This design comes from an exercise in tuning for small area on the open sky130 flow, not from production work.
At most, simulation tests tie the RTL to the original design; equivalence was not proved.
Not every run is shown, and edits may drop behaviour that the tests do not exercise.
Only the layout flow was run in runs 2, 3 and 10; the RTL was not checked for function there.
Power is estimated from default activity; no workload was simulated.

[config.mk]
export PLATFORM = sky130hd
export DESIGN_NAME = avalonBus
export DESIGN_NICKNAME = avalonBus
export VERILOG_FILES = /design/flow/design.v
export SDC_FILE = /design/flow/constraint.sdc
export NUM_CORES = 4
export LEC_CHECK = 0
export CAP_MARGIN = 20
export CORE_MARGIN = 2
export CORE_UTILIZATION = 40
export PLACE_DENSITY = 0.6
export SLEW_MARGIN = 20
[constraint.sdc]
create_clock -name core_clock -period 12.0 [get_ports {clk}]
set_input_delay 2.4000 -clock core_clock [delete_from_list [all_inputs] [get_ports {clk}]]
set_output_delay 2.4000 -clock core_clock [all_outputs]
set_load 0.01 [all_outputs]
[design.v]
module avalonBus
(
	input wire clk,
	input wire n_rst,
	input wire slave_read,
	input wire slave_write,
	input wire [31:0] slave_writedata,
	input wire [31:0] slave_addr,
	output reg [31:0] slave_readdata,
	input wire [31:0] master_readdata,
	output reg master_read,
	output reg master_write,
	output reg [31:0] master_addr,
	output reg [31:0] master_writedata,
	output reg sobel_complete
);
function automatic [31:0] add32(input [31:0] x, input [31:0] y, input ci);
	integer i;
	reg c;
	begin
		c = ci;
		for (i = 0; i < 32; i = i + 1) begin
			add32[i] = x[i] ^ y[i] ^ c;
			c = (x[i] & y[i]) | (c & (x[i] ^ y[i]));
		end
	end
endfunction
localparam [1:0] S_IDLE = 2'd0, S_READ = 2'd1, S_WRITE = 2'd2;
reg [1:0] s_state;
reg [31:0] startpixel, endpixel;
reg status, control;
wire a_hi0 = (slave_addr[31:3] == 29'd0);
wire a1 = a_hi0 && slave_addr[2:0] == 3'd1;
wire a2 = a_hi0 && slave_addr[2:0] == 3'd2;
wire a3 = a_hi0 && slave_addr[2:0] == 3'd3;
wire a4 = a_hi0 && slave_addr[2:0] == 3'd4;
always_ff @(posedge clk, negedge n_rst) begin
	if (!n_rst) begin
		s_state <= S_IDLE;
		startpixel <= 32'd0;
		endpixel <= 32'd0;
		status <= 1'b0;
		control <= 1'b0;
	end else begin
		case (s_state)
		S_IDLE: begin
			if (slave_write && (a1 || a2 || a4)) s_state <= S_WRITE;
			else if (slave_read && a3) s_state <= S_READ;
			else if (slave_write && a3) s_state <= S_WRITE;
		end
		S_READ: if (!(slave_read && a3)) s_state <= S_IDLE;
		default: s_state <= S_IDLE;
		endcase
		if (s_state == S_WRITE) begin
			if (a1) startpixel <= slave_writedata;
			if (a2) endpixel <= slave_writedata;
			if (a3) status <= slave_writedata[0];
			if (a4) control <= slave_writedata[0];
		end
	end
end
always_comb begin
	slave_readdata = 32'd0;
	slave_readdata[0] = (s_state == S_READ) && a3 && status;
end
localparam [3:0] C_IDLE = 4'd0, C_GPA = 4'd1, C_FETCH = 4'd2, C_PREWAIT = 4'd3,
	C_STORE = 4'd4, C_GRAY = 4'd5, C_WAIT2 = 4'd6, C_GSM = 4'd7, C_CHKOUT = 4'd8,
	C_STOREOUT = 4'd9, C_CHKDONE = 4'd10, C_DONE = 4'd11, C_ENDDONE = 4'd12;
reg [3:0] c_state;
reg store_out_pix;
reg need_fill;
localparam [2:0] M_IDLE = 3'd0, M_READ = 3'd1, M_RD1 = 3'd2, M_RD2 = 3'd3, M_WRITE = 3'd4, M_WD = 3'd5;
reg [2:0] m_state;
wire data_ready = (m_state == M_RD2);
wire addr_done;
wire image_done;
wire gray_en;
wire gray_done;
wire compute_sobel;
wire fill;
wire sobel_pixel;
wire out_full, out_empty;
wire nx_pixel_en = (c_state == C_GPA);
wire read_enable = (c_state == C_FETCH) && addr_done;
wire store_en = (c_state == C_STORE) && data_ready;
wire get_matrix = (c_state == C_WAIT2);
wire out_en = ((c_state == C_CHKOUT) && !out_full) || ((c_state == C_STOREOUT) && out_empty);
wire write_out_enable = ((c_state == C_CHKOUT) && out_full) || ((c_state == C_DONE) && !out_empty)
	|| ((c_state == C_ENDDONE) && out_empty);
wire img_done = ((c_state == C_DONE) && out_empty) || (c_state == C_ENDDONE);
always_comb sobel_complete = img_done;
always_ff @(posedge clk, negedge n_rst) begin
	if (!n_rst) begin
		c_state <= C_IDLE;
		store_out_pix <= 1'b0;
		need_fill <= 1'b0;
	end else begin
		case (c_state)
		C_IDLE: if (control) c_state <= C_GPA;
		C_GPA: c_state <= C_FETCH;
		C_FETCH: if (addr_done) c_state <= C_PREWAIT;
		C_PREWAIT: c_state <= C_STORE;
		C_STORE: if (data_ready) c_state <= gray_en ? C_GRAY : C_GPA;
		C_GRAY: if (gray_done) c_state <= C_WAIT2;
		C_WAIT2: begin
			need_fill <= fill;
			c_state <= compute_sobel ? C_GSM : C_GPA;
		end
		C_GSM: begin
			store_out_pix <= sobel_pixel;
			c_state <= C_CHKOUT;
		end
		C_CHKOUT: c_state <= out_full ? C_STOREOUT : C_CHKDONE;
		C_STOREOUT: if (out_empty) c_state <= C_CHKDONE;
		C_CHKDONE: begin
			if (image_done) c_state <= C_DONE;
			else if (need_fill) c_state <= C_GPA;
			else c_state <= C_WAIT2;
		end
		C_DONE: c_state <= C_ENDDONE;
		default: c_state <= C_ENDDONE;
		endcase
	end
end
always_ff @(posedge clk, negedge n_rst) begin
	if (!n_rst) m_state <= M_IDLE;
	else begin
		case (m_state)
		M_IDLE: if (read_enable) m_state <= M_READ; else if (write_out_enable) m_state <= M_WRITE;
		M_READ: m_state <= M_RD1;
		M_RD1: m_state <= M_RD2;
		M_WRITE: m_state <= M_WD;
		default: m_state <= M_IDLE;
		endcase
	end
end
wire [31:0] calc_address;
wire [31:0] write_addr;
wire [31:0] out_pixel;
wire m_rd = (m_state == M_READ) || (m_state == M_RD1) || (m_state == M_RD2);
wire m_wr = (m_state == M_WRITE) || (m_state == M_WD);
always_comb begin
	master_read = (m_state == M_READ) || (m_state == M_RD1);
	master_write = m_wr;
	master_addr = m_rd ? calc_address : (m_wr ? write_addr : 32'd0);
	master_writedata = m_wr ? out_pixel : 32'd0;
end
localparam [4:0] W_IDLE = 5'd0, W_CALC1 = 5'd1, W_DONE1 = 5'd2, W_CALC2 = 5'd3, W_DONE2 = 5'd4,
	W_CALC3 = 5'd5, W_DONE3 = 5'd6, W_INCDEC = 5'd7, W_DONEINCDEC = 5'd8, W_NR1 = 5'd9,
	W_DONEN1 = 5'd10, W_NR2 = 5'd11, W_DONEN2 = 5'd12, W_INCROW = 5'd13, W_DONEINCROW = 5'd14,
	W_DONE = 5'd15, W_ENDDONE = 5'd16;
reg [4:0] w_state;
reg [7:0] col_cnt;
reg [8:0] row_cnt;
reg [1:0] matrix_cnt;
reg [31:0] calc_q;
reg w_edge;
reg w_incdec;
reg w_adp;
reg get_addr;
wire w_is_done = (w_state == W_DONE1) || (w_state == W_DONE2) || (w_state == W_DONE3) ||
	(w_state == W_DONEINCDEC) || (w_state == W_DONEN1) || (w_state == W_DONEN2) ||
	(w_state == W_DONEINCROW) || (w_state == W_ENDDONE);
assign addr_done = w_is_done || ((w_state == W_IDLE) && w_adp);
assign image_done = (w_state == W_ENDDONE) || (w_state == W_DONE);
reg next_edge;
always_comb begin
	next_edge = w_edge;
	if (w_state == W_IDLE && nx_pixel_en && w_edge) next_edge = 1'b0;
	if (w_state == W_INCDEC && !w_adp) begin
		if (!w_incdec && col_cnt == 8'd159) next_edge = 1'b1;
		if (w_incdec && col_cnt == 8'd0) next_edge = 1'b1;
	end
end
wire trig = nx_pixel_en || get_addr;
wire upd = !w_adp && (((w_state == W_CALC1 || w_state == W_NR1) && trig) ||
	((w_state == W_CALC2 || w_state == W_CALC3 || w_state == W_NR2) && nx_pixel_en));
wire m0 = (matrix_cnt == 2'd0);
wire first = (w_state == W_CALC1) && m0;
wire big = m0 && (w_state == W_CALC2 || w_state == W_CALC3 || w_state == W_NR1);
wire [31:0] row15 = add32({19'd0, row_cnt, 4'd0}, ~{23'd0, row_cnt}, 1'b1);
wire [31:0] col3 = add32({23'd0, col_cnt, 1'b0}, {24'd0, col_cnt}, 1'b0);
wire [31:0] offs_w = add32({14'd0, row15[12:0], 5'd0}, {22'd0, col3[9:0]}, 1'b0);
wire [17:0] offs = offs_w[17:0];
wire [17:0] incv = big ? ((w_state == W_NR1 && w_incdec) ? 18'd475 : 18'd478) : 18'd1;
wire [31:0] add_a = first ? startpixel : calc_q;
wire [17:0] add_b = first ? offs : incv;
wire [31:0] add_s = add32(add_a, {14'd0, add_b}, 1'b0);
assign calc_address = calc_q;
always_ff @(posedge clk, negedge n_rst) begin
	if (!n_rst) begin
		w_state <= W_IDLE;
		col_cnt <= 8'd0;
		row_cnt <= 9'd0;
		matrix_cnt <= 2'd0;
		calc_q <= 32'd0;
		w_edge <= 1'b0;
		w_incdec <= 1'b0;
		w_adp <= 1'b0;
		get_addr <= 1'b0;
	end else begin
		w_adp <= addr_done;
		w_edge <= next_edge;
		if (upd) begin
			calc_q <= add_s;
			matrix_cnt <= (matrix_cnt == 2'd2) ? 2'd0 : matrix_cnt + 2'd1;
		end
		case (w_state)
		W_IDLE: begin
			if (nx_pixel_en) begin
				w_state <= w_edge ? W_NR1 : W_CALC1;
				get_addr <= 1'b1;
			end else get_addr <= 1'b0;
		end
		W_CALC1: if (upd) begin
			get_addr <= 1'b0;
			w_state <= (matrix_cnt == 2'd2) ? W_DONE2 : W_DONE1;
		end
		W_CALC2: if (upd) w_state <= (matrix_cnt == 2'd2) ? W_DONE3 : W_DONE2;
		W_CALC3: if (upd) begin
			if (row_cnt == 9'd477 && col_cnt == 8'd0 && matrix_cnt == 2'd2) w_state <= W_ENDDONE;
			else w_state <= (matrix_cnt == 2'd2) ? W_DONEINCDEC : W_DONE3;
		end
		W_NR1: if (upd) begin
			get_addr <= 1'b0;
			w_state <= (matrix_cnt == 2'd2) ? W_DONEN2 : W_DONEN1;
		end
		W_NR2: if (upd) w_state <= (matrix_cnt == 2'd2) ? W_DONEINCROW : W_DONEN2;
		W_INCDEC: if (!w_adp) begin
			w_state <= W_IDLE;
			if (!w_incdec) begin
				if (col_cnt == 8'd159) begin col_cnt <= 8'd157; w_incdec <= 1'b1; end
				else col_cnt <= col_cnt + 8'd1;
			end else begin
				if (col_cnt == 8'd0) begin col_cnt <= 8'd2; w_incdec <= 1'b0; end
				else col_cnt <= col_cnt - 8'd1;
			end
		end
		W_INCROW: if (!w_adp) begin
			row_cnt <= row_cnt + 9'd1;
			w_state <= W_IDLE;
		end
		W_DONE1: w_state <= W_CALC1;
		W_DONE2: w_state <= W_CALC2;
		W_DONE3: w_state <= W_CALC3;
		W_DONEINCDEC: w_state <= W_INCDEC;
		W_DONEN1: w_state <= W_NR1;
		W_DONEN2: w_state <= W_NR2;
		W_DONEINCROW: w_state <= W_INCROW;
		W_ENDDONE: w_state <= W_DONE;
		default: ;
		endcase
	end
end
reg [1:0] word_ph;        
reg [7:0] carry;          
reg [2:0] g_cnt;          
assign gray_en = store_en && (word_ph == 2'd2);
assign gray_done = (g_cnt == 3'd5);
wire [31:0] rw = master_readdata;
reg [5:0] gx_r, gx_g;
reg [3:0] gx_b;
always_comb begin
	case (word_ph)
	2'd0: begin gx_r = rw[31:26]; gx_g = rw[23:18]; gx_b = rw[15:12]; end
	2'd1: begin gx_r = carry[5:0]; gx_g = rw[31:26]; gx_b = rw[23:20]; end
	default: begin gx_r = rw[23:18]; gx_g = rw[15:10]; gx_b = rw[7:4]; end
	endcase
end
wire [31:0] g3 = add32({25'd0, gx_g, 1'b0}, {26'd0, gx_g}, 1'b0);
wire [31:0] grb = add32({26'd0, gx_r}, {28'd0, gx_b}, 1'b0);
wire [31:0] gsw = add32({24'd0, g3[7:0]}, {25'd0, grb[6:0]}, 1'b0);
wire [8:0] gsum = gsw[8:0];
wire [7:0] gray_a = gsum[8] ? 8'hFF : gsum[7:0];
wire [31:0] csw = add32({24'd0, carry}, {28'd0, rw[31:28]}, 1'b0);
wire [8:0] csum = csw[8:0];
wire [7:0] gray_c = csum[8] ? 8'hFF : csum[7:0];
wire [31:0] p3 = add32({25'd0, rw[7:2], 1'b0}, {26'd0, rw[7:2]}, 1'b0);
wire [31:0] p1w = add32({24'd0, p3[7:0]}, {26'd0, rw[15:10]}, 1'b0);
wire [7:0] p1 = p1w[7:0];
always_ff @(posedge clk, negedge n_rst) begin
	if (!n_rst) begin
		word_ph <= 2'd0;
		g_cnt <= 3'd0;
	end else begin
		if (store_en) word_ph <= (word_ph == 2'd2) ? 2'd0 : word_ph + 2'd1;
		if (g_cnt == 3'd5) g_cnt <= 3'd0;
		else if (g_cnt != 3'd0 || gray_en) g_cnt <= g_cnt + 3'd1;
	end
end
always_ff @(posedge clk) begin
	if (store_en) begin
		if (word_ph == 2'd0) carry <= {2'b00, rw[7:2]};
		else if (word_ph == 2'd1) carry <= p1;
	end
end
localparam [3:0] B_IDLE = 4'd0, B_FILL1 = 4'd1, B_FILL2 = 4'd2, B_FILL3 = 4'd3, B_FILL4 = 4'd4,
	B_FILL5 = 4'd5, B_FILL6 = 4'd6, B_INC = 4'd7, B_DEC = 4'd8, B_SHIFT = 4'd9, B_SHIFTC = 4'd10;
reg [3:0] b_state;
reg [2:0] counter;
reg shift_en, b_incdec, edge_found, shift_done, cs_prev;
reg cs;
reg fill_r;
reg [3:0] b_next;
reg [2:0] n_counter;
reg n_shift_en, n_incdec, n_edge_found, n_shift_done;
assign compute_sobel = cs;
assign fill = fill_r;
always_comb begin
	b_next = b_state;
	cs = cs_prev;
	n_counter = counter;
	n_shift_en = shift_en;
	n_incdec = b_incdec;
	n_edge_found = edge_found;
	n_shift_done = shift_done;
	fill_r = 1'b0;
	case (b_state)
	B_IDLE: b_next = B_FILL1;
	B_FILL1: begin
		cs = 1'b0;
		if (gray_done) b_next = B_FILL2;
	end
	B_FILL2: if (gray_done) b_next = B_FILL3;
	B_FILL3: if (gray_done) begin
		if (b_incdec && !shift_en) b_next = B_INC;
		else if (!b_incdec && !shift_en) b_next = B_DEC;
		else b_next = B_FILL6;
		if (next_edge) n_edge_found = 1'b1;
	end
	B_INC: begin
		if (cs_prev) cs = 1'b0;
		else if (get_matrix) begin
			cs = 1'b1;
			n_counter = counter + 3'd1;
			if (n_counter == 3'd1 && !shift_done) begin fill_r = 1'b1; b_next = B_FILL4; end
			else if (n_counter == 3'd5 && !edge_found) begin fill_r = 1'b1; b_next = B_FILL1; end
			else if (n_counter == 3'd5 && edge_found) begin n_edge_found = 1'b0; b_next = B_SHIFT; end
			else if (shift_done) n_shift_done = 1'b0;
		end
	end
	B_FILL4: begin
		cs = 1'b0;
		if (gray_done) b_next = B_FILL5;
	end
	B_FILL5: if (gray_done) b_next = B_FILL6;
	B_FILL6: if (gray_done) begin
		if (shift_en) begin n_shift_en = 1'b0; b_next = B_SHIFTC; end
		if (next_edge) n_edge_found = 1'b1;
		if (b_incdec && !shift_en) b_next = B_INC;
		else if (!b_incdec && !shift_en) b_next = B_DEC;
	end
	B_SHIFTC: begin
		cs = 1'b1;
		n_shift_done = 1'b1;
		b_next = b_incdec ? B_INC : B_DEC;
	end
	B_DEC: begin
		if (cs_prev) cs = 1'b0;
		else if (get_matrix) begin
			cs = 1'b1;
			n_counter = counter - 3'd1;
			if (n_counter == 3'd4 && !shift_done) begin fill_r = 1'b1; b_next = B_FILL1; end
			else if (n_counter == 3'd0 && !next_edge) begin fill_r = 1'b1; b_next = B_FILL4; end
			else if (n_counter == 3'd0 && next_edge) begin b_next = B_SHIFT; n_edge_found = 1'b0; end
			else if (shift_done) n_shift_done = 1'b0;
		end
	end
	B_SHIFT: begin
		cs = 1'b0;
		n_shift_en = 1'b1;
		fill_r = 1'b1;
		b_next = B_FILL3;
		n_incdec = !b_incdec;
	end
	default: ;
	endcase
end
always_ff @(posedge clk, negedge n_rst) begin
	if (!n_rst) begin
		b_state <= B_IDLE;
		counter <= 3'd0;
		shift_en <= 1'b0;
		b_incdec <= 1'b1;
		edge_found <= 1'b0;
		shift_done <= 1'b0;
		cs_prev <= 1'b0;
	end else begin
		b_state <= b_next;
		counter <= n_counter;
		shift_en <= n_shift_en;
		b_incdec <= n_incdec;
		edge_found <= n_edge_found;
		shift_done <= n_shift_done;
		cs_prev <= cs;
	end
end
wire [2:0][7:0][7:0] cb;
wire fill_hi = (b_state == B_FILL1) || (b_state == B_FILL2) || (b_state == B_FILL3);
wire fill_lo = (b_state == B_FILL4) || (b_state == B_FILL5) || (b_state == B_FILL6);
wire [2:0] fill_row;
assign fill_row[2] = (b_state == B_FILL1) || (b_state == B_FILL4);
assign fill_row[1] = (b_state == B_FILL2) || (b_state == B_FILL5);
assign fill_row[0] = (b_state == B_FILL3) || (b_state == B_FILL6);
wire do_shift = (b_state == B_SHIFT);
genvar gr, gc;
generate
for (gr = 0; gr < 3; gr = gr + 1) begin : g_row
	for (gc = 0; gc < 8; gc = gc + 1) begin : g_col
		wire half_ok = (gc >= 4) ? fill_hi : fill_lo;
		wire [1:0] ph = (gc % 4 == 3) ? 2'd0 : (gc % 4 == 2) ? 2'd1 : 2'd2;
		wire we = store_en && fill_row[gr] && half_ok && (word_ph == ph);
		wire [7:0] din = (gc % 4 == 1) ? gray_c : gray_a;
		reg [7:0] px;
		always_ff @(posedge clk) begin
			if (gr > 0 && do_shift) px <= cb[(gr > 0) ? gr - 1 : 0][gc];
			else if (we) px <= din;
		end
		assign cb[gr][gc] = px;
	end
end
endgenerate
wire [2:0] c2 = 3'd7 - counter;
wire [2:0] c1 = 3'd6 - counter;
wire [2:0] c0 = 3'd5 - counter;
wire [7:0] r12 = cb[1][c2], r11 = cb[1][c1], r10 = cb[1][c0];
wire [7:0] m02 = cb[0][c2], m01 = cb[0][c1], m00 = cb[0][c0];
wire [7:0] m22 = do_shift ? r12 : cb[2][c2];
wire [7:0] m21 = do_shift ? r11 : cb[2][c1];
wire [7:0] m20 = do_shift ? r10 : cb[2][c0];
wire [7:0] m12 = do_shift ? m02 : r12;
wire [7:0] m10 = do_shift ? m00 : r10;
function automatic [9:0] sum3(input [7:0] x, input [7:0] y, input [7:0] z);
	reg [31:0] t1, t2;
	begin
		t1 = add32({24'd0, x}, {24'd0, y}, 1'b0);
		t2 = add32({23'd0, t1[8:0]}, {24'd0, z}, 1'b0);
		sum3 = t2[9:0];
	end
endfunction
function automatic outside63(input [10:0] x);
	outside63 = !((x[10:6] == 5'd0) || ((x[10:6] == 5'b11111) && (x[5:0] != 6'd0)));
endfunction
wire [9:0] su_p = sum3(m22, m12, m21);
wire [9:0] su_n = sum3(m10, m01, m00);
wire [9:0] sv_p = sum3(m12, m02, m01);
wire [9:0] sv_n = sum3(m20, m10, m21);
wire [31:0] uw = add32({22'd0, su_p}, ~{22'd0, su_n}, 1'b1);
wire [31:0] vw = add32({22'd0, sv_p}, ~{22'd0, sv_n}, 1'b1);
assign sobel_pixel = outside63(uw[10:0]) || outside63(vw[10:0]);
localparam [2:0] O_IDLE = 3'd0, O_CHECK = 3'd1, O_FULL = 3'd2, O_WRITE = 3'd3, O_DONE = 3'd4;
reg [2:0] o_state;
reg [31:0] sr;
reg [5:0] buffcnt;
reg [4:0] ccnt;
reg [8:0] rcnt;
reg [31:0] curr_addr;
reg [31:0] opix_q;
wire full = (buffcnt == 6'd32);
wire nextcol = (ccnt == 5'd19);
wire odd = rcnt[0];
wire [31:0] r5 = add32({21'd0, rcnt, 2'b00}, {23'd0, rcnt}, 1'b0);
wire [31:0] evw = add32({20'd0, r5[11:0]}, {27'd0, ccnt}, 1'b0);
wire [31:0] odw = add32(32'd5, ~{27'd0, ccnt}, 1'b1);
wire [29:0] ob = odd ? odw[29:0] : {18'd0, evw[11:0]};
wire [31:0] oa = odd ? curr_addr : endpixel;
wire [31:0] osw = add32({2'b00, oa[31:2]}, {2'b00, ob}, 1'b0);
wire [31:0] oadd_s = {osw[29:0], oa[1:0]};
assign out_full = (o_state == O_FULL);
assign out_empty = (o_state == O_WRITE);
always_ff @(posedge clk, negedge n_rst) begin
	if (!n_rst) begin
		o_state <= O_IDLE;
		sr <= 32'hFFFFFFFF;
		buffcnt <= 6'd0;
		ccnt <= 5'd0;
		rcnt <= 9'd0;
		curr_addr <= 32'd0;
	end else begin
		case (o_state)
		O_IDLE: begin
			if (img_done) o_state <= O_DONE;
			else if (out_en) o_state <= O_CHECK;
		end
		O_CHECK: o_state <= full ? O_FULL : O_IDLE;
		O_FULL: if (write_out_enable) o_state <= O_WRITE;
		O_WRITE: o_state <= O_IDLE;
		default: ;
		endcase
		if (out_en) begin
			sr <= {store_out_pix, sr[31:1]};
			buffcnt <= full ? 6'd1 : buffcnt + 6'd1;
		end
		if (out_en && nextcol) ccnt <= 5'd0;
		else if (write_out_enable) ccnt <= nextcol ? 5'd1 : ccnt + 5'd1;
		if (nextcol) rcnt <= rcnt + 9'd1;
		if (write_out_enable && !img_done) curr_addr <= oadd_s;
	end
end
reg [31:0] opix;
always_comb begin
	opix = opix_q;
	if (o_state == O_WRITE) begin
		if (ccnt <= 5'd18) opix = sr;
		else if (!odd) opix = {sr[31:2], 2'b00};
		else opix = {2'b00, sr[29:0]};
	end else if (o_state == O_DONE) opix = 32'd1;
end
always_ff @(posedge clk) opix_q <= opix;
assign out_pixel = opix;
assign write_addr = img_done ? 32'd4 : curr_addr;
endmodule
[run.sh]
#!/bin/bash
# synth_recipe.tcl (not shown) runs the flow's synth.tcl, then flattens the netlist and writes it again
# the make line also repeats each setting of config.mk as NAME=value (left out here)
make -C /OpenROAD-flow-scripts/flow DESIGN_CONFIG=/design/flow/config.mk WORK_HOME=/design/flow/orfs CLKGATE_MAP_FILE= SYNTH_SCRIPT=/design/flow/synth_recipe.tcl finish
==> metrics.cfg, run 1 <==
[timing]
fmax_mhz = 86.49
drv_slew = 0
rsz0062_at_grt = no
hold_ws_ns = 0.4571
finalSetupViolations = 0
period_share_pct = 96.35
fin_ws_ns = 0.4379
setup_tns_ns = 0
hold_viol_final = 0
slew_headroom_pct = 27.32
worstMarginPinSlew_ns = 1.090

[detailed_routing]
wl_met2_um = 38970
num_vias = 21190
drc = 0
met3_length_um = 4059
ant_nets = 0

[layout]
seq_share_pct = 36.14
largest_class = multi-input combinational cells
design.seq.count = 473
nets = 3214
n_all_inverters = 187
top_register = g_row.g_col.px
finalNonFillerCells = 3928
multi_input_area_share_pct = 47.52
syn_to_final_growth_pct = 13.60
n_clock_buffer = 71
layout-drive-gt1-share_pct = 16.42
diodes = 1

[floorplan]
core-area_um2 = 77080
start_util_pct = 40.22
placementRows = 102
taps = 1040
die_h_um = 282.4
die_w_um = 282.4
ios = 199

[critical_path]
cpMostUsedCell = fa_1
r2r-start = rcnt[2]
worstSetupEndpoint = curr_addr[31]
cpPeakStageDelay_ns = 0.49
r2r_setup_slack_ns = 0.44
startpoint_type = register
rr_endpoint = curr_addr[31]
required_ns = 12.49
criticalPathCategory = reg2reg
cp_num_cells = 37
crit_family = adder cells
worstSetupStartpoint = rcnt[2]
crit_arrival_ns = 12.05
critPathCaptureType = register
path_buf_inv = 3

[placed_design]
dpl-instance-area_um2 = 33350
numPortBuffers = 159
dpl.cell_count = 3832

[outcome]
outcome = complete, no violations

[power_and_ir_drop]
p_sw_uw = 839.4
p_per_area_nw_per_um2 = 106.1
pg_clk_mw = 1.71
pg_comb_uw = 271
power.internal_mw = 2.896
pwr-share-comb_pct = 7.3

[grt]
grt_first_pass_wirelength_um = 121400
grt-ovfl-total = 0
grt-busiest-layer = met2
grt_antenna_before_repair = 1
grt_pass1_vias = 21930
grt_util_all_layers_pct = 19.38

[synthesis]
synth_most_common_cell = nor2_1
synth_mux_area_share_pct = 17.17
synth_cell_types = 87
syn-cell-area_um2 = 31000
synth_xor_area_share_pct = 0.9363
ys_warn_count = 1
synth_edf_count = 200
synthTopCellsByCount = nor2_1 (343), nand2_1 (286), dfrtp_1 (208)
synth_top_family_by_area = multiplexers
yosysSeqAreaShare_pct = 41.02
synth-simple-area-share_pct = 12.34
syn_area_per_cell_um2 = 11.24

[min_path]
worstHoldPathCells = 2
hp-class = reg2reg
min_to = opix_q[3]

[clock_network]
htreeDepth = 2
cts.reportedPaths.clkPinSlew_ns = 0.06
cts_buffer_depth = 3
cts_resized = 0
worstSkewPairLatency_ns = 0.60
cts_setup_buffers = 0
cts_hold_buf = 0
cts.sinks = 473
cts_tree = yes

[job]
max-cap-violations = 0

Run 1, pin map:
Pins as bars across the die edge, other pins in gray.
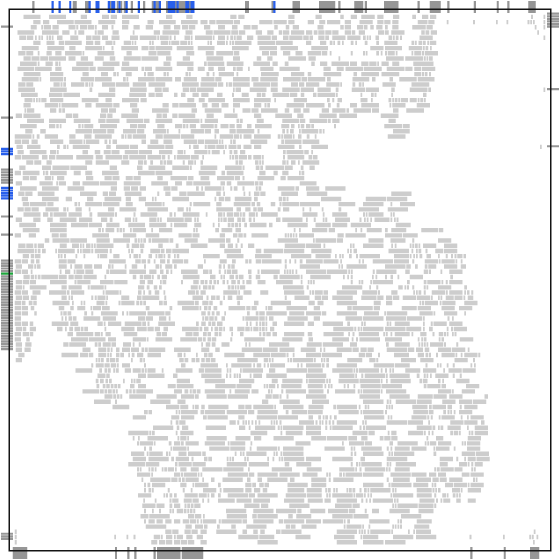
- master_addr: blue (pins 32; direction output; edge 24 north, 8 west)
- slave_write: green (pins 1; direction input; edge west)
- all pins by edge: 91 north, 56 west, 44 south, 8 east

Run 1, track usage over the die:
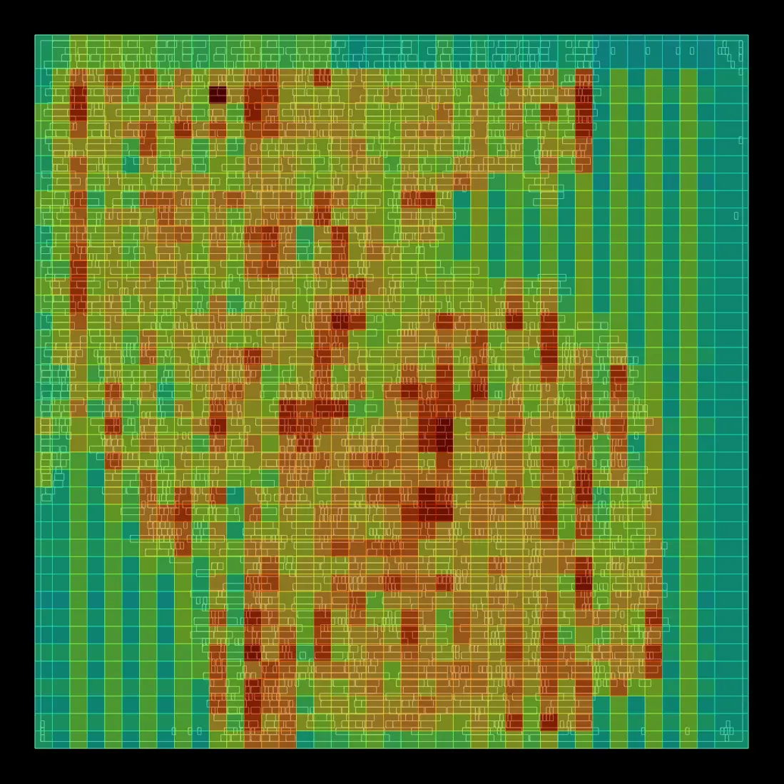
M1 GR Usage: 25.03%
grt met3 use: 2.701%
wire length per cell: 19.40 um

Run 1, M4 wires:
Bar = 100 um. Supply wires on this layer in gray.
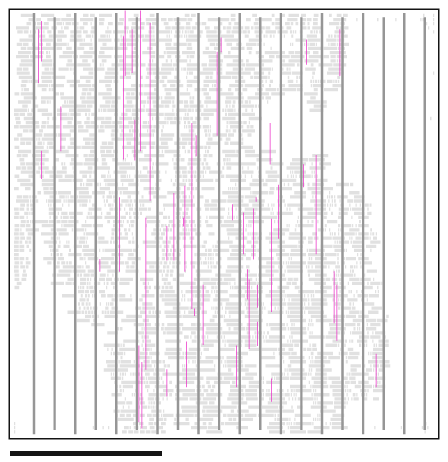
- wire length on this layer: 1,720 um
- share of all routed wire: 2.3%

Run 1, final layout:
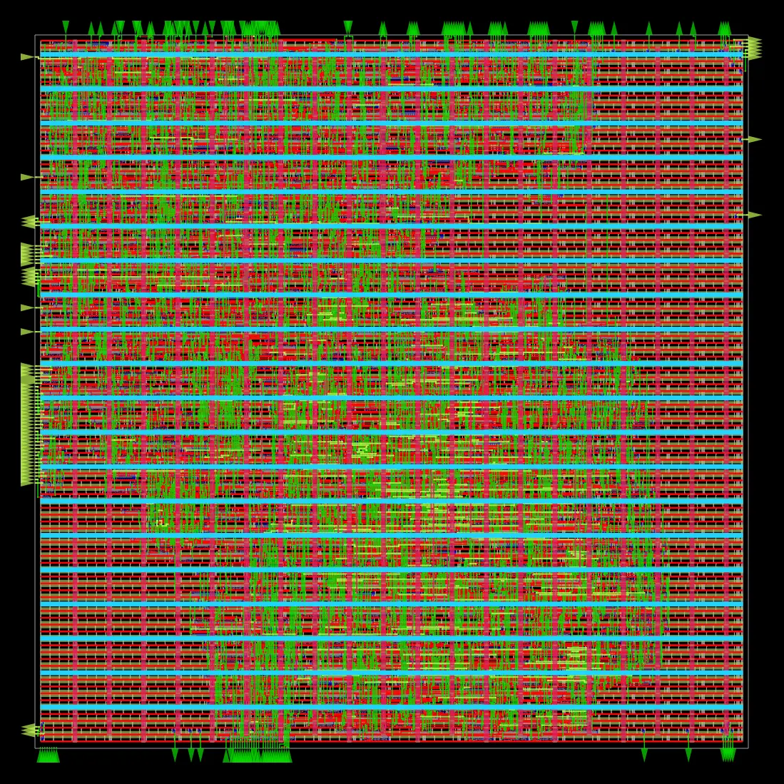
Die ar.: 79,750 um2
Post-Route WL: 76,190 um

==> inputs of run 2 (changes only) <==
--- a/design.v
+++ b/design.v
@@ -108,7 +108,7 @@
 		end
-		C_GSM: begin
+		C_GSM: c_state <= C_CHKOUT;
+		C_CHKOUT: begin
 			store_out_pix <= sobel_pixel;
-			c_state <= C_CHKOUT;
+			c_state <= out_full ? C_STOREOUT : C_CHKDONE;
 		end
-		C_CHKOUT: c_state <= out_full ? C_STOREOUT : C_CHKDONE;
 		C_STOREOUT: if (out_empty) c_state <= C_CHKDONE;
@@ -189,2 +189,3 @@
 assign calc_address = calc_q;
+always_ff @(posedge clk) if (upd) calc_q <= add_s;
 always_ff @(posedge clk, negedge n_rst) begin
@@ -195,3 +196,2 @@
 		matrix_cnt <= 2'd0;
-		calc_q <= 32'd0;
 		w_edge <= 1'b0;
@@ -204,3 +204,2 @@
 		if (upd) begin
-			calc_q <= add_s;
 			matrix_cnt <= (matrix_cnt == 2'd2) ? 2'd0 : matrix_cnt + 2'd1;
@@ -398,2 +397,5 @@
 wire [2:0][7:0][7:0] cb;
+reg [1:0] rot;
+reg sv_q;
+wire [1:0] rot_dec = (rot == 2'd0) ? 2'd2 : rot - 2'd1;
 wire fill_hi = (b_state == B_FILL1) || (b_state == B_FILL2) || (b_state == B_FILL3);
@@ -405,2 +407,15 @@
 wire do_shift = (b_state == B_SHIFT);
+always_ff @(posedge clk, negedge n_rst) begin
+	if (!n_rst) begin
+		rot <= 2'd0;
+		sv_q <= 1'b0;
+	end else begin
+		sv_q <= do_shift;
+		if (sv_q) rot <= rot_dec;
+	end
+end
+wire [2:0] fill_phys;
+assign fill_phys[0] = (rot == 2'd0) ? fill_row[0] : (rot == 2'd1) ? fill_row[2] : fill_row[1];
+assign fill_phys[1] = (rot == 2'd0) ? fill_row[1] : (rot == 2'd1) ? fill_row[0] : fill_row[2];
+assign fill_phys[2] = (rot == 2'd0) ? fill_row[2] : (rot == 2'd1) ? fill_row[1] : fill_row[0];
 genvar gr, gc;
@@ -411,3 +426,3 @@
 		wire [1:0] ph = (gc % 4 == 3) ? 2'd0 : (gc % 4 == 2) ? 2'd1 : 2'd2;
-		wire we = store_en && fill_row[gr] && half_ok && (word_ph == ph);
+		wire we = store_en && fill_phys[gr] && half_ok && (word_ph == ph);
 		wire [7:0] din = (gc % 4 == 1) ? gray_c : gray_a;
@@ -415,4 +430,3 @@
 		always_ff @(posedge clk) begin
-			if (gr > 0 && do_shift) px <= cb[(gr > 0) ? gr - 1 : 0][gc];
-			else if (we) px <= din;
+			if (we) px <= din;
 		end
@@ -422,20 +436,40 @@
 endgenerate
-wire [2:0] c2 = 3'd7 - counter;
-wire [2:0] c1 = 3'd6 - counter;
-wire [2:0] c0 = 3'd5 - counter;
-wire [7:0] r12 = cb[1][c2], r11 = cb[1][c1], r10 = cb[1][c0];
-wire [7:0] m02 = cb[0][c2], m01 = cb[0][c1], m00 = cb[0][c0];
-wire [7:0] m22 = do_shift ? r12 : cb[2][c2];
-wire [7:0] m21 = do_shift ? r11 : cb[2][c1];
-wire [7:0] m20 = do_shift ? r10 : cb[2][c0];
-wire [7:0] m12 = do_shift ? m02 : r12;
-wire [7:0] m10 = do_shift ? m00 : r10;
-function automatic [9:0] sum3(input [7:0] x, input [7:0] y, input [7:0] z);
-	reg [31:0] t1, t2;
-	begin
-		t1 = add32({24'd0, x}, {24'd0, y}, 1'b0);
-		t2 = add32({23'd0, t1[8:0]}, {24'd0, z}, 1'b0);
-		sum3 = t2[9:0];
-	end
+wire j0 = (c_state == C_WAIT2);
+wire j1 = (c_state == C_GSM);
+wire j2 = !j0 && !j1;
+wire [2:0] wcol = ~n_counter - {1'b0, j2, j1};
+wire vs = (b_next == B_SHIFT) || (b_state == B_SHIFT) || sv_q;
+wire [2:0] l2, l1, l0;
+assign l2 = vs ? ((rot == 2'd0) ? 3'b010 : (rot == 2'd1) ? 3'b100 : 3'b001)
+               : ((rot == 2'd0) ? 3'b100 : (rot == 2'd1) ? 3'b001 : 3'b010);
+assign l0 = (rot == 2'd0) ? 3'b001 : (rot == 2'd1) ? 3'b010 : 3'b100;
+assign l1 = vs ? l0 : ((rot == 2'd0) ? 3'b010 : (rot == 2'd1) ? 3'b100 : 3'b001);
+wire [2:0][7:0] yq;
+genvar gp;
+generate
+for (gp = 0; gp < 3; gp = gp + 1) begin : g_phys
+	assign yq[gp] = cb[gp][wcol];
+end
+endgenerate
+function automatic [7:0] pick(input [2:0] s, input [2:0][7:0] q);
+	pick = ({8{s[0]}} & q[0]) | ({8{s[1]}} & q[1]) | ({8{s[2]}} & q[2]);
 endfunction
+wire [7:0] x2 = pick(l2, yq), x1 = pick(l1, yq), x0 = pick(l0, yq);
+wire [31:0] pw = add32({24'd0, x2}, {24'd0, x1}, 1'b0);
+wire [31:0] qw = add32({24'd0, x1}, {24'd0, x0}, 1'b0);
+wire [31:0] dw = add32({24'd0, x2}, ~{24'd0, x0}, 1'b1);
+wire [10:0] cp = {2'b00, pw[8:0]};
+wire [10:0] cq = {2'b00, qw[8:0]};
+wire [10:0] cd = {{2{dw[8]}}, dw[8:0]};
+wire [10:0] xu = j0 ? cp : (j1 ? cd : cq);
+wire [10:0] xv = j0 ? cq : (j1 ? cd : cp);
+wire nu = j2;
+wire nv = !j0;
+reg [10:0] acc_u, acc_v;
+wire [31:0] su = add32({21'd0, j0 ? 11'd0 : acc_u}, {21'd0, xu ^ {11{nu}}}, nu);
+wire [31:0] sv = add32({21'd0, j0 ? 11'd0 : acc_v}, {21'd0, xv ^ {11{nv}}}, nv);
+always_ff @(posedge clk) begin
+	acc_u <= su[10:0];
+	acc_v <= sv[10:0];
+end
 function automatic outside63(input [10:0] x);
@@ -443,9 +477,3 @@
 endfunction
-wire [9:0] su_p = sum3(m22, m12, m21);
-wire [9:0] su_n = sum3(m10, m01, m00);
-wire [9:0] sv_p = sum3(m12, m02, m01);
-wire [9:0] sv_n = sum3(m20, m10, m21);
-wire [31:0] uw = add32({22'd0, su_p}, ~{22'd0, su_n}, 1'b1);
-wire [31:0] vw = add32({22'd0, sv_p}, ~{22'd0, sv_n}, 1'b1);
-assign sobel_pixel = outside63(uw[10:0]) || outside63(vw[10:0]);
+assign sobel_pixel = outside63(su[10:0]) || outside63(sv[10:0]);
 localparam [2:0] O_IDLE = 3'd0, O_CHECK = 3'd1, O_FULL = 3'd2, O_WRITE = 3'd3, O_DONE = 3'd4;
@@ -453,2 +481,3 @@
 reg [31:0] sr;
+reg sr_pend, sr_bit;
 reg [5:0] buffcnt;
@@ -457,3 +486,2 @@
 reg [31:0] curr_addr;
-reg [31:0] opix_q;
 wire full = (buffcnt == 6'd32);
@@ -473,3 +501,2 @@
 		o_state <= O_IDLE;
-		sr <= 32'hFFFFFFFF;
 		buffcnt <= 6'd0;
@@ -477,3 +504,2 @@
 		rcnt <= 9'd0;
-		curr_addr <= 32'd0;
 	end else begin
@@ -490,3 +516,2 @@
 		if (out_en) begin
-			sr <= {store_out_pix, sr[31:1]};
 			buffcnt <= full ? 6'd1 : buffcnt + 6'd1;
@@ -496,15 +521,28 @@
 		if (nextcol) rcnt <= rcnt + 9'd1;
-		if (write_out_enable && !img_done) curr_addr <= oadd_s;
 	end
 end
+always_ff @(posedge clk) begin
+	sr_pend <= out_en;
+	sr_bit <= (c_state == C_CHKOUT) ? sobel_pixel : store_out_pix;
+	if (sr_pend) sr <= {sr_bit, sr[31:1]};
+	if (write_out_enable && !img_done) curr_addr <= oadd_s;
+end
+wire in_wo = (o_state == O_WRITE);
+reg wo_keep, wo_odd;
+always_ff @(posedge clk) begin
+	if (in_wo) begin
+		wo_keep <= (ccnt <= 5'd18);
+		wo_odd <= odd;
+	end
+end
+wire [31:0] obase = sr;
+wire okeep = in_wo ? (ccnt <= 5'd18) : wo_keep;
+wire oodd = in_wo ? odd : wo_odd;
 reg [31:0] opix;
 always_comb begin
-	opix = opix_q;
-	if (o_state == O_WRITE) begin
-		if (ccnt <= 5'd18) opix = sr;
-		else if (!odd) opix = {sr[31:2], 2'b00};
-		else opix = {2'b00, sr[29:0]};
-	end else if (o_state == O_DONE) opix = 32'd1;
+	if (o_state == O_DONE) opix = 32'd1;
+	else if (okeep) opix = obase;
+	else if (!oodd) opix = {obase[31:2], 2'b00};
+	else opix = {2'b00, obase[29:0]};
 end
-always_ff @(posedge clk) opix_q <= opix;
 assign out_pixel = opix;
--- a/config.mk
+++ b/config.mk
@@ -10,2 +10,5 @@
 export CORE_UTILIZATION = 40
+export CTS_BUF_LIST = sky130_fd_sc_hd__clkbuf_8
+export CTS_CLUSTER_DIAMETER = 50
+export CTS_CLUSTER_SIZE = 16
 export PLACE_DENSITY = 0.6
==> run 2 against run 1 <==
  * Register-to-register slack improved by 0.08 ns
  * Final cell count decreased by 18%
  * Highest routed layer unchanged
  * First-iteration DRC count is 17% lower
  * Synthesized cell count is 21% lower
  * Area after synthesis shrank 15%
  * Sequential share of layout area increased by 7.3 points
  * Still clean
==> metrics.cfg, run 2 <==
[outcome]
outcome = complete, no violations

[critical_path]
required_ns = 12.40
crit_family = adder cells
r2r_setup_slack_ns = 0.52
r2r-start = rcnt[0]
cpMostUsedCell = fa_1
worstSetupStartpoint = rcnt[0]
startpoint_type = register
criticalPathCategory = reg2reg
crit_arrival_ns = 11.88
critPathCaptureType = register
path_buf_inv = 3
worstSetupEndpoint = curr_addr[31]
cp_num_cells = 34
cpPeakStageDelay_ns = 0.49

[min_path]
worstHoldPathCells = 0
hp-class = reg2reg

[detailed_routing]
num_vias = 16940
drt_iter0_markers = 1272
met3_length_um = 3469
drc = 0
ant_nets = 0
wl_per_cell_um = 18.93

[placed_design]
dpl.cell_count = 3121
gp_congestion = 0.8614
numPortBuffers = 159
dpl-instance-area_um2 = 28930

[layout]
top_register = g_row.g_col.px
seq_share_pct = 43.44
nets = 2639
n_clock_buffer = 55
multi_input_area_share_pct = 40.66
design.seq.count = 470
syn_to_final_growth_pct = 13.94
layout-drive-gt1-share_pct = 12.62
largest_class = flip-flops and latches
n_all_inverters = 179

[floorplan]
start_util_pct = 40.38
ios = 199
placementRows = 94
core-area_um2 = 65630
taps = 864

[timing]
period_share_pct = 95.70
worstMarginPinSlew_ns = 1.130
fin_ws_ns = 0.5160
setup_tns_ns = 0
hold_viol_final = 0
rsz0062_at_grt = no
slew_headroom_pct = 24.64
fmax_mhz = 87.08
hold_ws_ns = 0.4422

[clock_network]
htreeDepth = 2
cts_setup_buffers = 0
cts.reportedPaths.clkPinSlew_ns = 0.09
worstSkewPairLatency_ns = 0.65
cts_buffer_depth = 3
cts.sinks = 470
cts_hold_buf = 0

[power_and_ir_drop]
clkPwrFrac_pct = 38.8
power-top-group = registers
power.internal_mw = 2.432
p_sw_uw = 788.6
pg_comb_uw = 185
pwr-share-comb_pct = 5.7
pg_clk_mw = 1.25
p_per_area_nw_per_um2 = 106.7

[synthesis]
synth_mux_area_share_pct = 11.13
syn-cell-area_um2 = 26500
syn_area_per_cell_um2 = 12.22
synth-simple-area-share_pct = 10.43
yosysSeqAreaShare_pct = 49.49
synthTopCellsByCount = edfxtp_1 (296), nand2_1 (220), inv_1 (177)
synth_top_family_by_area = adder cells
synth_edf_count = 296
synth_most_common_cell = edfxtp_1
ys_warn_count = 1
synth_xor_area_share_pct = 1.388

[grt]
grt_first_pass_wirelength_um = 96920
use_met3_pct = 2.787
grt_antenna_before_repair = 1
met1_usage_pct = 24.91
grt_pass1_vias = 17420
grt-ovfl-total = 0

[job]
max-cap-violations = 0

Run 2, final layout:
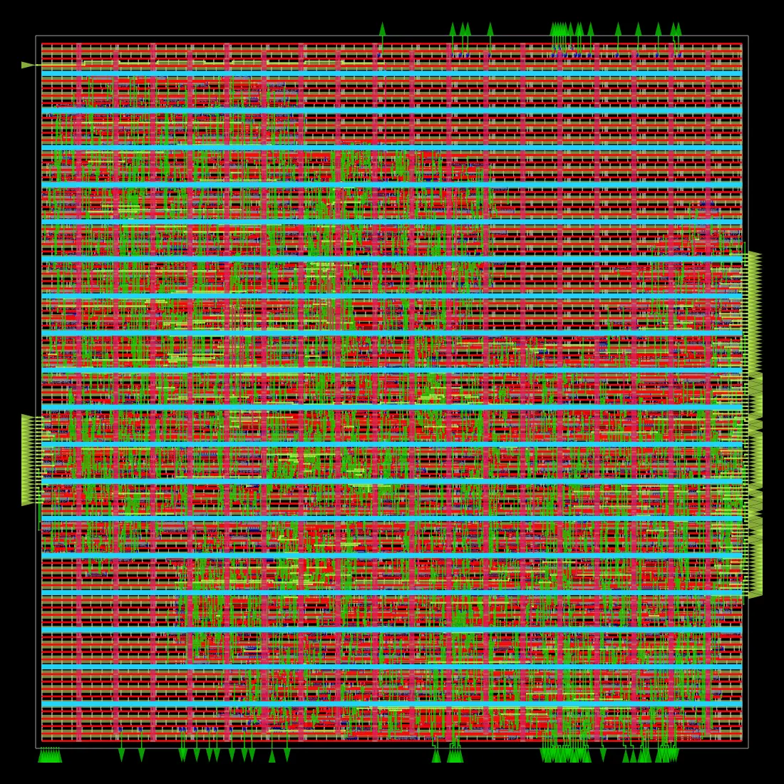
die height: 261.4 um
Die ar.: 68,320 um2
die width: 261.4 um
final cell count without fillers: 3,220

Run 2, metal layers overlaid:
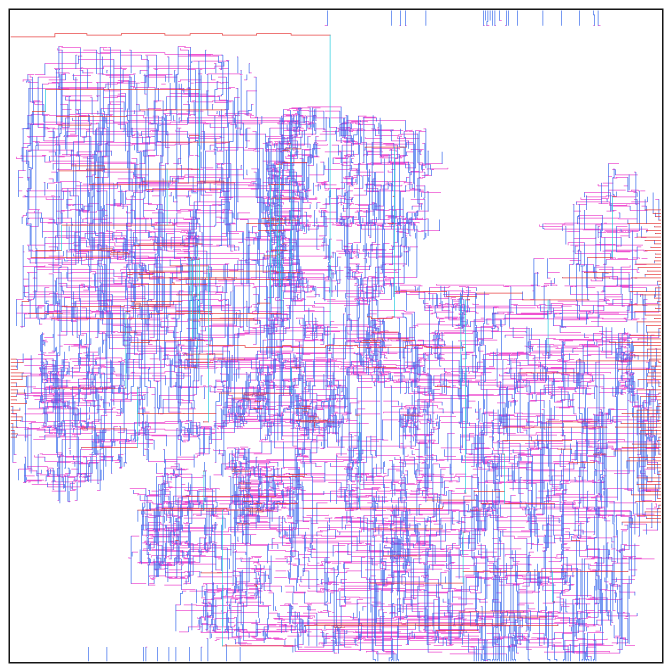
- M3: red (wire length 3,470 um)
- M1: magenta (wire length 27.6 mm)
- M2: blue (wire length 28.9 mm)
- M4: cyan (wire length 1,040 um)

Run 2, track usage over the die:
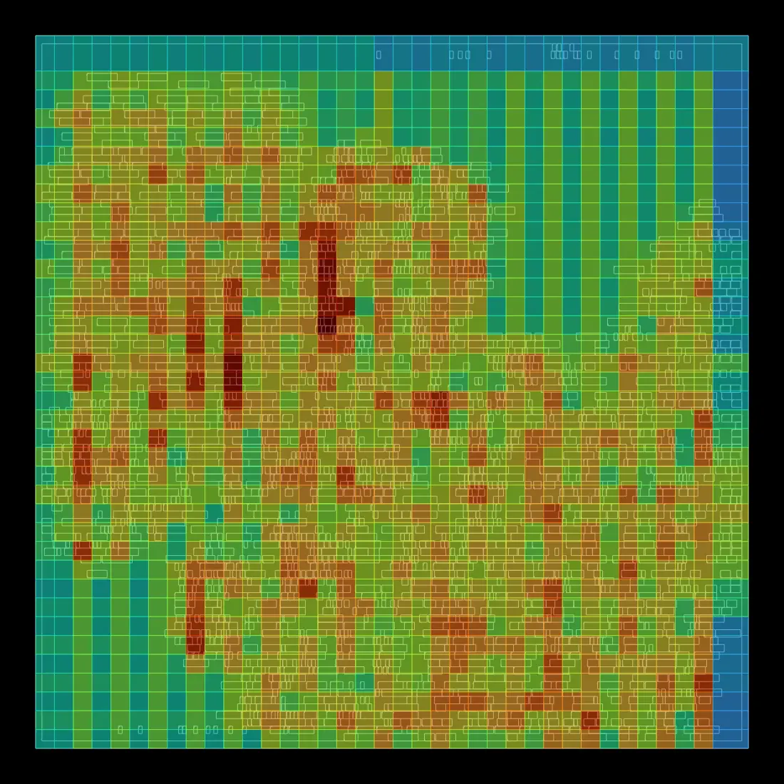
fin util: 46.00%
Most Used Layer, Global Route: met2

Run 2, sequential cells grouped by signal name:
Bar = 100 um. Other sequential cells in the stronger gray, the rest of the logic in the fainter gray.
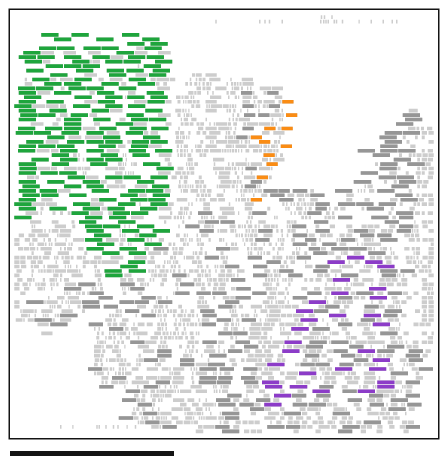
- g_row.g_col.px: green (placed flops 192)
- acc_v: orange (placed flops 11)
- curr_addr: purple (placed flops 32; where south-east)
- not colored: 235

==> inputs of run 3 (changes only) <==
==> flow/run.sh (new file) <==
#!/bin/bash
# Standard layout, with the port buffers made from the smallest buffer cell.
set -euo pipefail
bash standard.sh "BUFFER_PORTS_ARGS=-buffer_cell sky130_fd_sc_hd__buf_1" finish > standard_flow.log 2>&1
==> standard.sh (new file) <==
#!/bin/bash
# synth_recipe.tcl (not shown) runs the flow's synth.tcl, then flattens the netlist and writes it again
# the make line also repeats each setting of config.mk as NAME=value (left out here)
make -C /OpenROAD-flow-scripts/flow DESIGN_CONFIG=/design/flow/config.mk WORK_HOME=/design/flow/orfs CLKGATE_MAP_FILE= SYNTH_SCRIPT=/design/flow/synth_recipe.tcl "${@:-finish}"
--- a/config.mk
+++ b/config.mk
@@ -10,5 +10,2 @@
 export CORE_UTILIZATION = 40
-export CTS_BUF_LIST = sky130_fd_sc_hd__clkbuf_8
-export CTS_CLUSTER_DIAMETER = 50
-export CTS_CLUSTER_SIZE = 16
 export PLACE_DENSITY = 0.6
removed: run.sh
==> run 3 against run 2 <==
  * Wire length is 1.4% lower
  * Sequential share of layout area is 0.88 points higher
  * Combinational power is 11% lower
==> metrics.cfg, run 3 <==
[grt]
grt_pass1_vias = 17040
grt_antenna_before_repair = 0
grt_first_pass_wirelength_um = 95390
grt-busiest-layer = met2
grt-ovfl-total = 0

[outcome]
outcome = complete, no violations

[critical_path]
r2r_setup_slack_ns = 0.56
path_buf_inv = 3
rr_endpoint = curr_addr[31]
criticalPathCategory = reg2reg
required_ns = 12.34
cp_num_cells = 34
crit_family = adder cells
worstSetupEndpoint = curr_addr[31]
worstSetupStartpoint = rcnt[0]
crit_arrival_ns = 11.77
cpMostUsedCell = fa_1
r2r-start = rcnt[0]
critPathCaptureType = register
startpoint_type = register

[timing]
fin_ws_ns = 0.5636
fmax_mhz = 87.44
rsz0062_at_grt = no
hold_viol_final = 0
drv_slew = 0
period_share_pct = 95.30
setup_tns_ns = 0
finalSetupViolations = 0
worstMarginPinSlew_ns = 1.001

[floorplan]
core-area_um2 = 65630
die_w_um = 261.4
taps = 864
die_area_um2 = 68320
die_h_um = 261.4
start_util_pct = 40.38

[clock_network]
cts_setup_buffers = 0
cts.sinks = 470
cts.reportedPaths.clkPinSlew_ns = 0.06
htreeDepth = 2
cts_resized = 0
worstSkewPairLatency_ns = 0.60
cts_buffer_depth = 3
cts_hold_buf = 0

[detailed_routing]
drc = 0
num_vias = 16890
ant_nets = 0
wl_met2_um = 28720
drt_iter0_markers = 1253
met3_length_um = 3469
wirelength_um = 60060

[placed_design]
numPortBuffers = 159
dpl.cell_count = 3120
gp_congestion = 0.8661
dpl-instance-area_um2 = 27940

[power_and_ir_drop]
p_sw_uw = 776.3
power.internal_mw = 2.727
power-top-group = registers
pwr-share-comb_pct = 4.7
pg_comb_uw = 164
p_per_area_nw_per_um2 = 118.4
pg_clk_mw = 1.55
clkPwrFrac_pct = 44.3

[layout]
diodes = 0
n_all_inverters = 179
largest_class = flip-flops and latches
top_register = g_row.g_col.px
layout-drive-gt1-share_pct = 11.79
syn_to_final_growth_pct = 11.67
multi_input_area_share_pct = 41.49
n_clock_buffer = 69
nets = 2636
design.seq.count = 470
seq_share_pct = 44.32

[synthesis]
synth_mux_area_share_pct = 11.13
synth_edf_count = 296
ys_warn_count = 1
synth_top_family_by_area = adder cells
synth_xor_area_share_pct = 1.388
yosysSeqAreaShare_pct = 49.49
synth-simple-area-share_pct = 10.43
syn-cell-area_um2 = 26500
synth_cell_types = 80
synth_most_common_cell = edfxtp_1
syn_area_per_cell_um2 = 12.22
synthTopCellsByCount = edfxtp_1 (296), nand2_1 (220), inv_1 (177)

[min_path]
worstHoldPathCells = 0
min_to = sr[10]
hp-class = reg2reg

[job]
max-cap-violations = 0

Run 3, pin map:
Pins as bars across the die edge, other pins in gray.
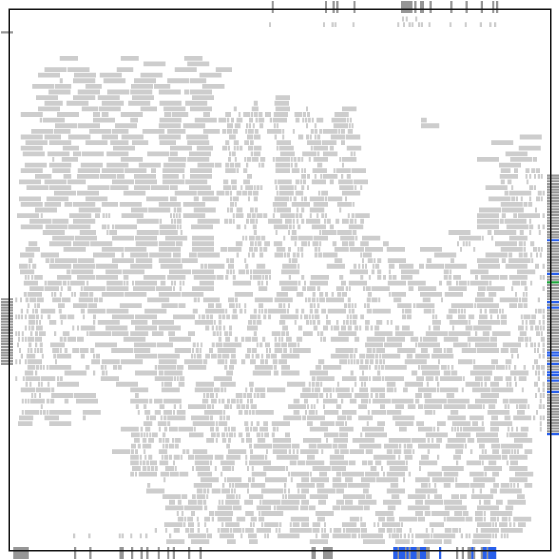
- slave_write: green (pins 1; direction input; edge east)
- master_addr: blue (pins 32; direction output; edge 20 south, 12 east)

Run 3, final layout:
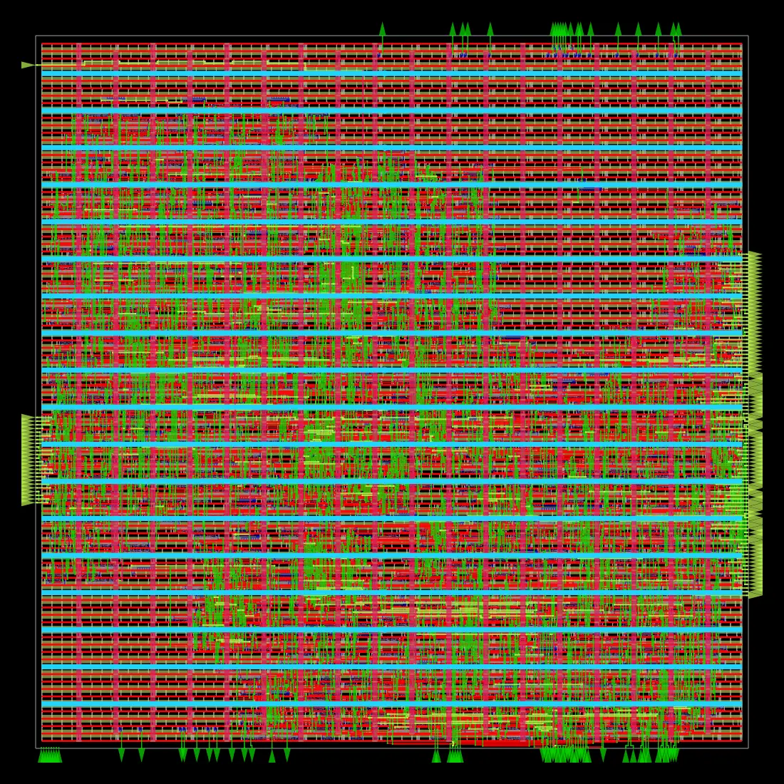
post-route cell area: 29,590 um2
fin util: 45.09%
final cell count without fillers: 3,213
FP Rows: 94
Ports: 199

Run 3, track usage over the die:
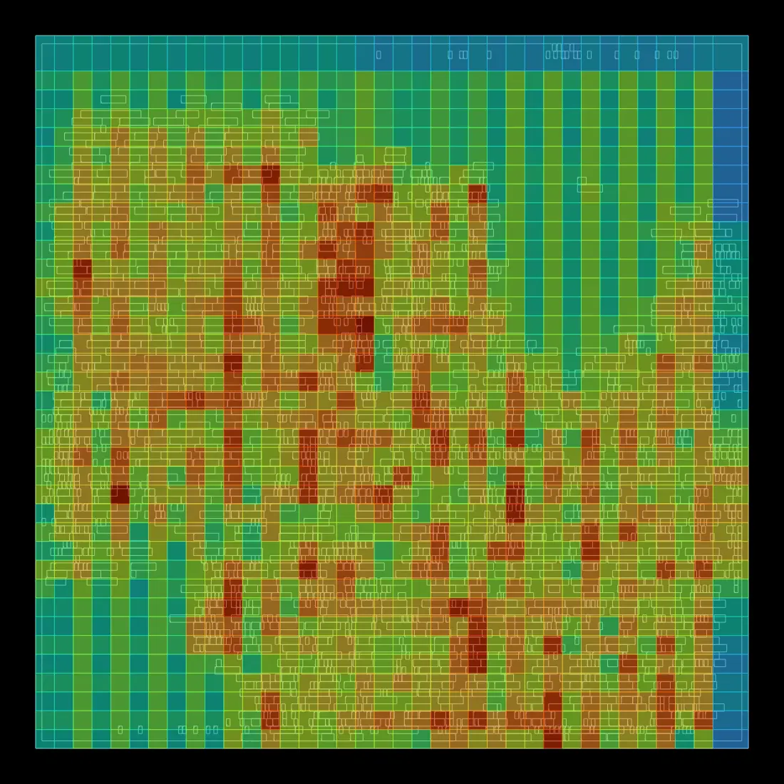
grt met3 use: 3.223%
M1 GR Usage: 24.29%
M2 GR Usage: 29.56%
wire length per cell: 18.69 um

Run 3, metal layers overlaid:
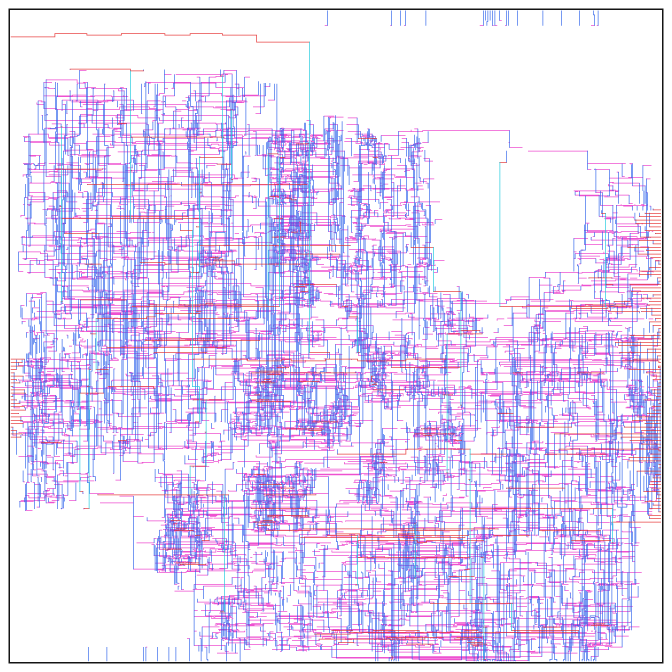
- M2: blue (wire length 28.7 mm)
- M3: red (wire length 3,470 um)
- M1: magenta (wire length 26.7 mm)
- M4: cyan (wire length 1,160 um)

==> inputs of run 4 (changes only) <==
--- a/design.v
+++ b/design.v
@@ -481,3 +481,2 @@
 reg [31:0] sr;
-reg sr_pend, sr_bit;
 reg [5:0] buffcnt;
@@ -524,5 +523,3 @@
 always_ff @(posedge clk) begin
-	sr_pend <= out_en;
-	sr_bit <= (c_state == C_CHKOUT) ? sobel_pixel : store_out_pix;
-	if (sr_pend) sr <= {sr_bit, sr[31:1]};
+	if (out_en) sr <= {(c_state == C_CHKOUT) ? sobel_pixel : store_out_pix, sr[31:1]};
 	if (write_out_enable && !img_done) curr_addr <= oadd_s;
@@ -530,5 +527,7 @@
 wire in_wo = (o_state == O_WRITE);
-reg wo_keep, wo_odd;
+reg wo_shift, wo_lost, wo_keep, wo_odd;
 always_ff @(posedge clk) begin
 	if (in_wo) begin
+		wo_shift <= out_en;
+		wo_lost <= sr[0];
 		wo_keep <= (ccnt <= 5'd18);
@@ -537,3 +536,3 @@
 end
-wire [31:0] obase = sr;
+wire [31:0] obase = (!in_wo && wo_shift) ? {sr[30:0], wo_lost} : sr;
 wire okeep = in_wo ? (ccnt <= 5'd18) : wo_keep;
==> run.sh (new file) <==
#!/bin/bash
# synth_recipe.tcl (not shown) runs the flow's synth.tcl, then flattens the netlist and writes it again
# the make line also repeats each setting of config.mk as NAME=value (left out here)
make -C /OpenROAD-flow-scripts/flow DESIGN_CONFIG=/design/flow/config.mk WORK_HOME=/design/flow/orfs CLKGATE_MAP_FILE= SYNTH_SCRIPT=/design/flow/synth_recipe.tcl finish
removed: flow/run.sh
removed: standard.sh
==> run 4 against run 3 <==
  * Sequential share of layout area fell by 2.2 points
  * Final cell count is 2.7% higher
  * Die area up 2.0%
  * Maximum frequency fell by 0.15%
  * Synthesized cell count rose by 4.1%
  * Critical path type unchanged
  * Setup slack worse by 0.017 ns
  * Area after synthesis up 2.0%
  * Clock power is 7% higher
  * Via count up 3.5%
  * Sequential cell count stayed put
  * Critical endpoint unchanged
==> metrics.cfg, run 4 <==
[critical_path]
cpPeakStageDelay_ns = 0.48
startpoint_type = register
cpMostUsedCell = fa_1
required_ns = 12.35
rr_endpoint = curr_addr[31]
critPathCaptureType = register
path_buf_inv = 3
criticalPathCategory = reg2reg
cp_num_cells = 34
r2r-start = rcnt[2]
crit_arrival_ns = 11.80
worstSetupEndpoint = curr_addr[31]
worstSetupStartpoint = rcnt[2]
crit_family = adder cells
r2r_setup_slack_ns = 0.55

[floorplan]
placementRows = 95
die_w_um = 263.9
taps = 873
die_area_um2 = 69650
start_util_pct = 40.31
ios = 199

[layout]
seq_share_pct = 42.14
multi_input_area_share_pct = 40.59
syn_to_final_growth_pct = 15.36
diodes = 0
n_clock_buffer = 72
top_register = g_row.g_col.px
design.seq.count = 470
nets = 2712
n_all_inverters = 182
layout-drive-gt1-share_pct = 12.03
postLayoutCoreUtil_pct = 46.50
finalNonFillerCells = 3300
largest_class = flip-flops and latches
final_area_um2 = 31170

[detailed_routing]
wirelength_um = 62540
wl_per_cell_um = 18.95
wl_met2_um = 28900
drc = 0
ant_nets = 0
met3_length_um = 3031
drt_iter0_markers = 1311

[timing]
slew_headroom_pct = 28.49
finalSetupViolations = 0
rsz0062_at_grt = no
hold_ws_ns = 0.4501
period_share_pct = 95.45
fin_ws_ns = 0.5463
hold_viol_final = 0
fmax_mhz = 87.31
worstMarginPinSlew_ns = 1.073

[clock_network]
cts_buffer_depth = 3
htreeDepth = 2
cts_hold_buf = 0
cts_resized = 0
worstSkewPairLatency_ns = 0.61
cts.reportedPaths.clkPinSlew_ns = 0.06
cts_tree = yes

[power_and_ir_drop]
pwr-share-comb_pct = 4.7
pg_comb_uw = 171
power-top-group = registers
p_sw_uw = 780.2
power.internal_mw = 2.840
p_per_area_nw_per_um2 = 116.1

[grt]
grt_pass1_vias = 17820
grt_first_pass_wirelength_um = 100100
grt-busiest-layer = met2
use_met3_pct = 2.591
grt-ovfl-total = 0

[synthesis]
synth_top_family_by_area = adder cells
yosysSeqAreaShare_pct = 48.60
syn_area_per_cell_um2 = 11.98
synthTopCellsByCount = edfxtp_1 (298), nand2_1 (285), inv_1 (182)
synth_mux_area_share_pct = 11.33
synth_most_common_cell = edfxtp_1
ys_warn_count = 1
synth_xor_area_share_pct = 1.417
synth_edf_count = 298
synth-simple-area-share_pct = 10.40
synth_cell_types = 86

[min_path]
worstHoldPathCells = 0
min_to = curr_addr[0]
hp-class = reg2reg

[placed_design]
numPortBuffers = 159
gp_congestion = 0.8227
dpl.cell_count = 3203

[outcome]
outcome = complete, no violations

Run 4, sequential cells grouped by signal name:
Bar = 100 um. Other sequential cells in the stronger gray, the rest of the logic in the fainter gray.
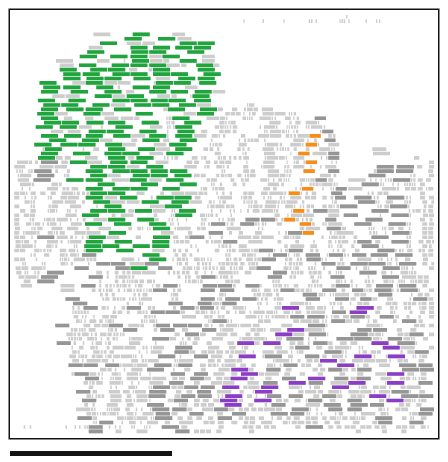
- acc_v: orange (placed flops 11)
- g_row.g_col.px: green (placed flops 192)
- curr_addr: purple (placed flops 32)
- not colored: 235

Run 4, track usage over the die:
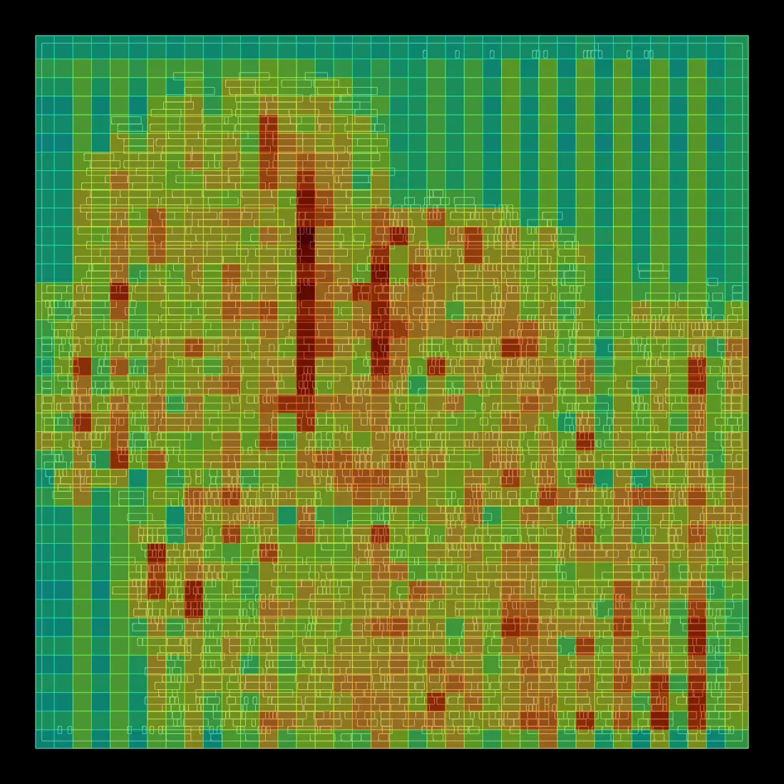
GRT Util Overall: 18.06%
M2 GR Usage: 28.52%
M1 GR Usage: 26.29%

Run 4, metal layers overlaid:
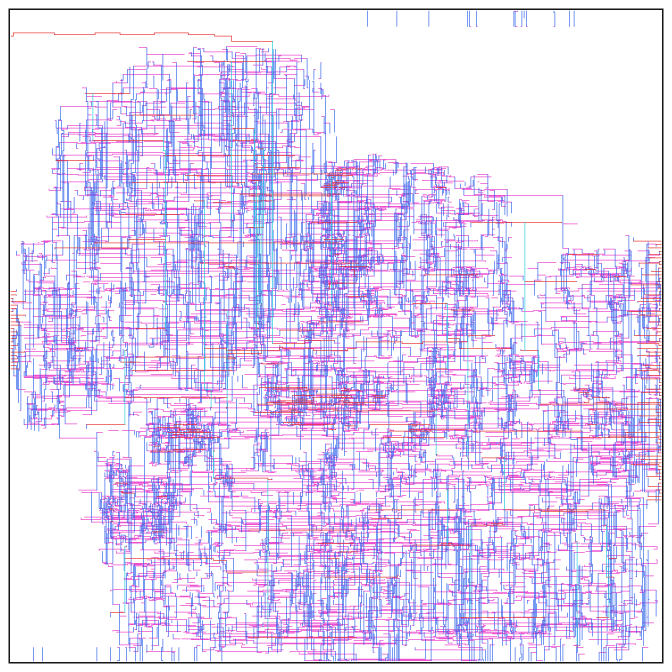
- M1: magenta (wire length 29.5 mm)
- M3: red (wire length 3,030 um)
- M4: cyan (wire length 1,140 um)
- M2: blue (wire length 28.9 mm)

Run 4, M4 wires:
Bar = 100 um. Supply wires on this layer in gray.
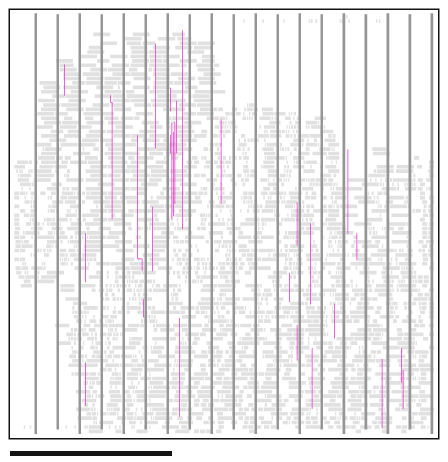
- longest straight run: 122 um
- share of all routed wire: 1.8%

==> inputs of run 5 (changes only) <==
--- a/design.v
+++ b/design.v
@@ -457,10 +457,8 @@
 wire [7:0] x2 = pick(l2, yq), x1 = pick(l1, yq), x0 = pick(l0, yq);
-wire [31:0] pw = add32({24'd0, x2}, {24'd0, x1}, 1'b0);
-wire [31:0] qw = add32({24'd0, x1}, {24'd0, x0}, 1'b0);
-wire [31:0] dw = add32({24'd0, x2}, ~{24'd0, x0}, 1'b1);
-wire [10:0] cp = {2'b00, pw[8:0]};
-wire [10:0] cq = {2'b00, qw[8:0]};
-wire [10:0] cd = {{2{dw[8]}}, dw[8:0]};
-wire [10:0] xu = j0 ? cp : (j1 ? cd : cq);
-wire [10:0] xv = j0 ? cq : (j1 ? cd : cp);
+wire [31:0] aw = add32({24'd0, x2}, j1 ? ~{24'd0, x0} : {24'd0, x1}, j1);
+wire [31:0] bw = add32({24'd0, x1}, {24'd0, x0}, 1'b0);
+wire [10:0] ca = aw[10:0];
+wire [10:0] cb2 = {2'b00, bw[8:0]};
+wire [10:0] xu = j2 ? cb2 : ca;
+wire [10:0] xv = j0 ? cb2 : ca;
 wire nu = j2;
@@ -481,2 +479,3 @@
 reg [31:0] sr;
+reg sr_pend, sr_bit;
 reg [5:0] buffcnt;
@@ -523,3 +522,5 @@
 always_ff @(posedge clk) begin
-	if (out_en) sr <= {(c_state == C_CHKOUT) ? sobel_pixel : store_out_pix, sr[31:1]};
+	sr_pend <= out_en;
+	sr_bit <= (c_state == C_CHKOUT) ? sobel_pixel : store_out_pix;
+	if (sr_pend) sr <= {sr_bit, sr[31:1]};
 	if (write_out_enable && !img_done) curr_addr <= oadd_s;
@@ -527,7 +528,5 @@
 wire in_wo = (o_state == O_WRITE);
-reg wo_shift, wo_lost, wo_keep, wo_odd;
+reg wo_keep, wo_odd;
 always_ff @(posedge clk) begin
 	if (in_wo) begin
-		wo_shift <= out_en;
-		wo_lost <= sr[0];
 		wo_keep <= (ccnt <= 5'd18);
@@ -536,3 +535,3 @@
 end
-wire [31:0] obase = (!in_wo && wo_shift) ? {sr[30:0], wo_lost} : sr;
+wire [31:0] obase = sr;
 wire okeep = in_wo ? (ccnt <= 5'd18) : wo_keep;
==> flow/run.sh (new file) <==
#!/bin/bash
# Standard layout, with the port buffers made from the smallest buffer cell
# and a clock tree of clkbuf_8 without dummy loads.
set -euo pipefail
bash standard.sh "BUFFER_PORTS_ARGS=-buffer_cell sky130_fd_sc_hd__buf_1" \
  "CTS_ARGS=-sink_clustering_enable -repair_clock_nets -dont_use_dummy_load -buf_list sky130_fd_sc_hd__clkbuf_8" \
  finish > standard_flow.log 2>&1
==> standard.sh (new file) <==
#!/bin/bash
# synth_recipe.tcl (not shown) runs the flow's synth.tcl, then flattens the netlist and writes it again
# the make line also repeats each setting of config.mk as NAME=value (left out here)
make -C /OpenROAD-flow-scripts/flow DESIGN_CONFIG=/design/flow/config.mk WORK_HOME=/design/flow/orfs CLKGATE_MAP_FILE= SYNTH_SCRIPT=/design/flow/synth_recipe.tcl "${@:-finish}"
removed: run.sh
==> run 5 against run 4 <==
  * Still clean on timing, DRC and antenna
  * Setup slack gained 0.013 ns
  * Power shrank 13%
  * Critical path depth is the same
==> metrics.cfg, run 5 <==
[layout]
top_register = g_row.g_col.px
n_clock_buffer = 83
syn_to_final_growth_pct = 9.774
layout-drive-gt1-share_pct = 12.33
nets = 2644
diodes = 4
final_area_um2 = 29000

[synthesis]
synth_xor_area_share_pct = 1.293
yosysSeqAreaShare_pct = 49.63
synth_cell_types = 93
synth_most_common_cell = edfxtp_1
synth_top_family_by_area = adder cells
syn_area_per_cell_um2 = 12.29
synth-simple-area-share_pct = 10.66

[critical_path]
crit_family = adder cells
worstSetupEndpoint = curr_addr[31]
startpoint_type = register
path_buf_inv = 3
cpMostUsedCell = fa_1
critPathCaptureType = register
r2r-start = rcnt[2]
criticalPathCategory = reg2reg
rr_endpoint = curr_addr[31]
r2r_setup_slack_ns = 0.56
cpPeakStageDelay_ns = 0.48
worstSetupStartpoint = rcnt[2]

[detailed_routing]
num_vias = 16910
wl_met2_um = 28290

[floorplan]
ios = 199
placementRows = 94
taps = 864
die_w_um = 261.0
start_util_pct = 40.26

[placed_design]
gp_congestion = 0.8506
dpl.cell_count = 3099
dpl-instance-area_um2 = 27840

[timing]
fmax_mhz = 87.41
rsz0062_at_grt = no
hold_viol_final = 0
fin_ws_ns = 0.5593
slew_headroom_pct = 30.51
worstMarginPinSlew_ns = 1.041
period_share_pct = 95.34
finalSetupViolations = 0

[grt]
use_met3_pct = 3.417
grt_first_pass_wirelength_um = 96610
grt_antenna_before_repair = 3

[power_and_ir_drop]
p_per_area_nw_per_um2 = 108.4
p_sw_uw = 714.4

[min_path]
worstHoldPathCells = 0

[clock_network]
htreeDepth = 3
cts_setup_buffers = 0
cts_hold_buf = 0

[outcome]
outcome = complete, no violations

Run 5, pin map:
Pins as bars across the die edge, other pins in gray.
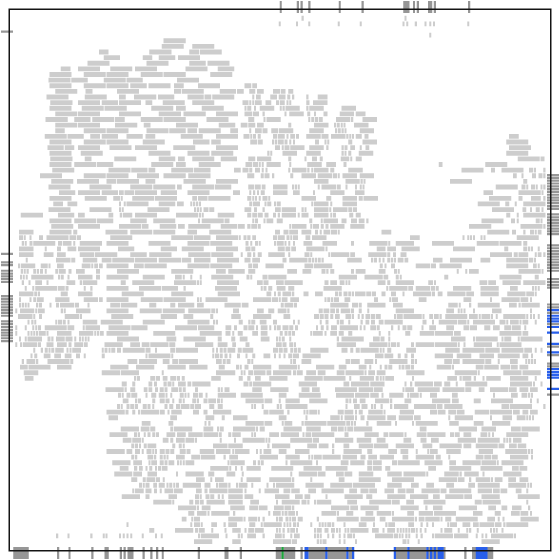
- slave_write: green (pins 1; direction input; edge south)
- master_addr: blue (pins 32; direction output; edge 19 south, 13 east)
- all pins by edge: 102 south, 57 east, 25 west, 15 north

Run 5, sequential cells grouped by signal name:
Bar = 100 um. Other sequential cells in the stronger gray, the rest of the logic in the fainter gray.
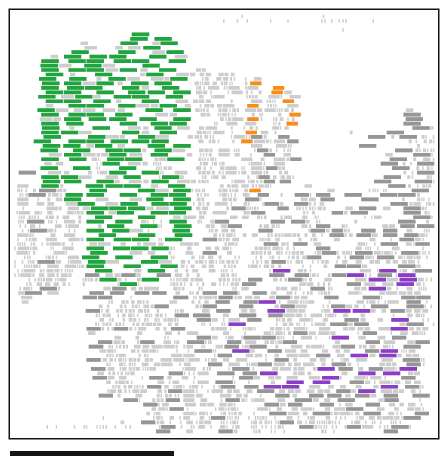
- curr_addr: purple (placed flops 32; where south-east)
- acc_v: orange (placed flops 11; where north)
- g_row.g_col.px: green (placed flops 192)
- not colored: 235

Run 5, track usage over the die:
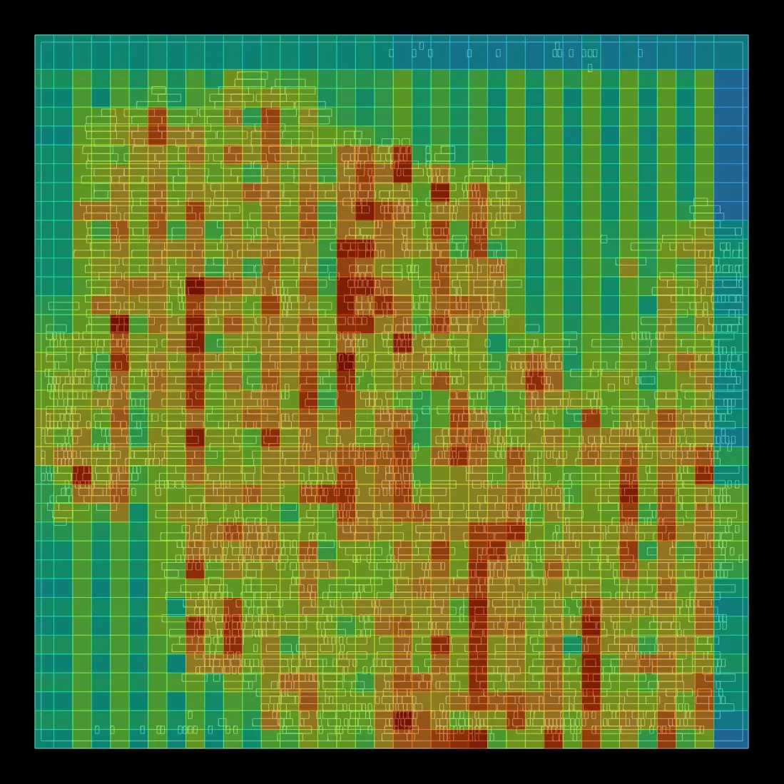
M1 GR Usage: 24.75%
GRT Util Overall: 18.06%
M2 GR Usage: 29.09%
wire length per cell: 18.97 um

Run 5, metal layers overlaid:
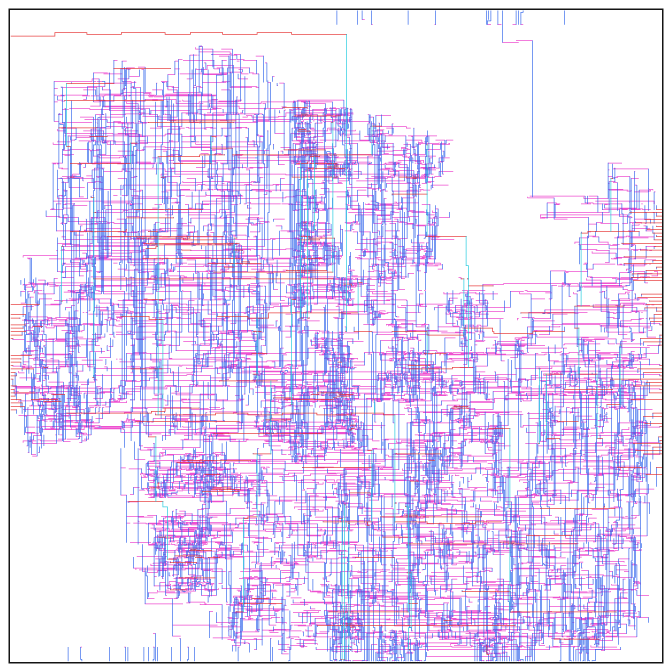
- M4: cyan (wire length 1,540 um)
- M1: magenta (wire length 27.6 mm)
- M3: red (wire length 3,060 um)
- M2: blue (wire length 28.3 mm)

==> inputs of run 6 (changes only) <==
==> flow/run.sh (replaced) <==
#!/bin/bash
set -euo pipefail
bash standard.sh "BUFFER_PORTS_ARGS=-buffer_cell sky130_fd_sc_hd__buf_1" \
  "CTS_ARGS=-sink_clustering_enable -repair_clock_nets -dont_use_dummy_load -buf_list sky130_fd_sc_hd__clkbuf_2 -sink_clustering_size 6 -sink_clustering_max_diameter 25" \
  finish > standard_flow.log 2>&1
==> run 6 against run 5 <==
  * Wire length rose by 0.56%
  * Combinational power hardly changed
  * Highest routed layer unchanged
  * Largest cell class unchanged
  * Power fell by 9.1%
  * Via count up 2.3%
  * Critical path type unchanged
  * Clock-buffer cell count increased by 62
  * Sequential share of layout area rose by 0.64 points
  * Critical path depth unchanged
==> metrics.cfg, run 6 <==
[outcome]
outcome = complete, no violations

[synthesis]
syn_area_per_cell_um2 = 12.29
synth_top_family_by_area = adder cells
syn-cell-area_um2 = 26420
synth_cell_types = 93
synth_most_common_cell = edfxtp_1
synthTopCellsByCount = edfxtp_1 (296), nand2_1 (239), inv_1 (165)
yosysSeqAreaShare_pct = 49.63
synth_xor_area_share_pct = 1.293
synth-simple-area-share_pct = 10.66
synth_edf_count = 296
ys_warn_count = 1

[critical_path]
cpPeakStageDelay_ns = 0.48
r2r-start = rcnt[2]
startpoint_type = register
rr_endpoint = curr_addr[31]
crit_family = adder cells
cpMostUsedCell = fa_1
crit_arrival_ns = 12.36
worstSetupEndpoint = curr_addr[31]
r2r_setup_slack_ns = 0.60
required_ns = 12.96
worstSetupStartpoint = rcnt[2]
critPathCaptureType = register
criticalPathCategory = reg2reg
cpMaxStageDelayCell = fa_1
cp_num_cells = 34

[job]
max-cap-violations = 0

[grt]
grt-ovfl-total = 0
met1_usage_pct = 24.27
use_met3_pct = 4.249
grt_pass1_vias = 17930
grt_use_met2_pct = 28.77
grt_util_all_layers_pct = 18.22
grt_antenna_before_repair = 4
grt_first_pass_wirelength_um = 96950

[detailed_routing]
met3_length_um = 3576
wl_per_cell_um = 18.69
drc = 0
wirelength_um = 60800
num_vias = 17300
drt_iter0_markers = 1147
ant_nets = 0

[layout]
seq_share_pct = 45.86
multi_input_area_share_pct = 42.69
syn_to_final_growth_pct = 8.235
final_area_um2 = 28600
postLayoutCoreUtil_pct = 43.58
n_all_inverters = 166
largest_class = flip-flops and latches
final_common_cell = edfxtp_1
n_clock_buffer = 145
layout-drive-gt1-share_pct = 14.62
nets = 2706
top_register = g_row.g_col.px

[clock_network]
cts_tree = yes
cts_resized = 0
cts_hold_buf = 0
worstSkewPairLatency_ns = 1.29
cts.sinks = 470
cts_buffer_depth = 3
cts.reportedPaths.clkPinSlew_ns = 0.08

[floorplan]
start_util_pct = 40.26
die_area_um2 = 68130
taps = 864
placementRows = 94
core-area_um2 = 65630
ios = 199

[timing]
setup_tns_ns = 0
finalSetupViolations = 0
period_share_pct = 95.00
slew_headroom_pct = 30.95
rsz0062_at_grt = no
worstMarginPinSlew_ns = 1.035
hold_ws_ns = 0.4113
fmax_mhz = 87.72
fin_ws_ns = 0.5998
hold_viol_final = 0
drv_slew = 0

[power_and_ir_drop]
power.internal_mw = 2.132
pg_comb_uw = 160
power-top-group = registers
p_per_area_nw_per_um2 = 99.89
p_sw_uw = 724.7
pwr-share-comb_pct = 5.6
clkPwrFrac_pct = 31.9
power_leakage_nw = 11.24
pg_clk_uw = 911

[min_path]
worstHoldPathCells = 0
min_to = sr[27]
hp-class = reg2reg

[placed_design]
numPortBuffers = 159
dpl.cell_count = 3099
dpl-instance-area_um2 = 27840

Run 6, sequential cells grouped by signal name:
Bar = 100 um. Other sequential cells in the stronger gray, the rest of the logic in the fainter gray.
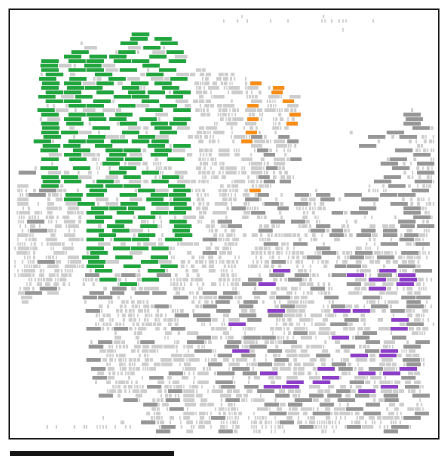
- curr_addr: purple (placed flops 32; where south-east)
- acc_v: orange (placed flops 11; where north)
- g_row.g_col.px: green (placed flops 192)
- not colored: 235

Run 6, final layout:
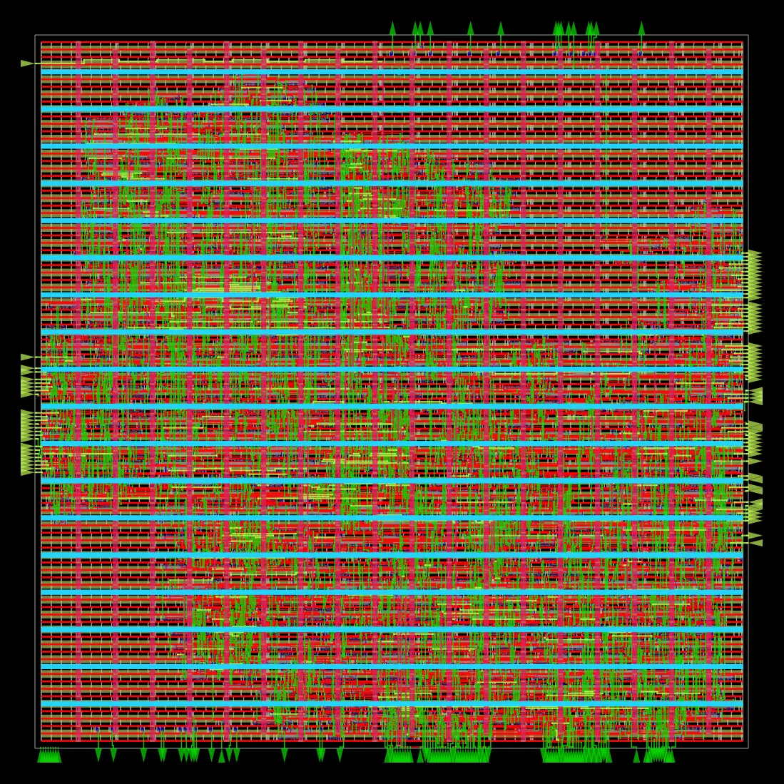
final cell count without fillers: 3,253
die width: 261.0 um

Run 6, M4 wires:
Bar = 100 um. Supply wires on this layer in gray.
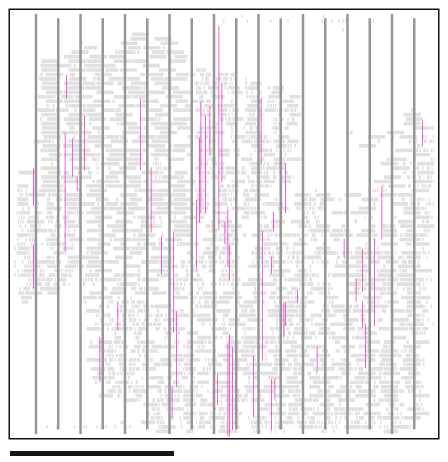
- longest straight run: 124 um
- share of all routed wire: 2.8%

Run 6, metal layers overlaid:
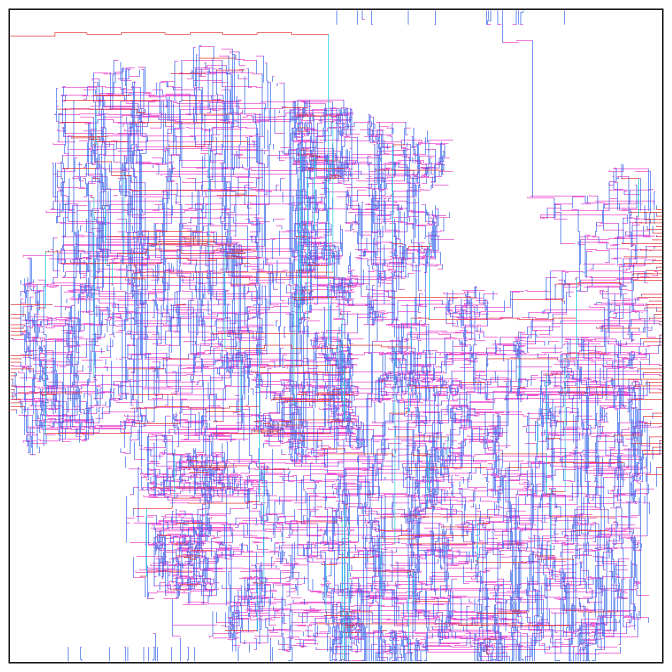
- M4: cyan (wire length 1,670 um)
- M1: magenta (wire length 27.1 mm)
- M2: blue (wire length 28.4 mm)
- M3: red (wire length 3,580 um)

==> inputs of run 7 (changes only) <==
==> flow/run.sh (replaced) <==
#!/bin/bash
set -euo pipefail
bash standard.sh "BUFFER_PORTS_ARGS=-buffer_cell sky130_fd_sc_hd__buf_1" \
  "CTS_ARGS=-sink_clustering_enable -repair_clock_nets -dont_use_dummy_load -buf_list sky130_fd_sc_hd__clkbuf_4 -sink_clustering_size 10 -sink_clustering_max_diameter 40" \
  finish > standard_flow.log 2>&1
--- a/config.mk
+++ b/config.mk
@@ -7,3 +7,3 @@
 export LEC_CHECK = 0
-export CAP_MARGIN = 20
+export CAP_MARGIN = 0
 export CORE_MARGIN = 2
@@ -11,2 +11,2 @@
 export PLACE_DENSITY = 0.6
-export SLEW_MARGIN = 20
+export SLEW_MARGIN = 0
==> run 7 against run 6 <==
  * Final cell count fell by 1.9%
  * Clock skew decreased by 0.080 ns
  * Area after synthesis unchanged
  * Die area stayed put
  * Sequential cell count unchanged
  * Sequential power hardly changed
  * Critical path type unchanged
  * Critical endpoint unchanged
  * Largest cell class unchanged
==> metrics.cfg, run 7 <==
[outcome]
outcome = complete, no violations

[timing]
slew_headroom_pct = 29.07
fin_ws_ns = 0.5858
period_share_pct = 95.12
rsz0062_at_grt = no
worstMarginPinSlew_ns = 1.054

[synthesis]
synth_mux_area_share_pct = 11.35
synth_top_family_by_area = adder cells
synth_xor_area_share_pct = 1.293
synth-simple-area-share_pct = 10.66
ys_warn_count = 1

[floorplan]
core-area_um2 = 65630
taps = 864
die_area_um2 = 68130
placementRows = 94
die_h_um = 261.0

[layout]
layout-drive-gt1-share_pct = 12.33
multi_input_area_share_pct = 42.83
n_clock_buffer = 85
largest_class = flip-flops and latches
diodes = 6

[detailed_routing]
wl_per_cell_um = 18.83
met3_length_um = 3274
ant_nets = 0
num_vias = 16880
drt_iter0_markers = 1207
wl_met2_um = 28040

[critical_path]
worstSetupStartpoint = rcnt[2]
critPathCaptureType = register
startpoint_type = register
cpMostUsedCell = fa_1
criticalPathCategory = reg2reg
worstSetupEndpoint = curr_addr[31]
required_ns = 12.57
rr_endpoint = curr_addr[31]

[clock_network]
cts_tree = yes
htreeDepth = 3
cts_buffer_depth = 3

[power_and_ir_drop]
power.internal_mw = 2.141
clkPwrFrac_pct = 30.6
pg_clk_uw = 856
p_per_area_nw_per_um2 = 98.25

[placed_design]
dpl-instance-area_um2 = 27840

[grt]
grt_use_met2_pct = 28.71
grt_first_pass_wirelength_um = 96050

Run 7, sequential cells grouped by signal name:
Bar = 100 um. Other sequential cells in the stronger gray, the rest of the logic in the fainter gray.
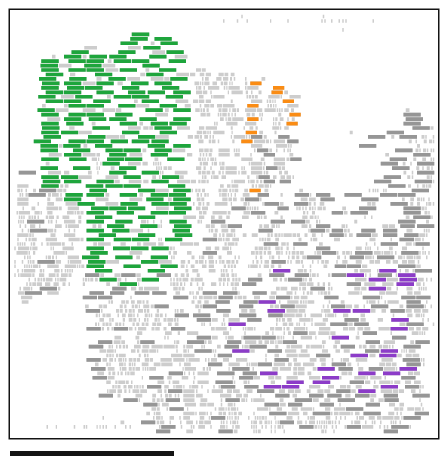
- curr_addr: purple (placed flops 32; where south-east)
- acc_v: orange (placed flops 11; where north)
- g_row.g_col.px: green (placed flops 192)

Run 7, M4 wires:
Bar = 100 um. Supply wires on this layer in gray.
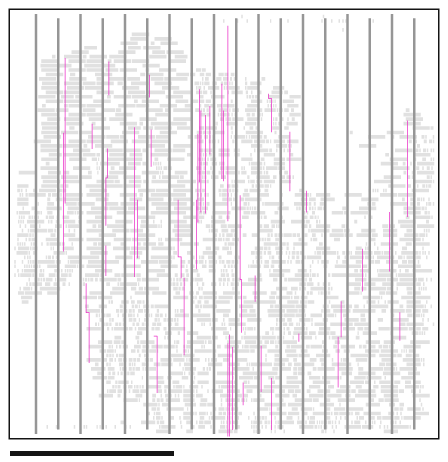
- longest straight run: 119 um
- nets with wire on the layer: 24
- share of all routed wire: 2.9%

Run 7, final layout:
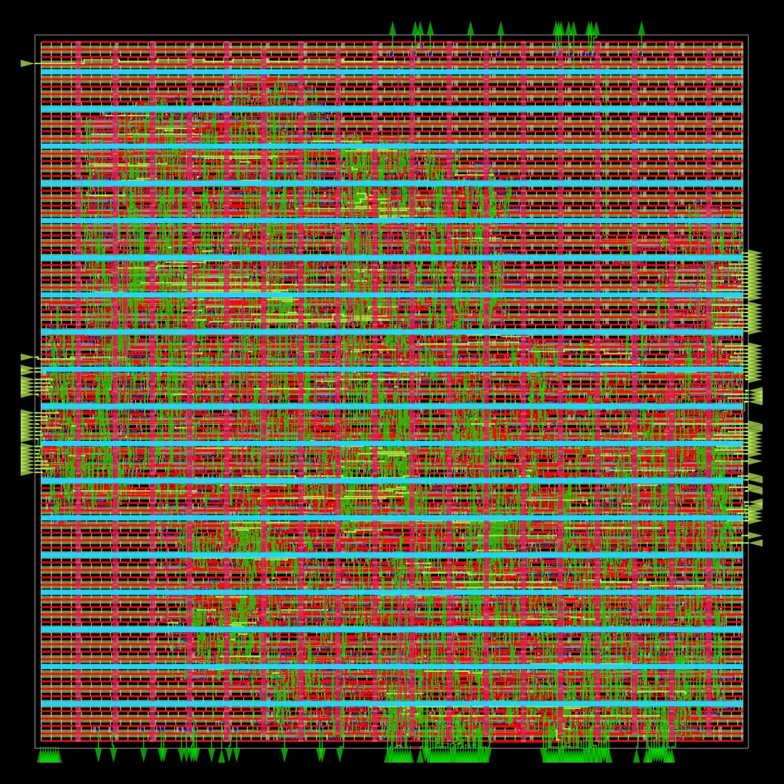
Post-Route WL: 60,060 um
fin util: 43.42%

Run 7, pin map:
Pins as bars across the die edge, other pins in gray.
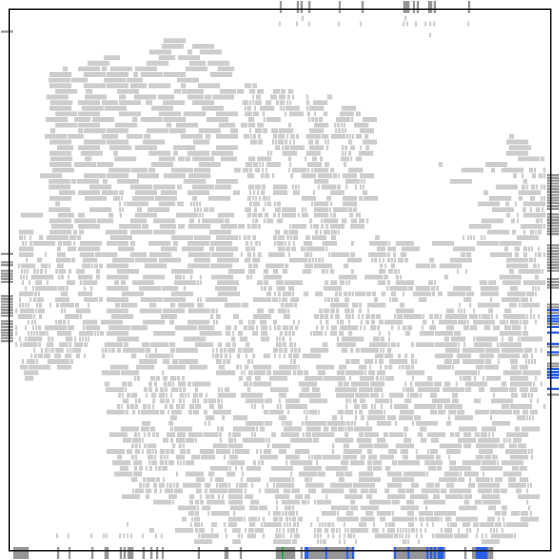
- master_addr: blue (pins 32; direction output; edge 19 south, 13 east)
- slave_write: green (pins 1; direction input; edge south)
- all pins by edge: 102 south, 57 east, 25 west, 15 north

==> inputs of run 8 (changes only) <==
==> flow/run.sh (replaced) <==
#!/bin/bash
# Standard layout, with the port buffers made from the smallest buffer cell
# and a clock tree of clkbuf_4 in small clusters without dummy loads.
set -euo pipefail
bash standard.sh "BUFFER_PORTS_ARGS=-buffer_cell sky130_fd_sc_hd__buf_1" \
  "CTS_ARGS=-sink_clustering_enable -repair_clock_nets -dont_use_dummy_load -buf_list sky130_fd_sc_hd__clkbuf_4 -sink_clustering_size 8 -sink_clustering_max_diameter 30" \
  finish > standard_flow.log 2>&1
--- a/config.mk
+++ b/config.mk
@@ -7,3 +7,3 @@
 export LEC_CHECK = 0
-export CAP_MARGIN = 0
+export CAP_MARGIN = 20
 export CORE_MARGIN = 2
@@ -11,2 +11,2 @@
 export PLACE_DENSITY = 0.6
-export SLEW_MARGIN = 0
+export SLEW_MARGIN = 20
==> run 8 against run 7 <==
  * Final cell count rose by 0.75%
  * Critical path depth unchanged
  * Critical path type unchanged
  * Non-clock buffer count grew 1
  * Still clean
  * Largest cell class unchanged
  * Register-to-register slack about the same
  * Final area is 0.68% higher
  * Clock-buffer cell count rose by 25
  * First-iteration DRC count shrank 9.7%
  * Sequential share of layout area decreased by 0.31 points
  * Clock power increased by 13%
==> metrics.cfg, run 8 <==
[power_and_ir_drop]
power.internal_mw = 2.232
pwr-share-comb_pct = 5.4
pg_comb_uw = 158
pg_clk_uw = 970
clkPwrFrac_pct = 33.3
p_sw_uw = 682.9
power-top-group = registers

[critical_path]
startpoint_type = register
criticalPathCategory = reg2reg
critPathCaptureType = register
required_ns = 12.58
rr_endpoint = curr_addr[31]
crit_family = adder cells
r2r-start = rcnt[0]
path_buf_inv = 3
cpMostUsedCell = fa_1
worstSetupStartpoint = rcnt[0]
cpMaxStageDelayCell = fa_1
crit_arrival_ns = 12.00
worstSetupEndpoint = curr_addr[31]

[grt]
grt_use_met2_pct = 28.71
grt_pass1_vias = 17590
grt-ovfl-total = 0
grt_antenna_before_repair = 3
grt_first_pass_wirelength_um = 96210
grt-busiest-layer = met2
grt_util_all_layers_pct = 17.94
use_met3_pct = 3.852

[timing]
rsz0062_at_grt = no
period_share_pct = 95.17
worstMarginPinSlew_ns = 1.010
hold_viol_final = 0
setup_tns_ns = 0
finalSetupViolations = 0
fmax_mhz = 87.56
hold_ws_ns = 0.4200
drv_slew = 0

[synthesis]
synth_mux_area_share_pct = 11.35
synth_edf_count = 296
syn_area_per_cell_um2 = 12.29
synth-simple-area-share_pct = 10.66
ys_warn_count = 1
synth_xor_area_share_pct = 1.293
synthTopCellsByCount = edfxtp_1 (296), nand2_1 (239), inv_1 (165)
synth_top_family_by_area = adder cells
yosysSeqAreaShare_pct = 49.63

[clock_network]
cts_hold_buf = 0
cts_resized = 0
htreeDepth = 3
cts_setup_buffers = 0
cts_buffer_depth = 3
cts.reportedPaths.clkPinSlew_ns = 0.06
cts_tree = yes
cts.sinks = 470

[detailed_routing]
num_vias = 17060
wl_met2_um = 28070
drc = 0
ant_nets = 0
wl_per_cell_um = 18.74
met3_length_um = 3554
drt_iter0_markers = 1090
drtPass1Iterations = 5
viasPerCell = 5.308

[min_path]
hp-class = reg2reg
worstHoldPathCells = 0
min_to = sr[27]

[floorplan]
taps = 864
die_w_um = 261.0
placementRows = 94
start_util_pct = 40.26
die_h_um = 261.0
ios = 199

[layout]
final_common_cell = edfxtp_1
seq_share_pct = 45.72
syn_to_final_growth_pct = 8.576
n_clock_buffer = 110
diodes = 4
design.seq.count = 470
nets = 2671
largest_class = flip-flops and latches
multi_input_area_share_pct = 42.56

[outcome]
outcome = complete, no violations

[placed_design]
dpl-instance-area_um2 = 27840
gp_congestion = 0.8506
numPortBuffers = 159

[job]
max-cap-violations = 0

Run 8, M4 wires:
Bar = 100 um. Supply wires on this layer in gray.
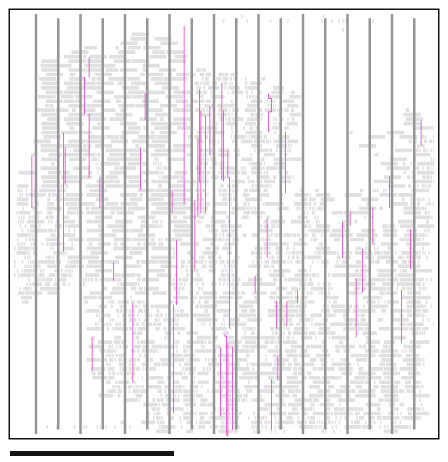
- longest straight run: 108 um
- wire length on this layer: 1,670 um
- share of all routed wire: 2.8%

Run 8, final layout:
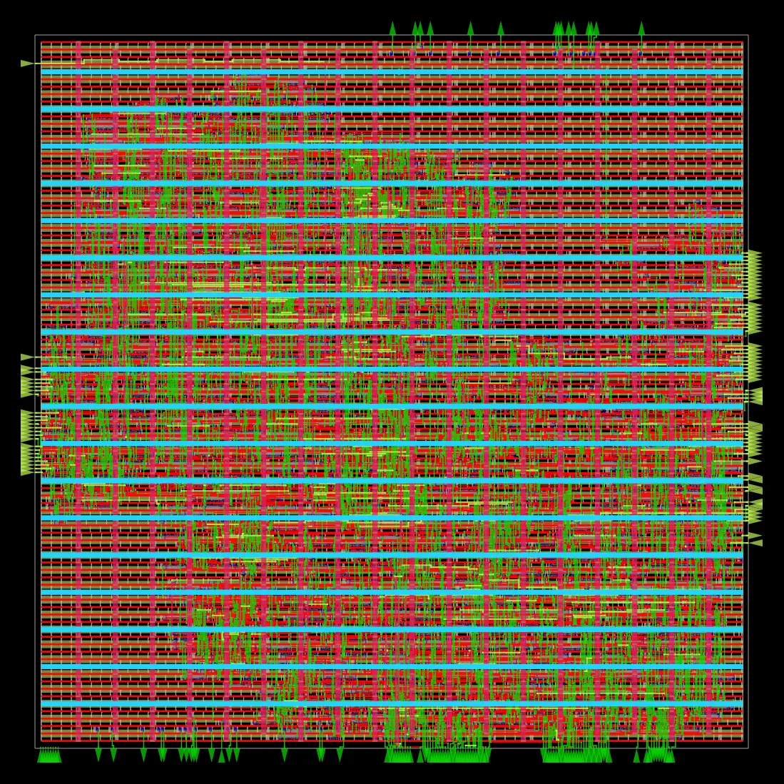
fin util: 43.71%
Die ar.: 68,130 um2
Post-Route WL: 60,230 um
post-route cell area: 28,690 um2

Run 8, metal layers overlaid:
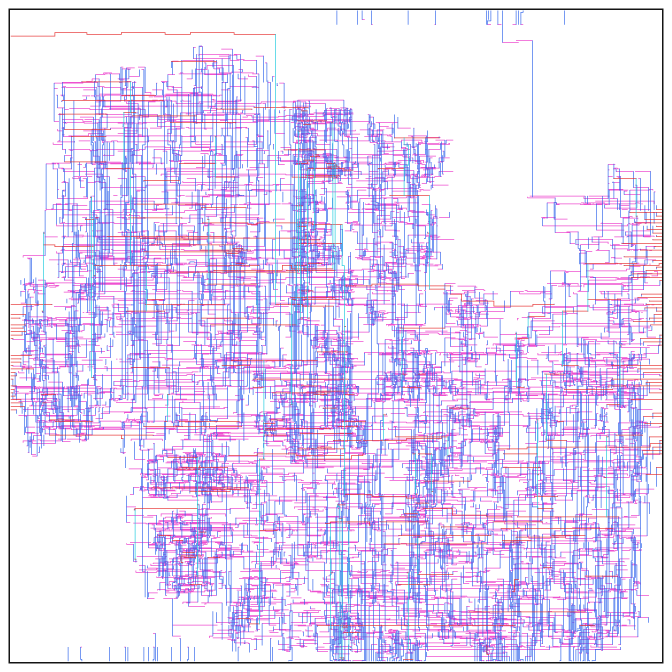
- M4: cyan (wire length 1,670 um)
- M2: blue (wire length 28.1 mm)
- M1: magenta (wire length 26.9 mm)
- M3: red (wire length 3,550 um)

Run 8, pin map:
Pins as bars across the die edge, other pins in gray.
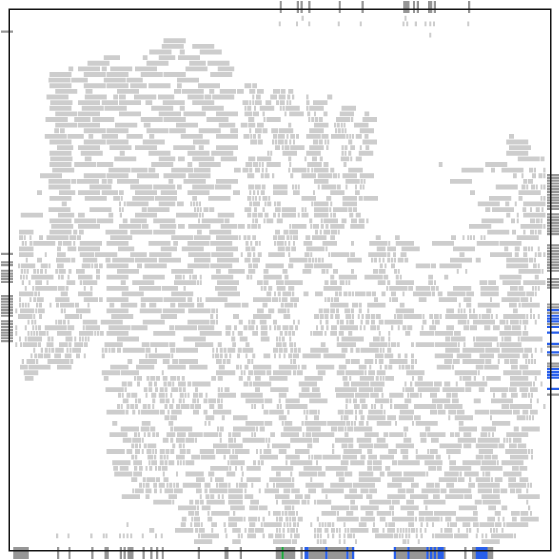
- slave_write: green (pins 1; direction input; edge south)
- master_addr: blue (pins 32; direction output; edge 19 south, 13 east)

==> inputs of run 9 (changes only) <==
--- a/design.v
+++ b/design.v
@@ -147,6 +147,6 @@
 end
-localparam [4:0] W_IDLE = 5'd0, W_CALC1 = 5'd1, W_DONE1 = 5'd2, W_CALC2 = 5'd3, W_DONE2 = 5'd4,
-	W_CALC3 = 5'd5, W_DONE3 = 5'd6, W_INCDEC = 5'd7, W_DONEINCDEC = 5'd8, W_NR1 = 5'd9,
-	W_DONEN1 = 5'd10, W_NR2 = 5'd11, W_DONEN2 = 5'd12, W_INCROW = 5'd13, W_DONEINCROW = 5'd14,
-	W_DONE = 5'd15, W_ENDDONE = 5'd16;
+localparam [4:0] W_IDLE = 5'd0, W_CALC1 = 5'd1, W_CALC2 = 5'd2, W_CALC3 = 5'd3, W_INCDEC = 5'd4,
+	W_NR1 = 5'd5, W_NR2 = 5'd6, W_INCROW = 5'd7, W_DONE = 5'd8,
+	W_DONE1 = 5'd17, W_DONE2 = 5'd18, W_DONE3 = 5'd19, W_DONEINCDEC = 5'd20,
+	W_DONEN1 = 5'd21, W_DONEN2 = 5'd22, W_DONEINCROW = 5'd23, W_ENDDONE = 5'd24;
 reg [4:0] w_state;
@@ -160,5 +160,3 @@
 reg get_addr;
-wire w_is_done = (w_state == W_DONE1) || (w_state == W_DONE2) || (w_state == W_DONE3) ||
-	(w_state == W_DONEINCDEC) || (w_state == W_DONEN1) || (w_state == W_DONEN2) ||
-	(w_state == W_DONEINCROW) || (w_state == W_ENDDONE);
+wire w_is_done = w_state[4];
 assign addr_done = w_is_done || ((w_state == W_IDLE) && w_adp);
@@ -241,11 +239,3 @@
 		end
-		W_DONE1: w_state <= W_CALC1;
-		W_DONE2: w_state <= W_CALC2;
-		W_DONE3: w_state <= W_CALC3;
-		W_DONEINCDEC: w_state <= W_INCDEC;
-		W_DONEN1: w_state <= W_NR1;
-		W_DONEN2: w_state <= W_NR2;
-		W_DONEINCROW: w_state <= W_INCROW;
-		W_ENDDONE: w_state <= W_DONE;
-		default: ;
+		default: w_state[4] <= 1'b0;
 		endcase
==> flow/run.sh (replaced) <==
#!/bin/bash
# The standard layout (standard.sh, standard synthesis unchanged), with:
#  - port buffers made from the smallest buffer cell (buf_1);
#  - a clock tree of clkbuf_4 in clusters of at most 10 sinks, without dummy loads.
# make's full output goes to standard_flow.log; ORFS keeps each step's log under orfs/logs.
set -euo pipefail
bash standard.sh "BUFFER_PORTS_ARGS=-buffer_cell sky130_fd_sc_hd__buf_1" \
  "CTS_ARGS=-sink_clustering_enable -repair_clock_nets -dont_use_dummy_load -buf_list sky130_fd_sc_hd__clkbuf_4 -sink_clustering_size 10 -sink_clustering_max_diameter 40" \
  finish > standard_flow.log 2>&1
--- a/config.mk
+++ b/config.mk
@@ -7,3 +7,3 @@
 export LEC_CHECK = 0
-export CAP_MARGIN = 20
+export CAP_MARGIN = 0
 export CORE_MARGIN = 2
@@ -11,2 +11,2 @@
 export PLACE_DENSITY = 0.6
-export SLEW_MARGIN = 20
+export SLEW_MARGIN = 0
==> run 9 against run 8 <==
  * Still clean
  * Die area fell by 0.60%
  * Sequential power barely moved
  * Power fell by 4.7%
  * Clock power fell by 14%
  * Global-route usage fell by 0.63 points
  * Critical path depth did not move
  * Setup slack improved by 0.082 ns
  * Final area fell by 1.3%
  * Sequential cell count did not move
==> metrics.cfg, run 9 <==
[outcome]
outcome = complete, no violations

[clock_network]
cts_resized = 0
cts.sinks = 470

[critical_path]
path_buf_inv = 3
r2r-start = rcnt[2]
worstSetupStartpoint = rcnt[2]
crit_family = adder cells
r2r_setup_slack_ns = 0.66
startpoint_type = register
cpMaxStageDelayCell = fa_1
cpPeakStageDelay_ns = 0.48
required_ns = 12.56
crit_arrival_ns = 11.90
critPathCaptureType = register
rr_endpoint = curr_addr[31]

[job]
max-cap-violations = 0

[layout]
diodes = 8
final_common_cell = edfxtp_1
top_register = g_row.g_col.px
multi_input_area_share_pct = 42.35
seq_share_pct = 46.34

[timing]
drv_slew = 0
worstMarginPinSlew_ns = 1.158
finalSetupViolations = 0
setup_tns_ns = 0
hold_viol_final = 0
rsz0062_at_grt = no

[synthesis]
synth_cell_types = 90
synthTopCellsByCount = edfxtp_1 (296), nand2_1 (216), inv_1 (172)
yosysSeqAreaShare_pct = 49.94
synth-simple-area-share_pct = 9.667
syn-cell-area_um2 = 26260
synth_edf_count = 296
synth_top_family_by_area = adder cells
synth_xor_area_share_pct = 1.515

[placed_design]
dpl-instance-area_um2 = 27670
numPortBuffers = 159

[detailed_routing]
drc = 0
drt_iter0_markers = 1064
ant_nets = 0
num_vias = 16600

[grt]
grt_use_met2_pct = 26.74
met1_usage_pct = 24.68
grt_first_pass_wirelength_um = 92140

[power_and_ir_drop]
clkPwrFrac_pct = 30.2
pwr-share-comb_pct = 5.5
pg_comb_uw = 154
p_per_area_nw_per_um2 = 98.13
power-top-group = registers

[floorplan]
core-area_um2 = 64700
placementRows = 93
ios = 199

[min_path]
hp-class = reg2reg

Run 9, M4 wires:
Bar = 100 um. Supply wires on this layer in gray.
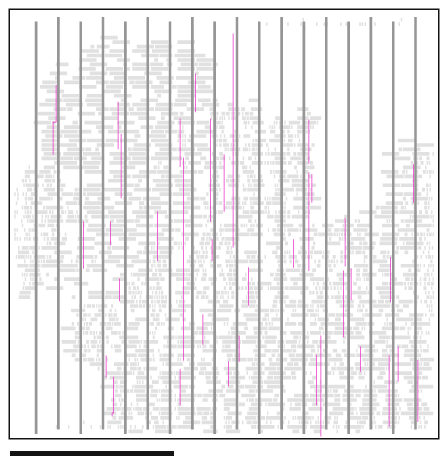
- wire length on this layer: 1,210 um
- share of all routed wire: 2.1%
- longest straight run: 130 um
- main direction: vertical
- nets with wire on the layer: 16

Run 9, final layout:
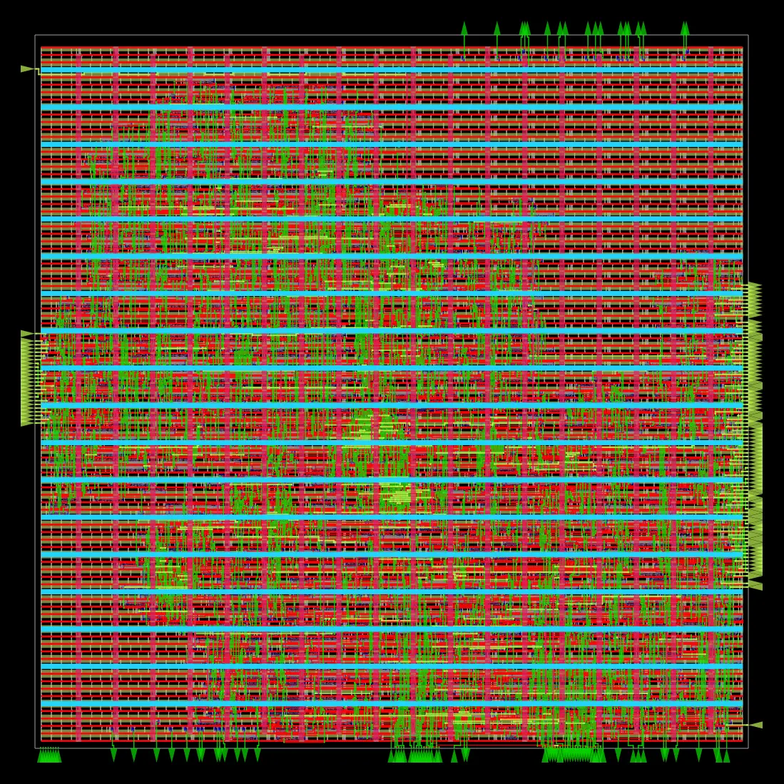
die width: 260.2 um
fin util: 43.75%
post-route cell area: 28,300 um2

Run 9, metal layers overlaid:
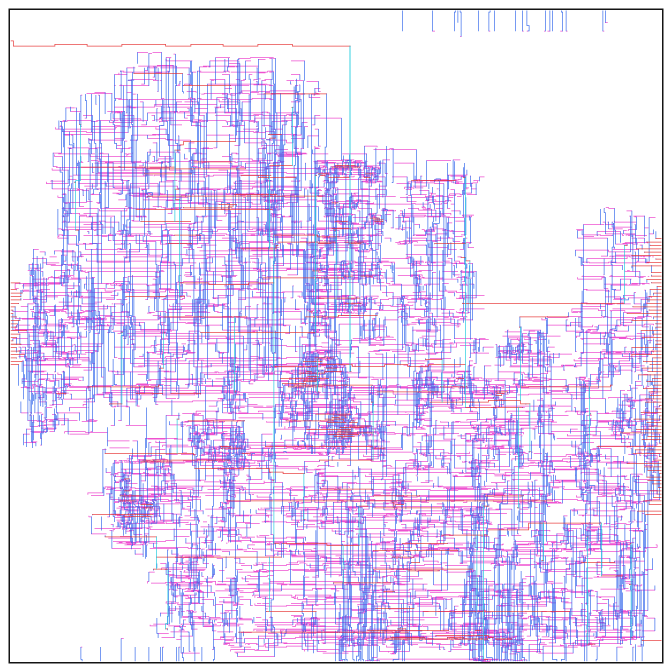
- M3: red (wire length 3,380 um)
- M2: blue (wire length 26.3 mm)
- M1: magenta (wire length 27.1 mm)
- M4: cyan (wire length 1,210 um)

Run 9, sequential cells grouped by signal name:
Bar = 100 um. Other sequential cells in the stronger gray, the rest of the logic in the fainter gray.
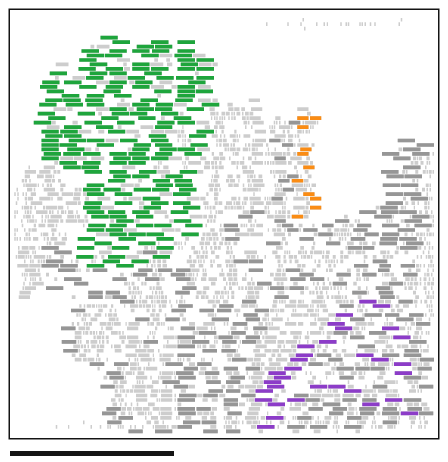
- acc_v: orange (placed flops 11)
- curr_addr: purple (placed flops 32; where south-east)
- g_row.g_col.px: green (placed flops 192)
- not colored: 235

==> inputs of run 10 (changes only) <==
--- a/design.v
+++ b/design.v
@@ -29,3 +29,6 @@
 reg [1:0] s_state;
-reg [31:0] startpixel, endpixel;
+reg [31:0] start_q, end_q;
+reg start_set, end_set;
+wire [31:0] startpixel = start_set ? start_q : 32'd0;
+wire [31:0] endpixel = end_set ? end_q : 32'd0;
 reg status, control;
@@ -39,4 +42,4 @@
 		s_state <= S_IDLE;
-		startpixel <= 32'd0;
-		endpixel <= 32'd0;
+		start_set <= 1'b0;
+		end_set <= 1'b0;
 		status <= 1'b0;
@@ -54,4 +57,4 @@
 		if (s_state == S_WRITE) begin
-			if (a1) startpixel <= slave_writedata;
-			if (a2) endpixel <= slave_writedata;
+			if (a1) start_set <= 1'b1;
+			if (a2) end_set <= 1'b1;
 			if (a3) status <= slave_writedata[0];
@@ -61,2 +64,6 @@
 end
+always_ff @(posedge clk) begin
+	if (s_state == S_WRITE && a1) start_q <= slave_writedata;
+	if (s_state == S_WRITE && a2) end_q <= slave_writedata;
+end
 always_comb begin
@@ -289,3 +296,4 @@
 reg [2:0] counter;
-reg shift_en, b_incdec, edge_found, shift_done, cs_prev;
+reg shift_en, b_incdec, edge_found, shift_done;
+wire cs_prev = (c_state == C_GSM);
 reg cs;
@@ -375,3 +383,2 @@
 		shift_done <= 1'b0;
-		cs_prev <= 1'b0;
 	end else begin
@@ -383,3 +390,2 @@
 		shift_done <= n_shift_done;
-		cs_prev <= cs;
 	end
@@ -388,3 +394,3 @@
 reg [1:0] rot;
-reg sv_q;
+wire sv_q = (c_state == C_CHKOUT) && shift_en;
 wire [1:0] rot_dec = (rot == 2'd0) ? 2'd2 : rot - 2'd1;
@@ -400,5 +406,3 @@
 		rot <= 2'd0;
-		sv_q <= 1'b0;
 	end else begin
-		sv_q <= do_shift;
 		if (sv_q) rot <= rot_dec;
==> run 10 against run 9 <==
  * Clock skew increased by 0.027 ns
  * Wire length increased by 4.3%
  * Sequential share of layout area increased by 1.5 points
  * Combinational power about the same
  * Sequential cell count unchanged
  * First-iteration DRC count increased by 20%
  * Non-clock buffer count increased by 1
  * Clock-buffer cell count decreased by 8
  * Global-route usage increased by 0.85 points
  * Final area decreased by 0.75%
  * Setup slack got worse by 0.20 ns
  * Critical endpoint unchanged
  * Highest routed layer is now met5
==> metrics.cfg, run 10 <==
[timing]
worstMarginPinSlew_ns = 1.026
fin_crit_ns = 11.54
hold_viol_final = 0
fmax_mhz = 86.63
drv_slew = 0
hold_ws_ns = 0.4008
setup_tns_ns = 0
period_share_pct = 96.19
fin_ws_ns = 0.4571
slew_headroom_pct = 30.86
finalSetupViolations = 0
rsz0062_at_grt = no

[clock_network]
cts.sinks = 470
cts_setup_buffers = 0
cts_tree = yes
worstSkewPairLatency_ns = 0.86
cts_resized = 0
cts.reportedPaths.clkPinSlew_ns = 0.10
cts_buffer_depth = 3
htreeDepth = 3
cts_hold_buf = 0

[layout]
nets = 2611
design.seq.count = 470
layout-drive-gt1-share_pct = 9.668
top_register = g_row.g_col.px
n_clock_buffer = 74
final_common_cell = edfxtp_1
largest_class = flip-flops and latches
multi_input_area_share_pct = 41.01
finalNonFillerCells = 3145
syn_to_final_growth_pct = 7.704
seq_share_pct = 47.82
diodes = 4
n_all_inverters = 172
clkCellAreaFrac_pct = 1.977

[grt]
met1_usage_pct = 25.40
grt-busiest-layer = met2
grt_first_pass_wirelength_um = 95380
grt_pass1_vias = 16950
grt-ovfl-total = 0

[detailed_routing]
viasPerCell = 5.366
num_vias = 16880
drc = 0
ant_nets = 0
drt_iter0_markers = 1281
wirelength_um = 60440
wl_met2_um = 27800
drtPass1Iterations = 8

[power_and_ir_drop]
pwr-share-comb_pct = 5.6
p_per_area_nw_per_um2 = 98.49
p_sw_uw = 637.1
pg_clk_uw = 798
power_leakage_nw = 10.41
clkPwrFrac_pct = 28.8
power.internal_mw = 2.130
pg_comb_uw = 154
power-top-group = registers

[placed_design]
numPortBuffers = 159
dpl.cell_count = 3067
dpl-instance-area_um2 = 27530
gp_congestion = 0.8309

[synthesis]
synth_mux_area_share_pct = 6.495
synthTopCellsByCount = edfxtp_1 (360), nand2_1 (207), inv_1 (171)
synth_edf_count = 360
synth_top_family_by_area = adder cells
synth-simple-area-share_pct = 11.10
syn-cell-area_um2 = 26080
synth_xor_area_share_pct = 1.310
syn_area_per_cell_um2 = 12.32
yosysSeqAreaShare_pct = 51.50
synth_most_common_cell = edfxtp_1
ys_warn_count = 1
synth_cell_types = 95

[critical_path]
r2r-start = rcnt[0]
worstSetupStartpoint = rcnt[0]
crit_family = adder cells
r2r_setup_slack_ns = 0.46
cp_num_cells = 34
path_buf_inv = 3
crit_arrival_ns = 12.12
cpMaxStageDelayCell = dfrtp_2
worstSetupEndpoint = curr_addr[31]
critPathCaptureType = register
rr_endpoint = curr_addr[31]
criticalPathCategory = reg2reg
cpPeakStageDelay_ns = 0.54

[floorplan]
core-area_um2 = 64460
taps = 855
placementRows = 93
die_w_um = 259.4
ios = 199
die_area_um2 = 67270
start_util_pct = 40.46

[outcome]
outcome = complete, no violations

[min_path]
worstHoldPathCells = 0
min_to = sr[17]
hp-class = reg2reg

Run 10, M4 wires:
Bar = 100 um. Supply wires on this layer in gray.
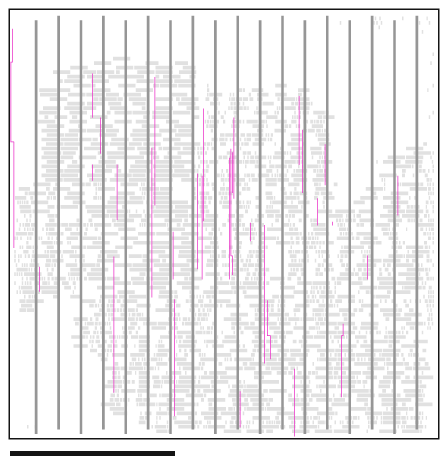
- nets with wire on the layer: 22
- wire length on this layer: 1,400 um

Run 10, track usage over the die:
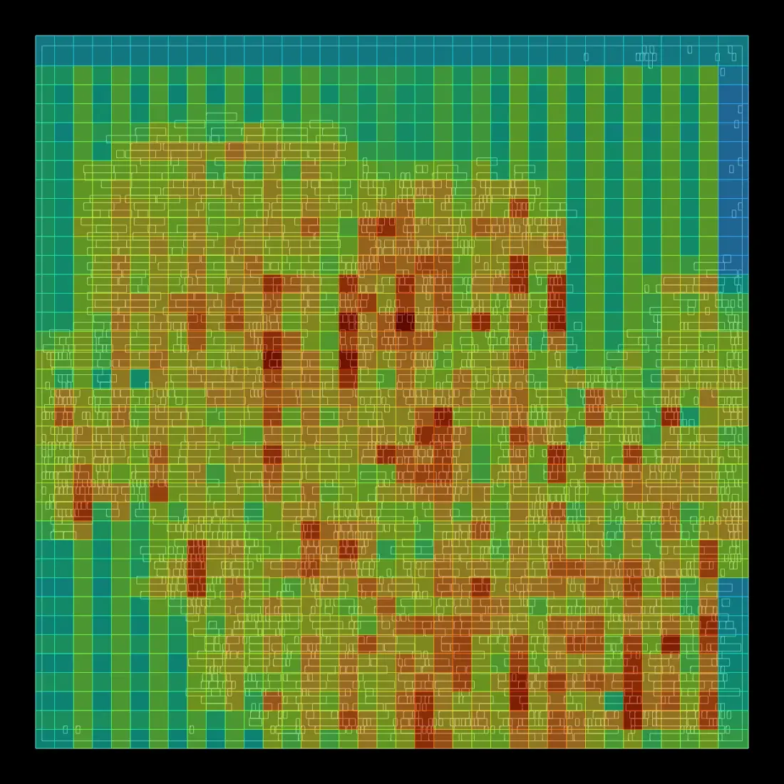
GRT Util Overall: 18.16%
grt met3 use: 3.652%
fin util: 43.58%
wire length per cell: 19.22 um

Run 10, metal layers overlaid:
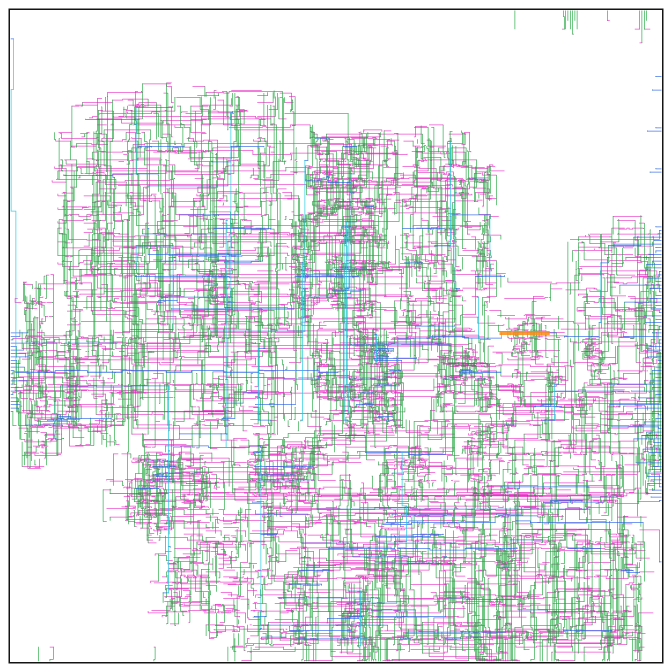
- M2: green (wire length 27.8 mm)
- M1: magenta (wire length 27.3 mm)
- M4: cyan (wire length 1,400 um)
- M3: blue (wire length 3,880 um)
- M5: orange (wire length 18.4 um)

Run 10, sequential cells grouped by signal name:
Bar = 100 um. Other sequential cells in the stronger gray, the rest of the logic in the fainter gray.
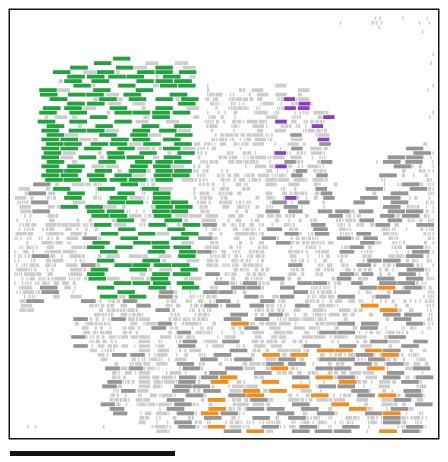
- acc_v: purple (placed flops 11)
- g_row.g_col.px: green (placed flops 192)
- end_q: orange (placed flops 32)

port drivers added, routing unchanged:
The results above use ideal ports. As a check the final layouts listed here were re-extracted and re-timed, cells and wires unchanged. Step 1 assumes that a clkbuf_16 drives the clock port and a buf_2 every other input. Step 2 also shifts input and output timing later by t, the mid clock arrival at the registers, as if the neighbouring blocks saw the same clock. a / b / c = ideal / step 1 / step 2; a / b = the first two.
| run | t (ns) | slack for setup (ns) | worst hold slack (ns) | slew at the worst register clock pin (ns) |
|---|---|---|---|---|
| run 1 | 0.652 | 0.438 / 0.438 / 0.438 | 0.457 / 0.457 / 0.457 | 0.07 / 0.07 |
| run 2 | 0.697 | 0.516 / 0.516 / 0.516 | 0.442 / 0.442 / 0.442 | 0.10 / 0.10 |
| run 3 | 0.646 | 0.564 / 0.564 / 0.564 | 0.437 / 0.437 / 0.437 | 0.07 / 0.07 |
| run 4 | 0.648 | 0.546 / 0.546 / 0.546 | 0.450 / 0.450 / 0.450 | 0.06 / 0.06 |
| run 5 | 0.692 | 0.559 / 0.559 / 0.559 | 0.415 / 0.415 / 0.415 | 0.07 / 0.07 |
| run 6 | 1.248 | 0.600 / 0.600 / 0.600 | 0.411 / 0.411 / 0.411 | 0.11 / 0.11 |
| run 7 | 0.852 | 0.586 / 0.586 / 0.586 | 0.406 / 0.406 / 0.406 | 0.11 / 0.11 |
| run 8 | 0.863 | 0.580 / 0.580 / 0.580 | 0.420 / 0.420 / 0.420 | 0.09 / 0.09 |
| run 9 | 0.855 | 0.662 / 0.662 / 0.662 | 0.371 / 0.371 / 0.371 | 0.11 / 0.11 |
| run 10 | 0.843 | 0.457 / 0.457 / 0.457 | 0.401 / 0.401 / 0.401 | 0.11 / 0.11 |
After both steps setup and hold are still met in every run listed.
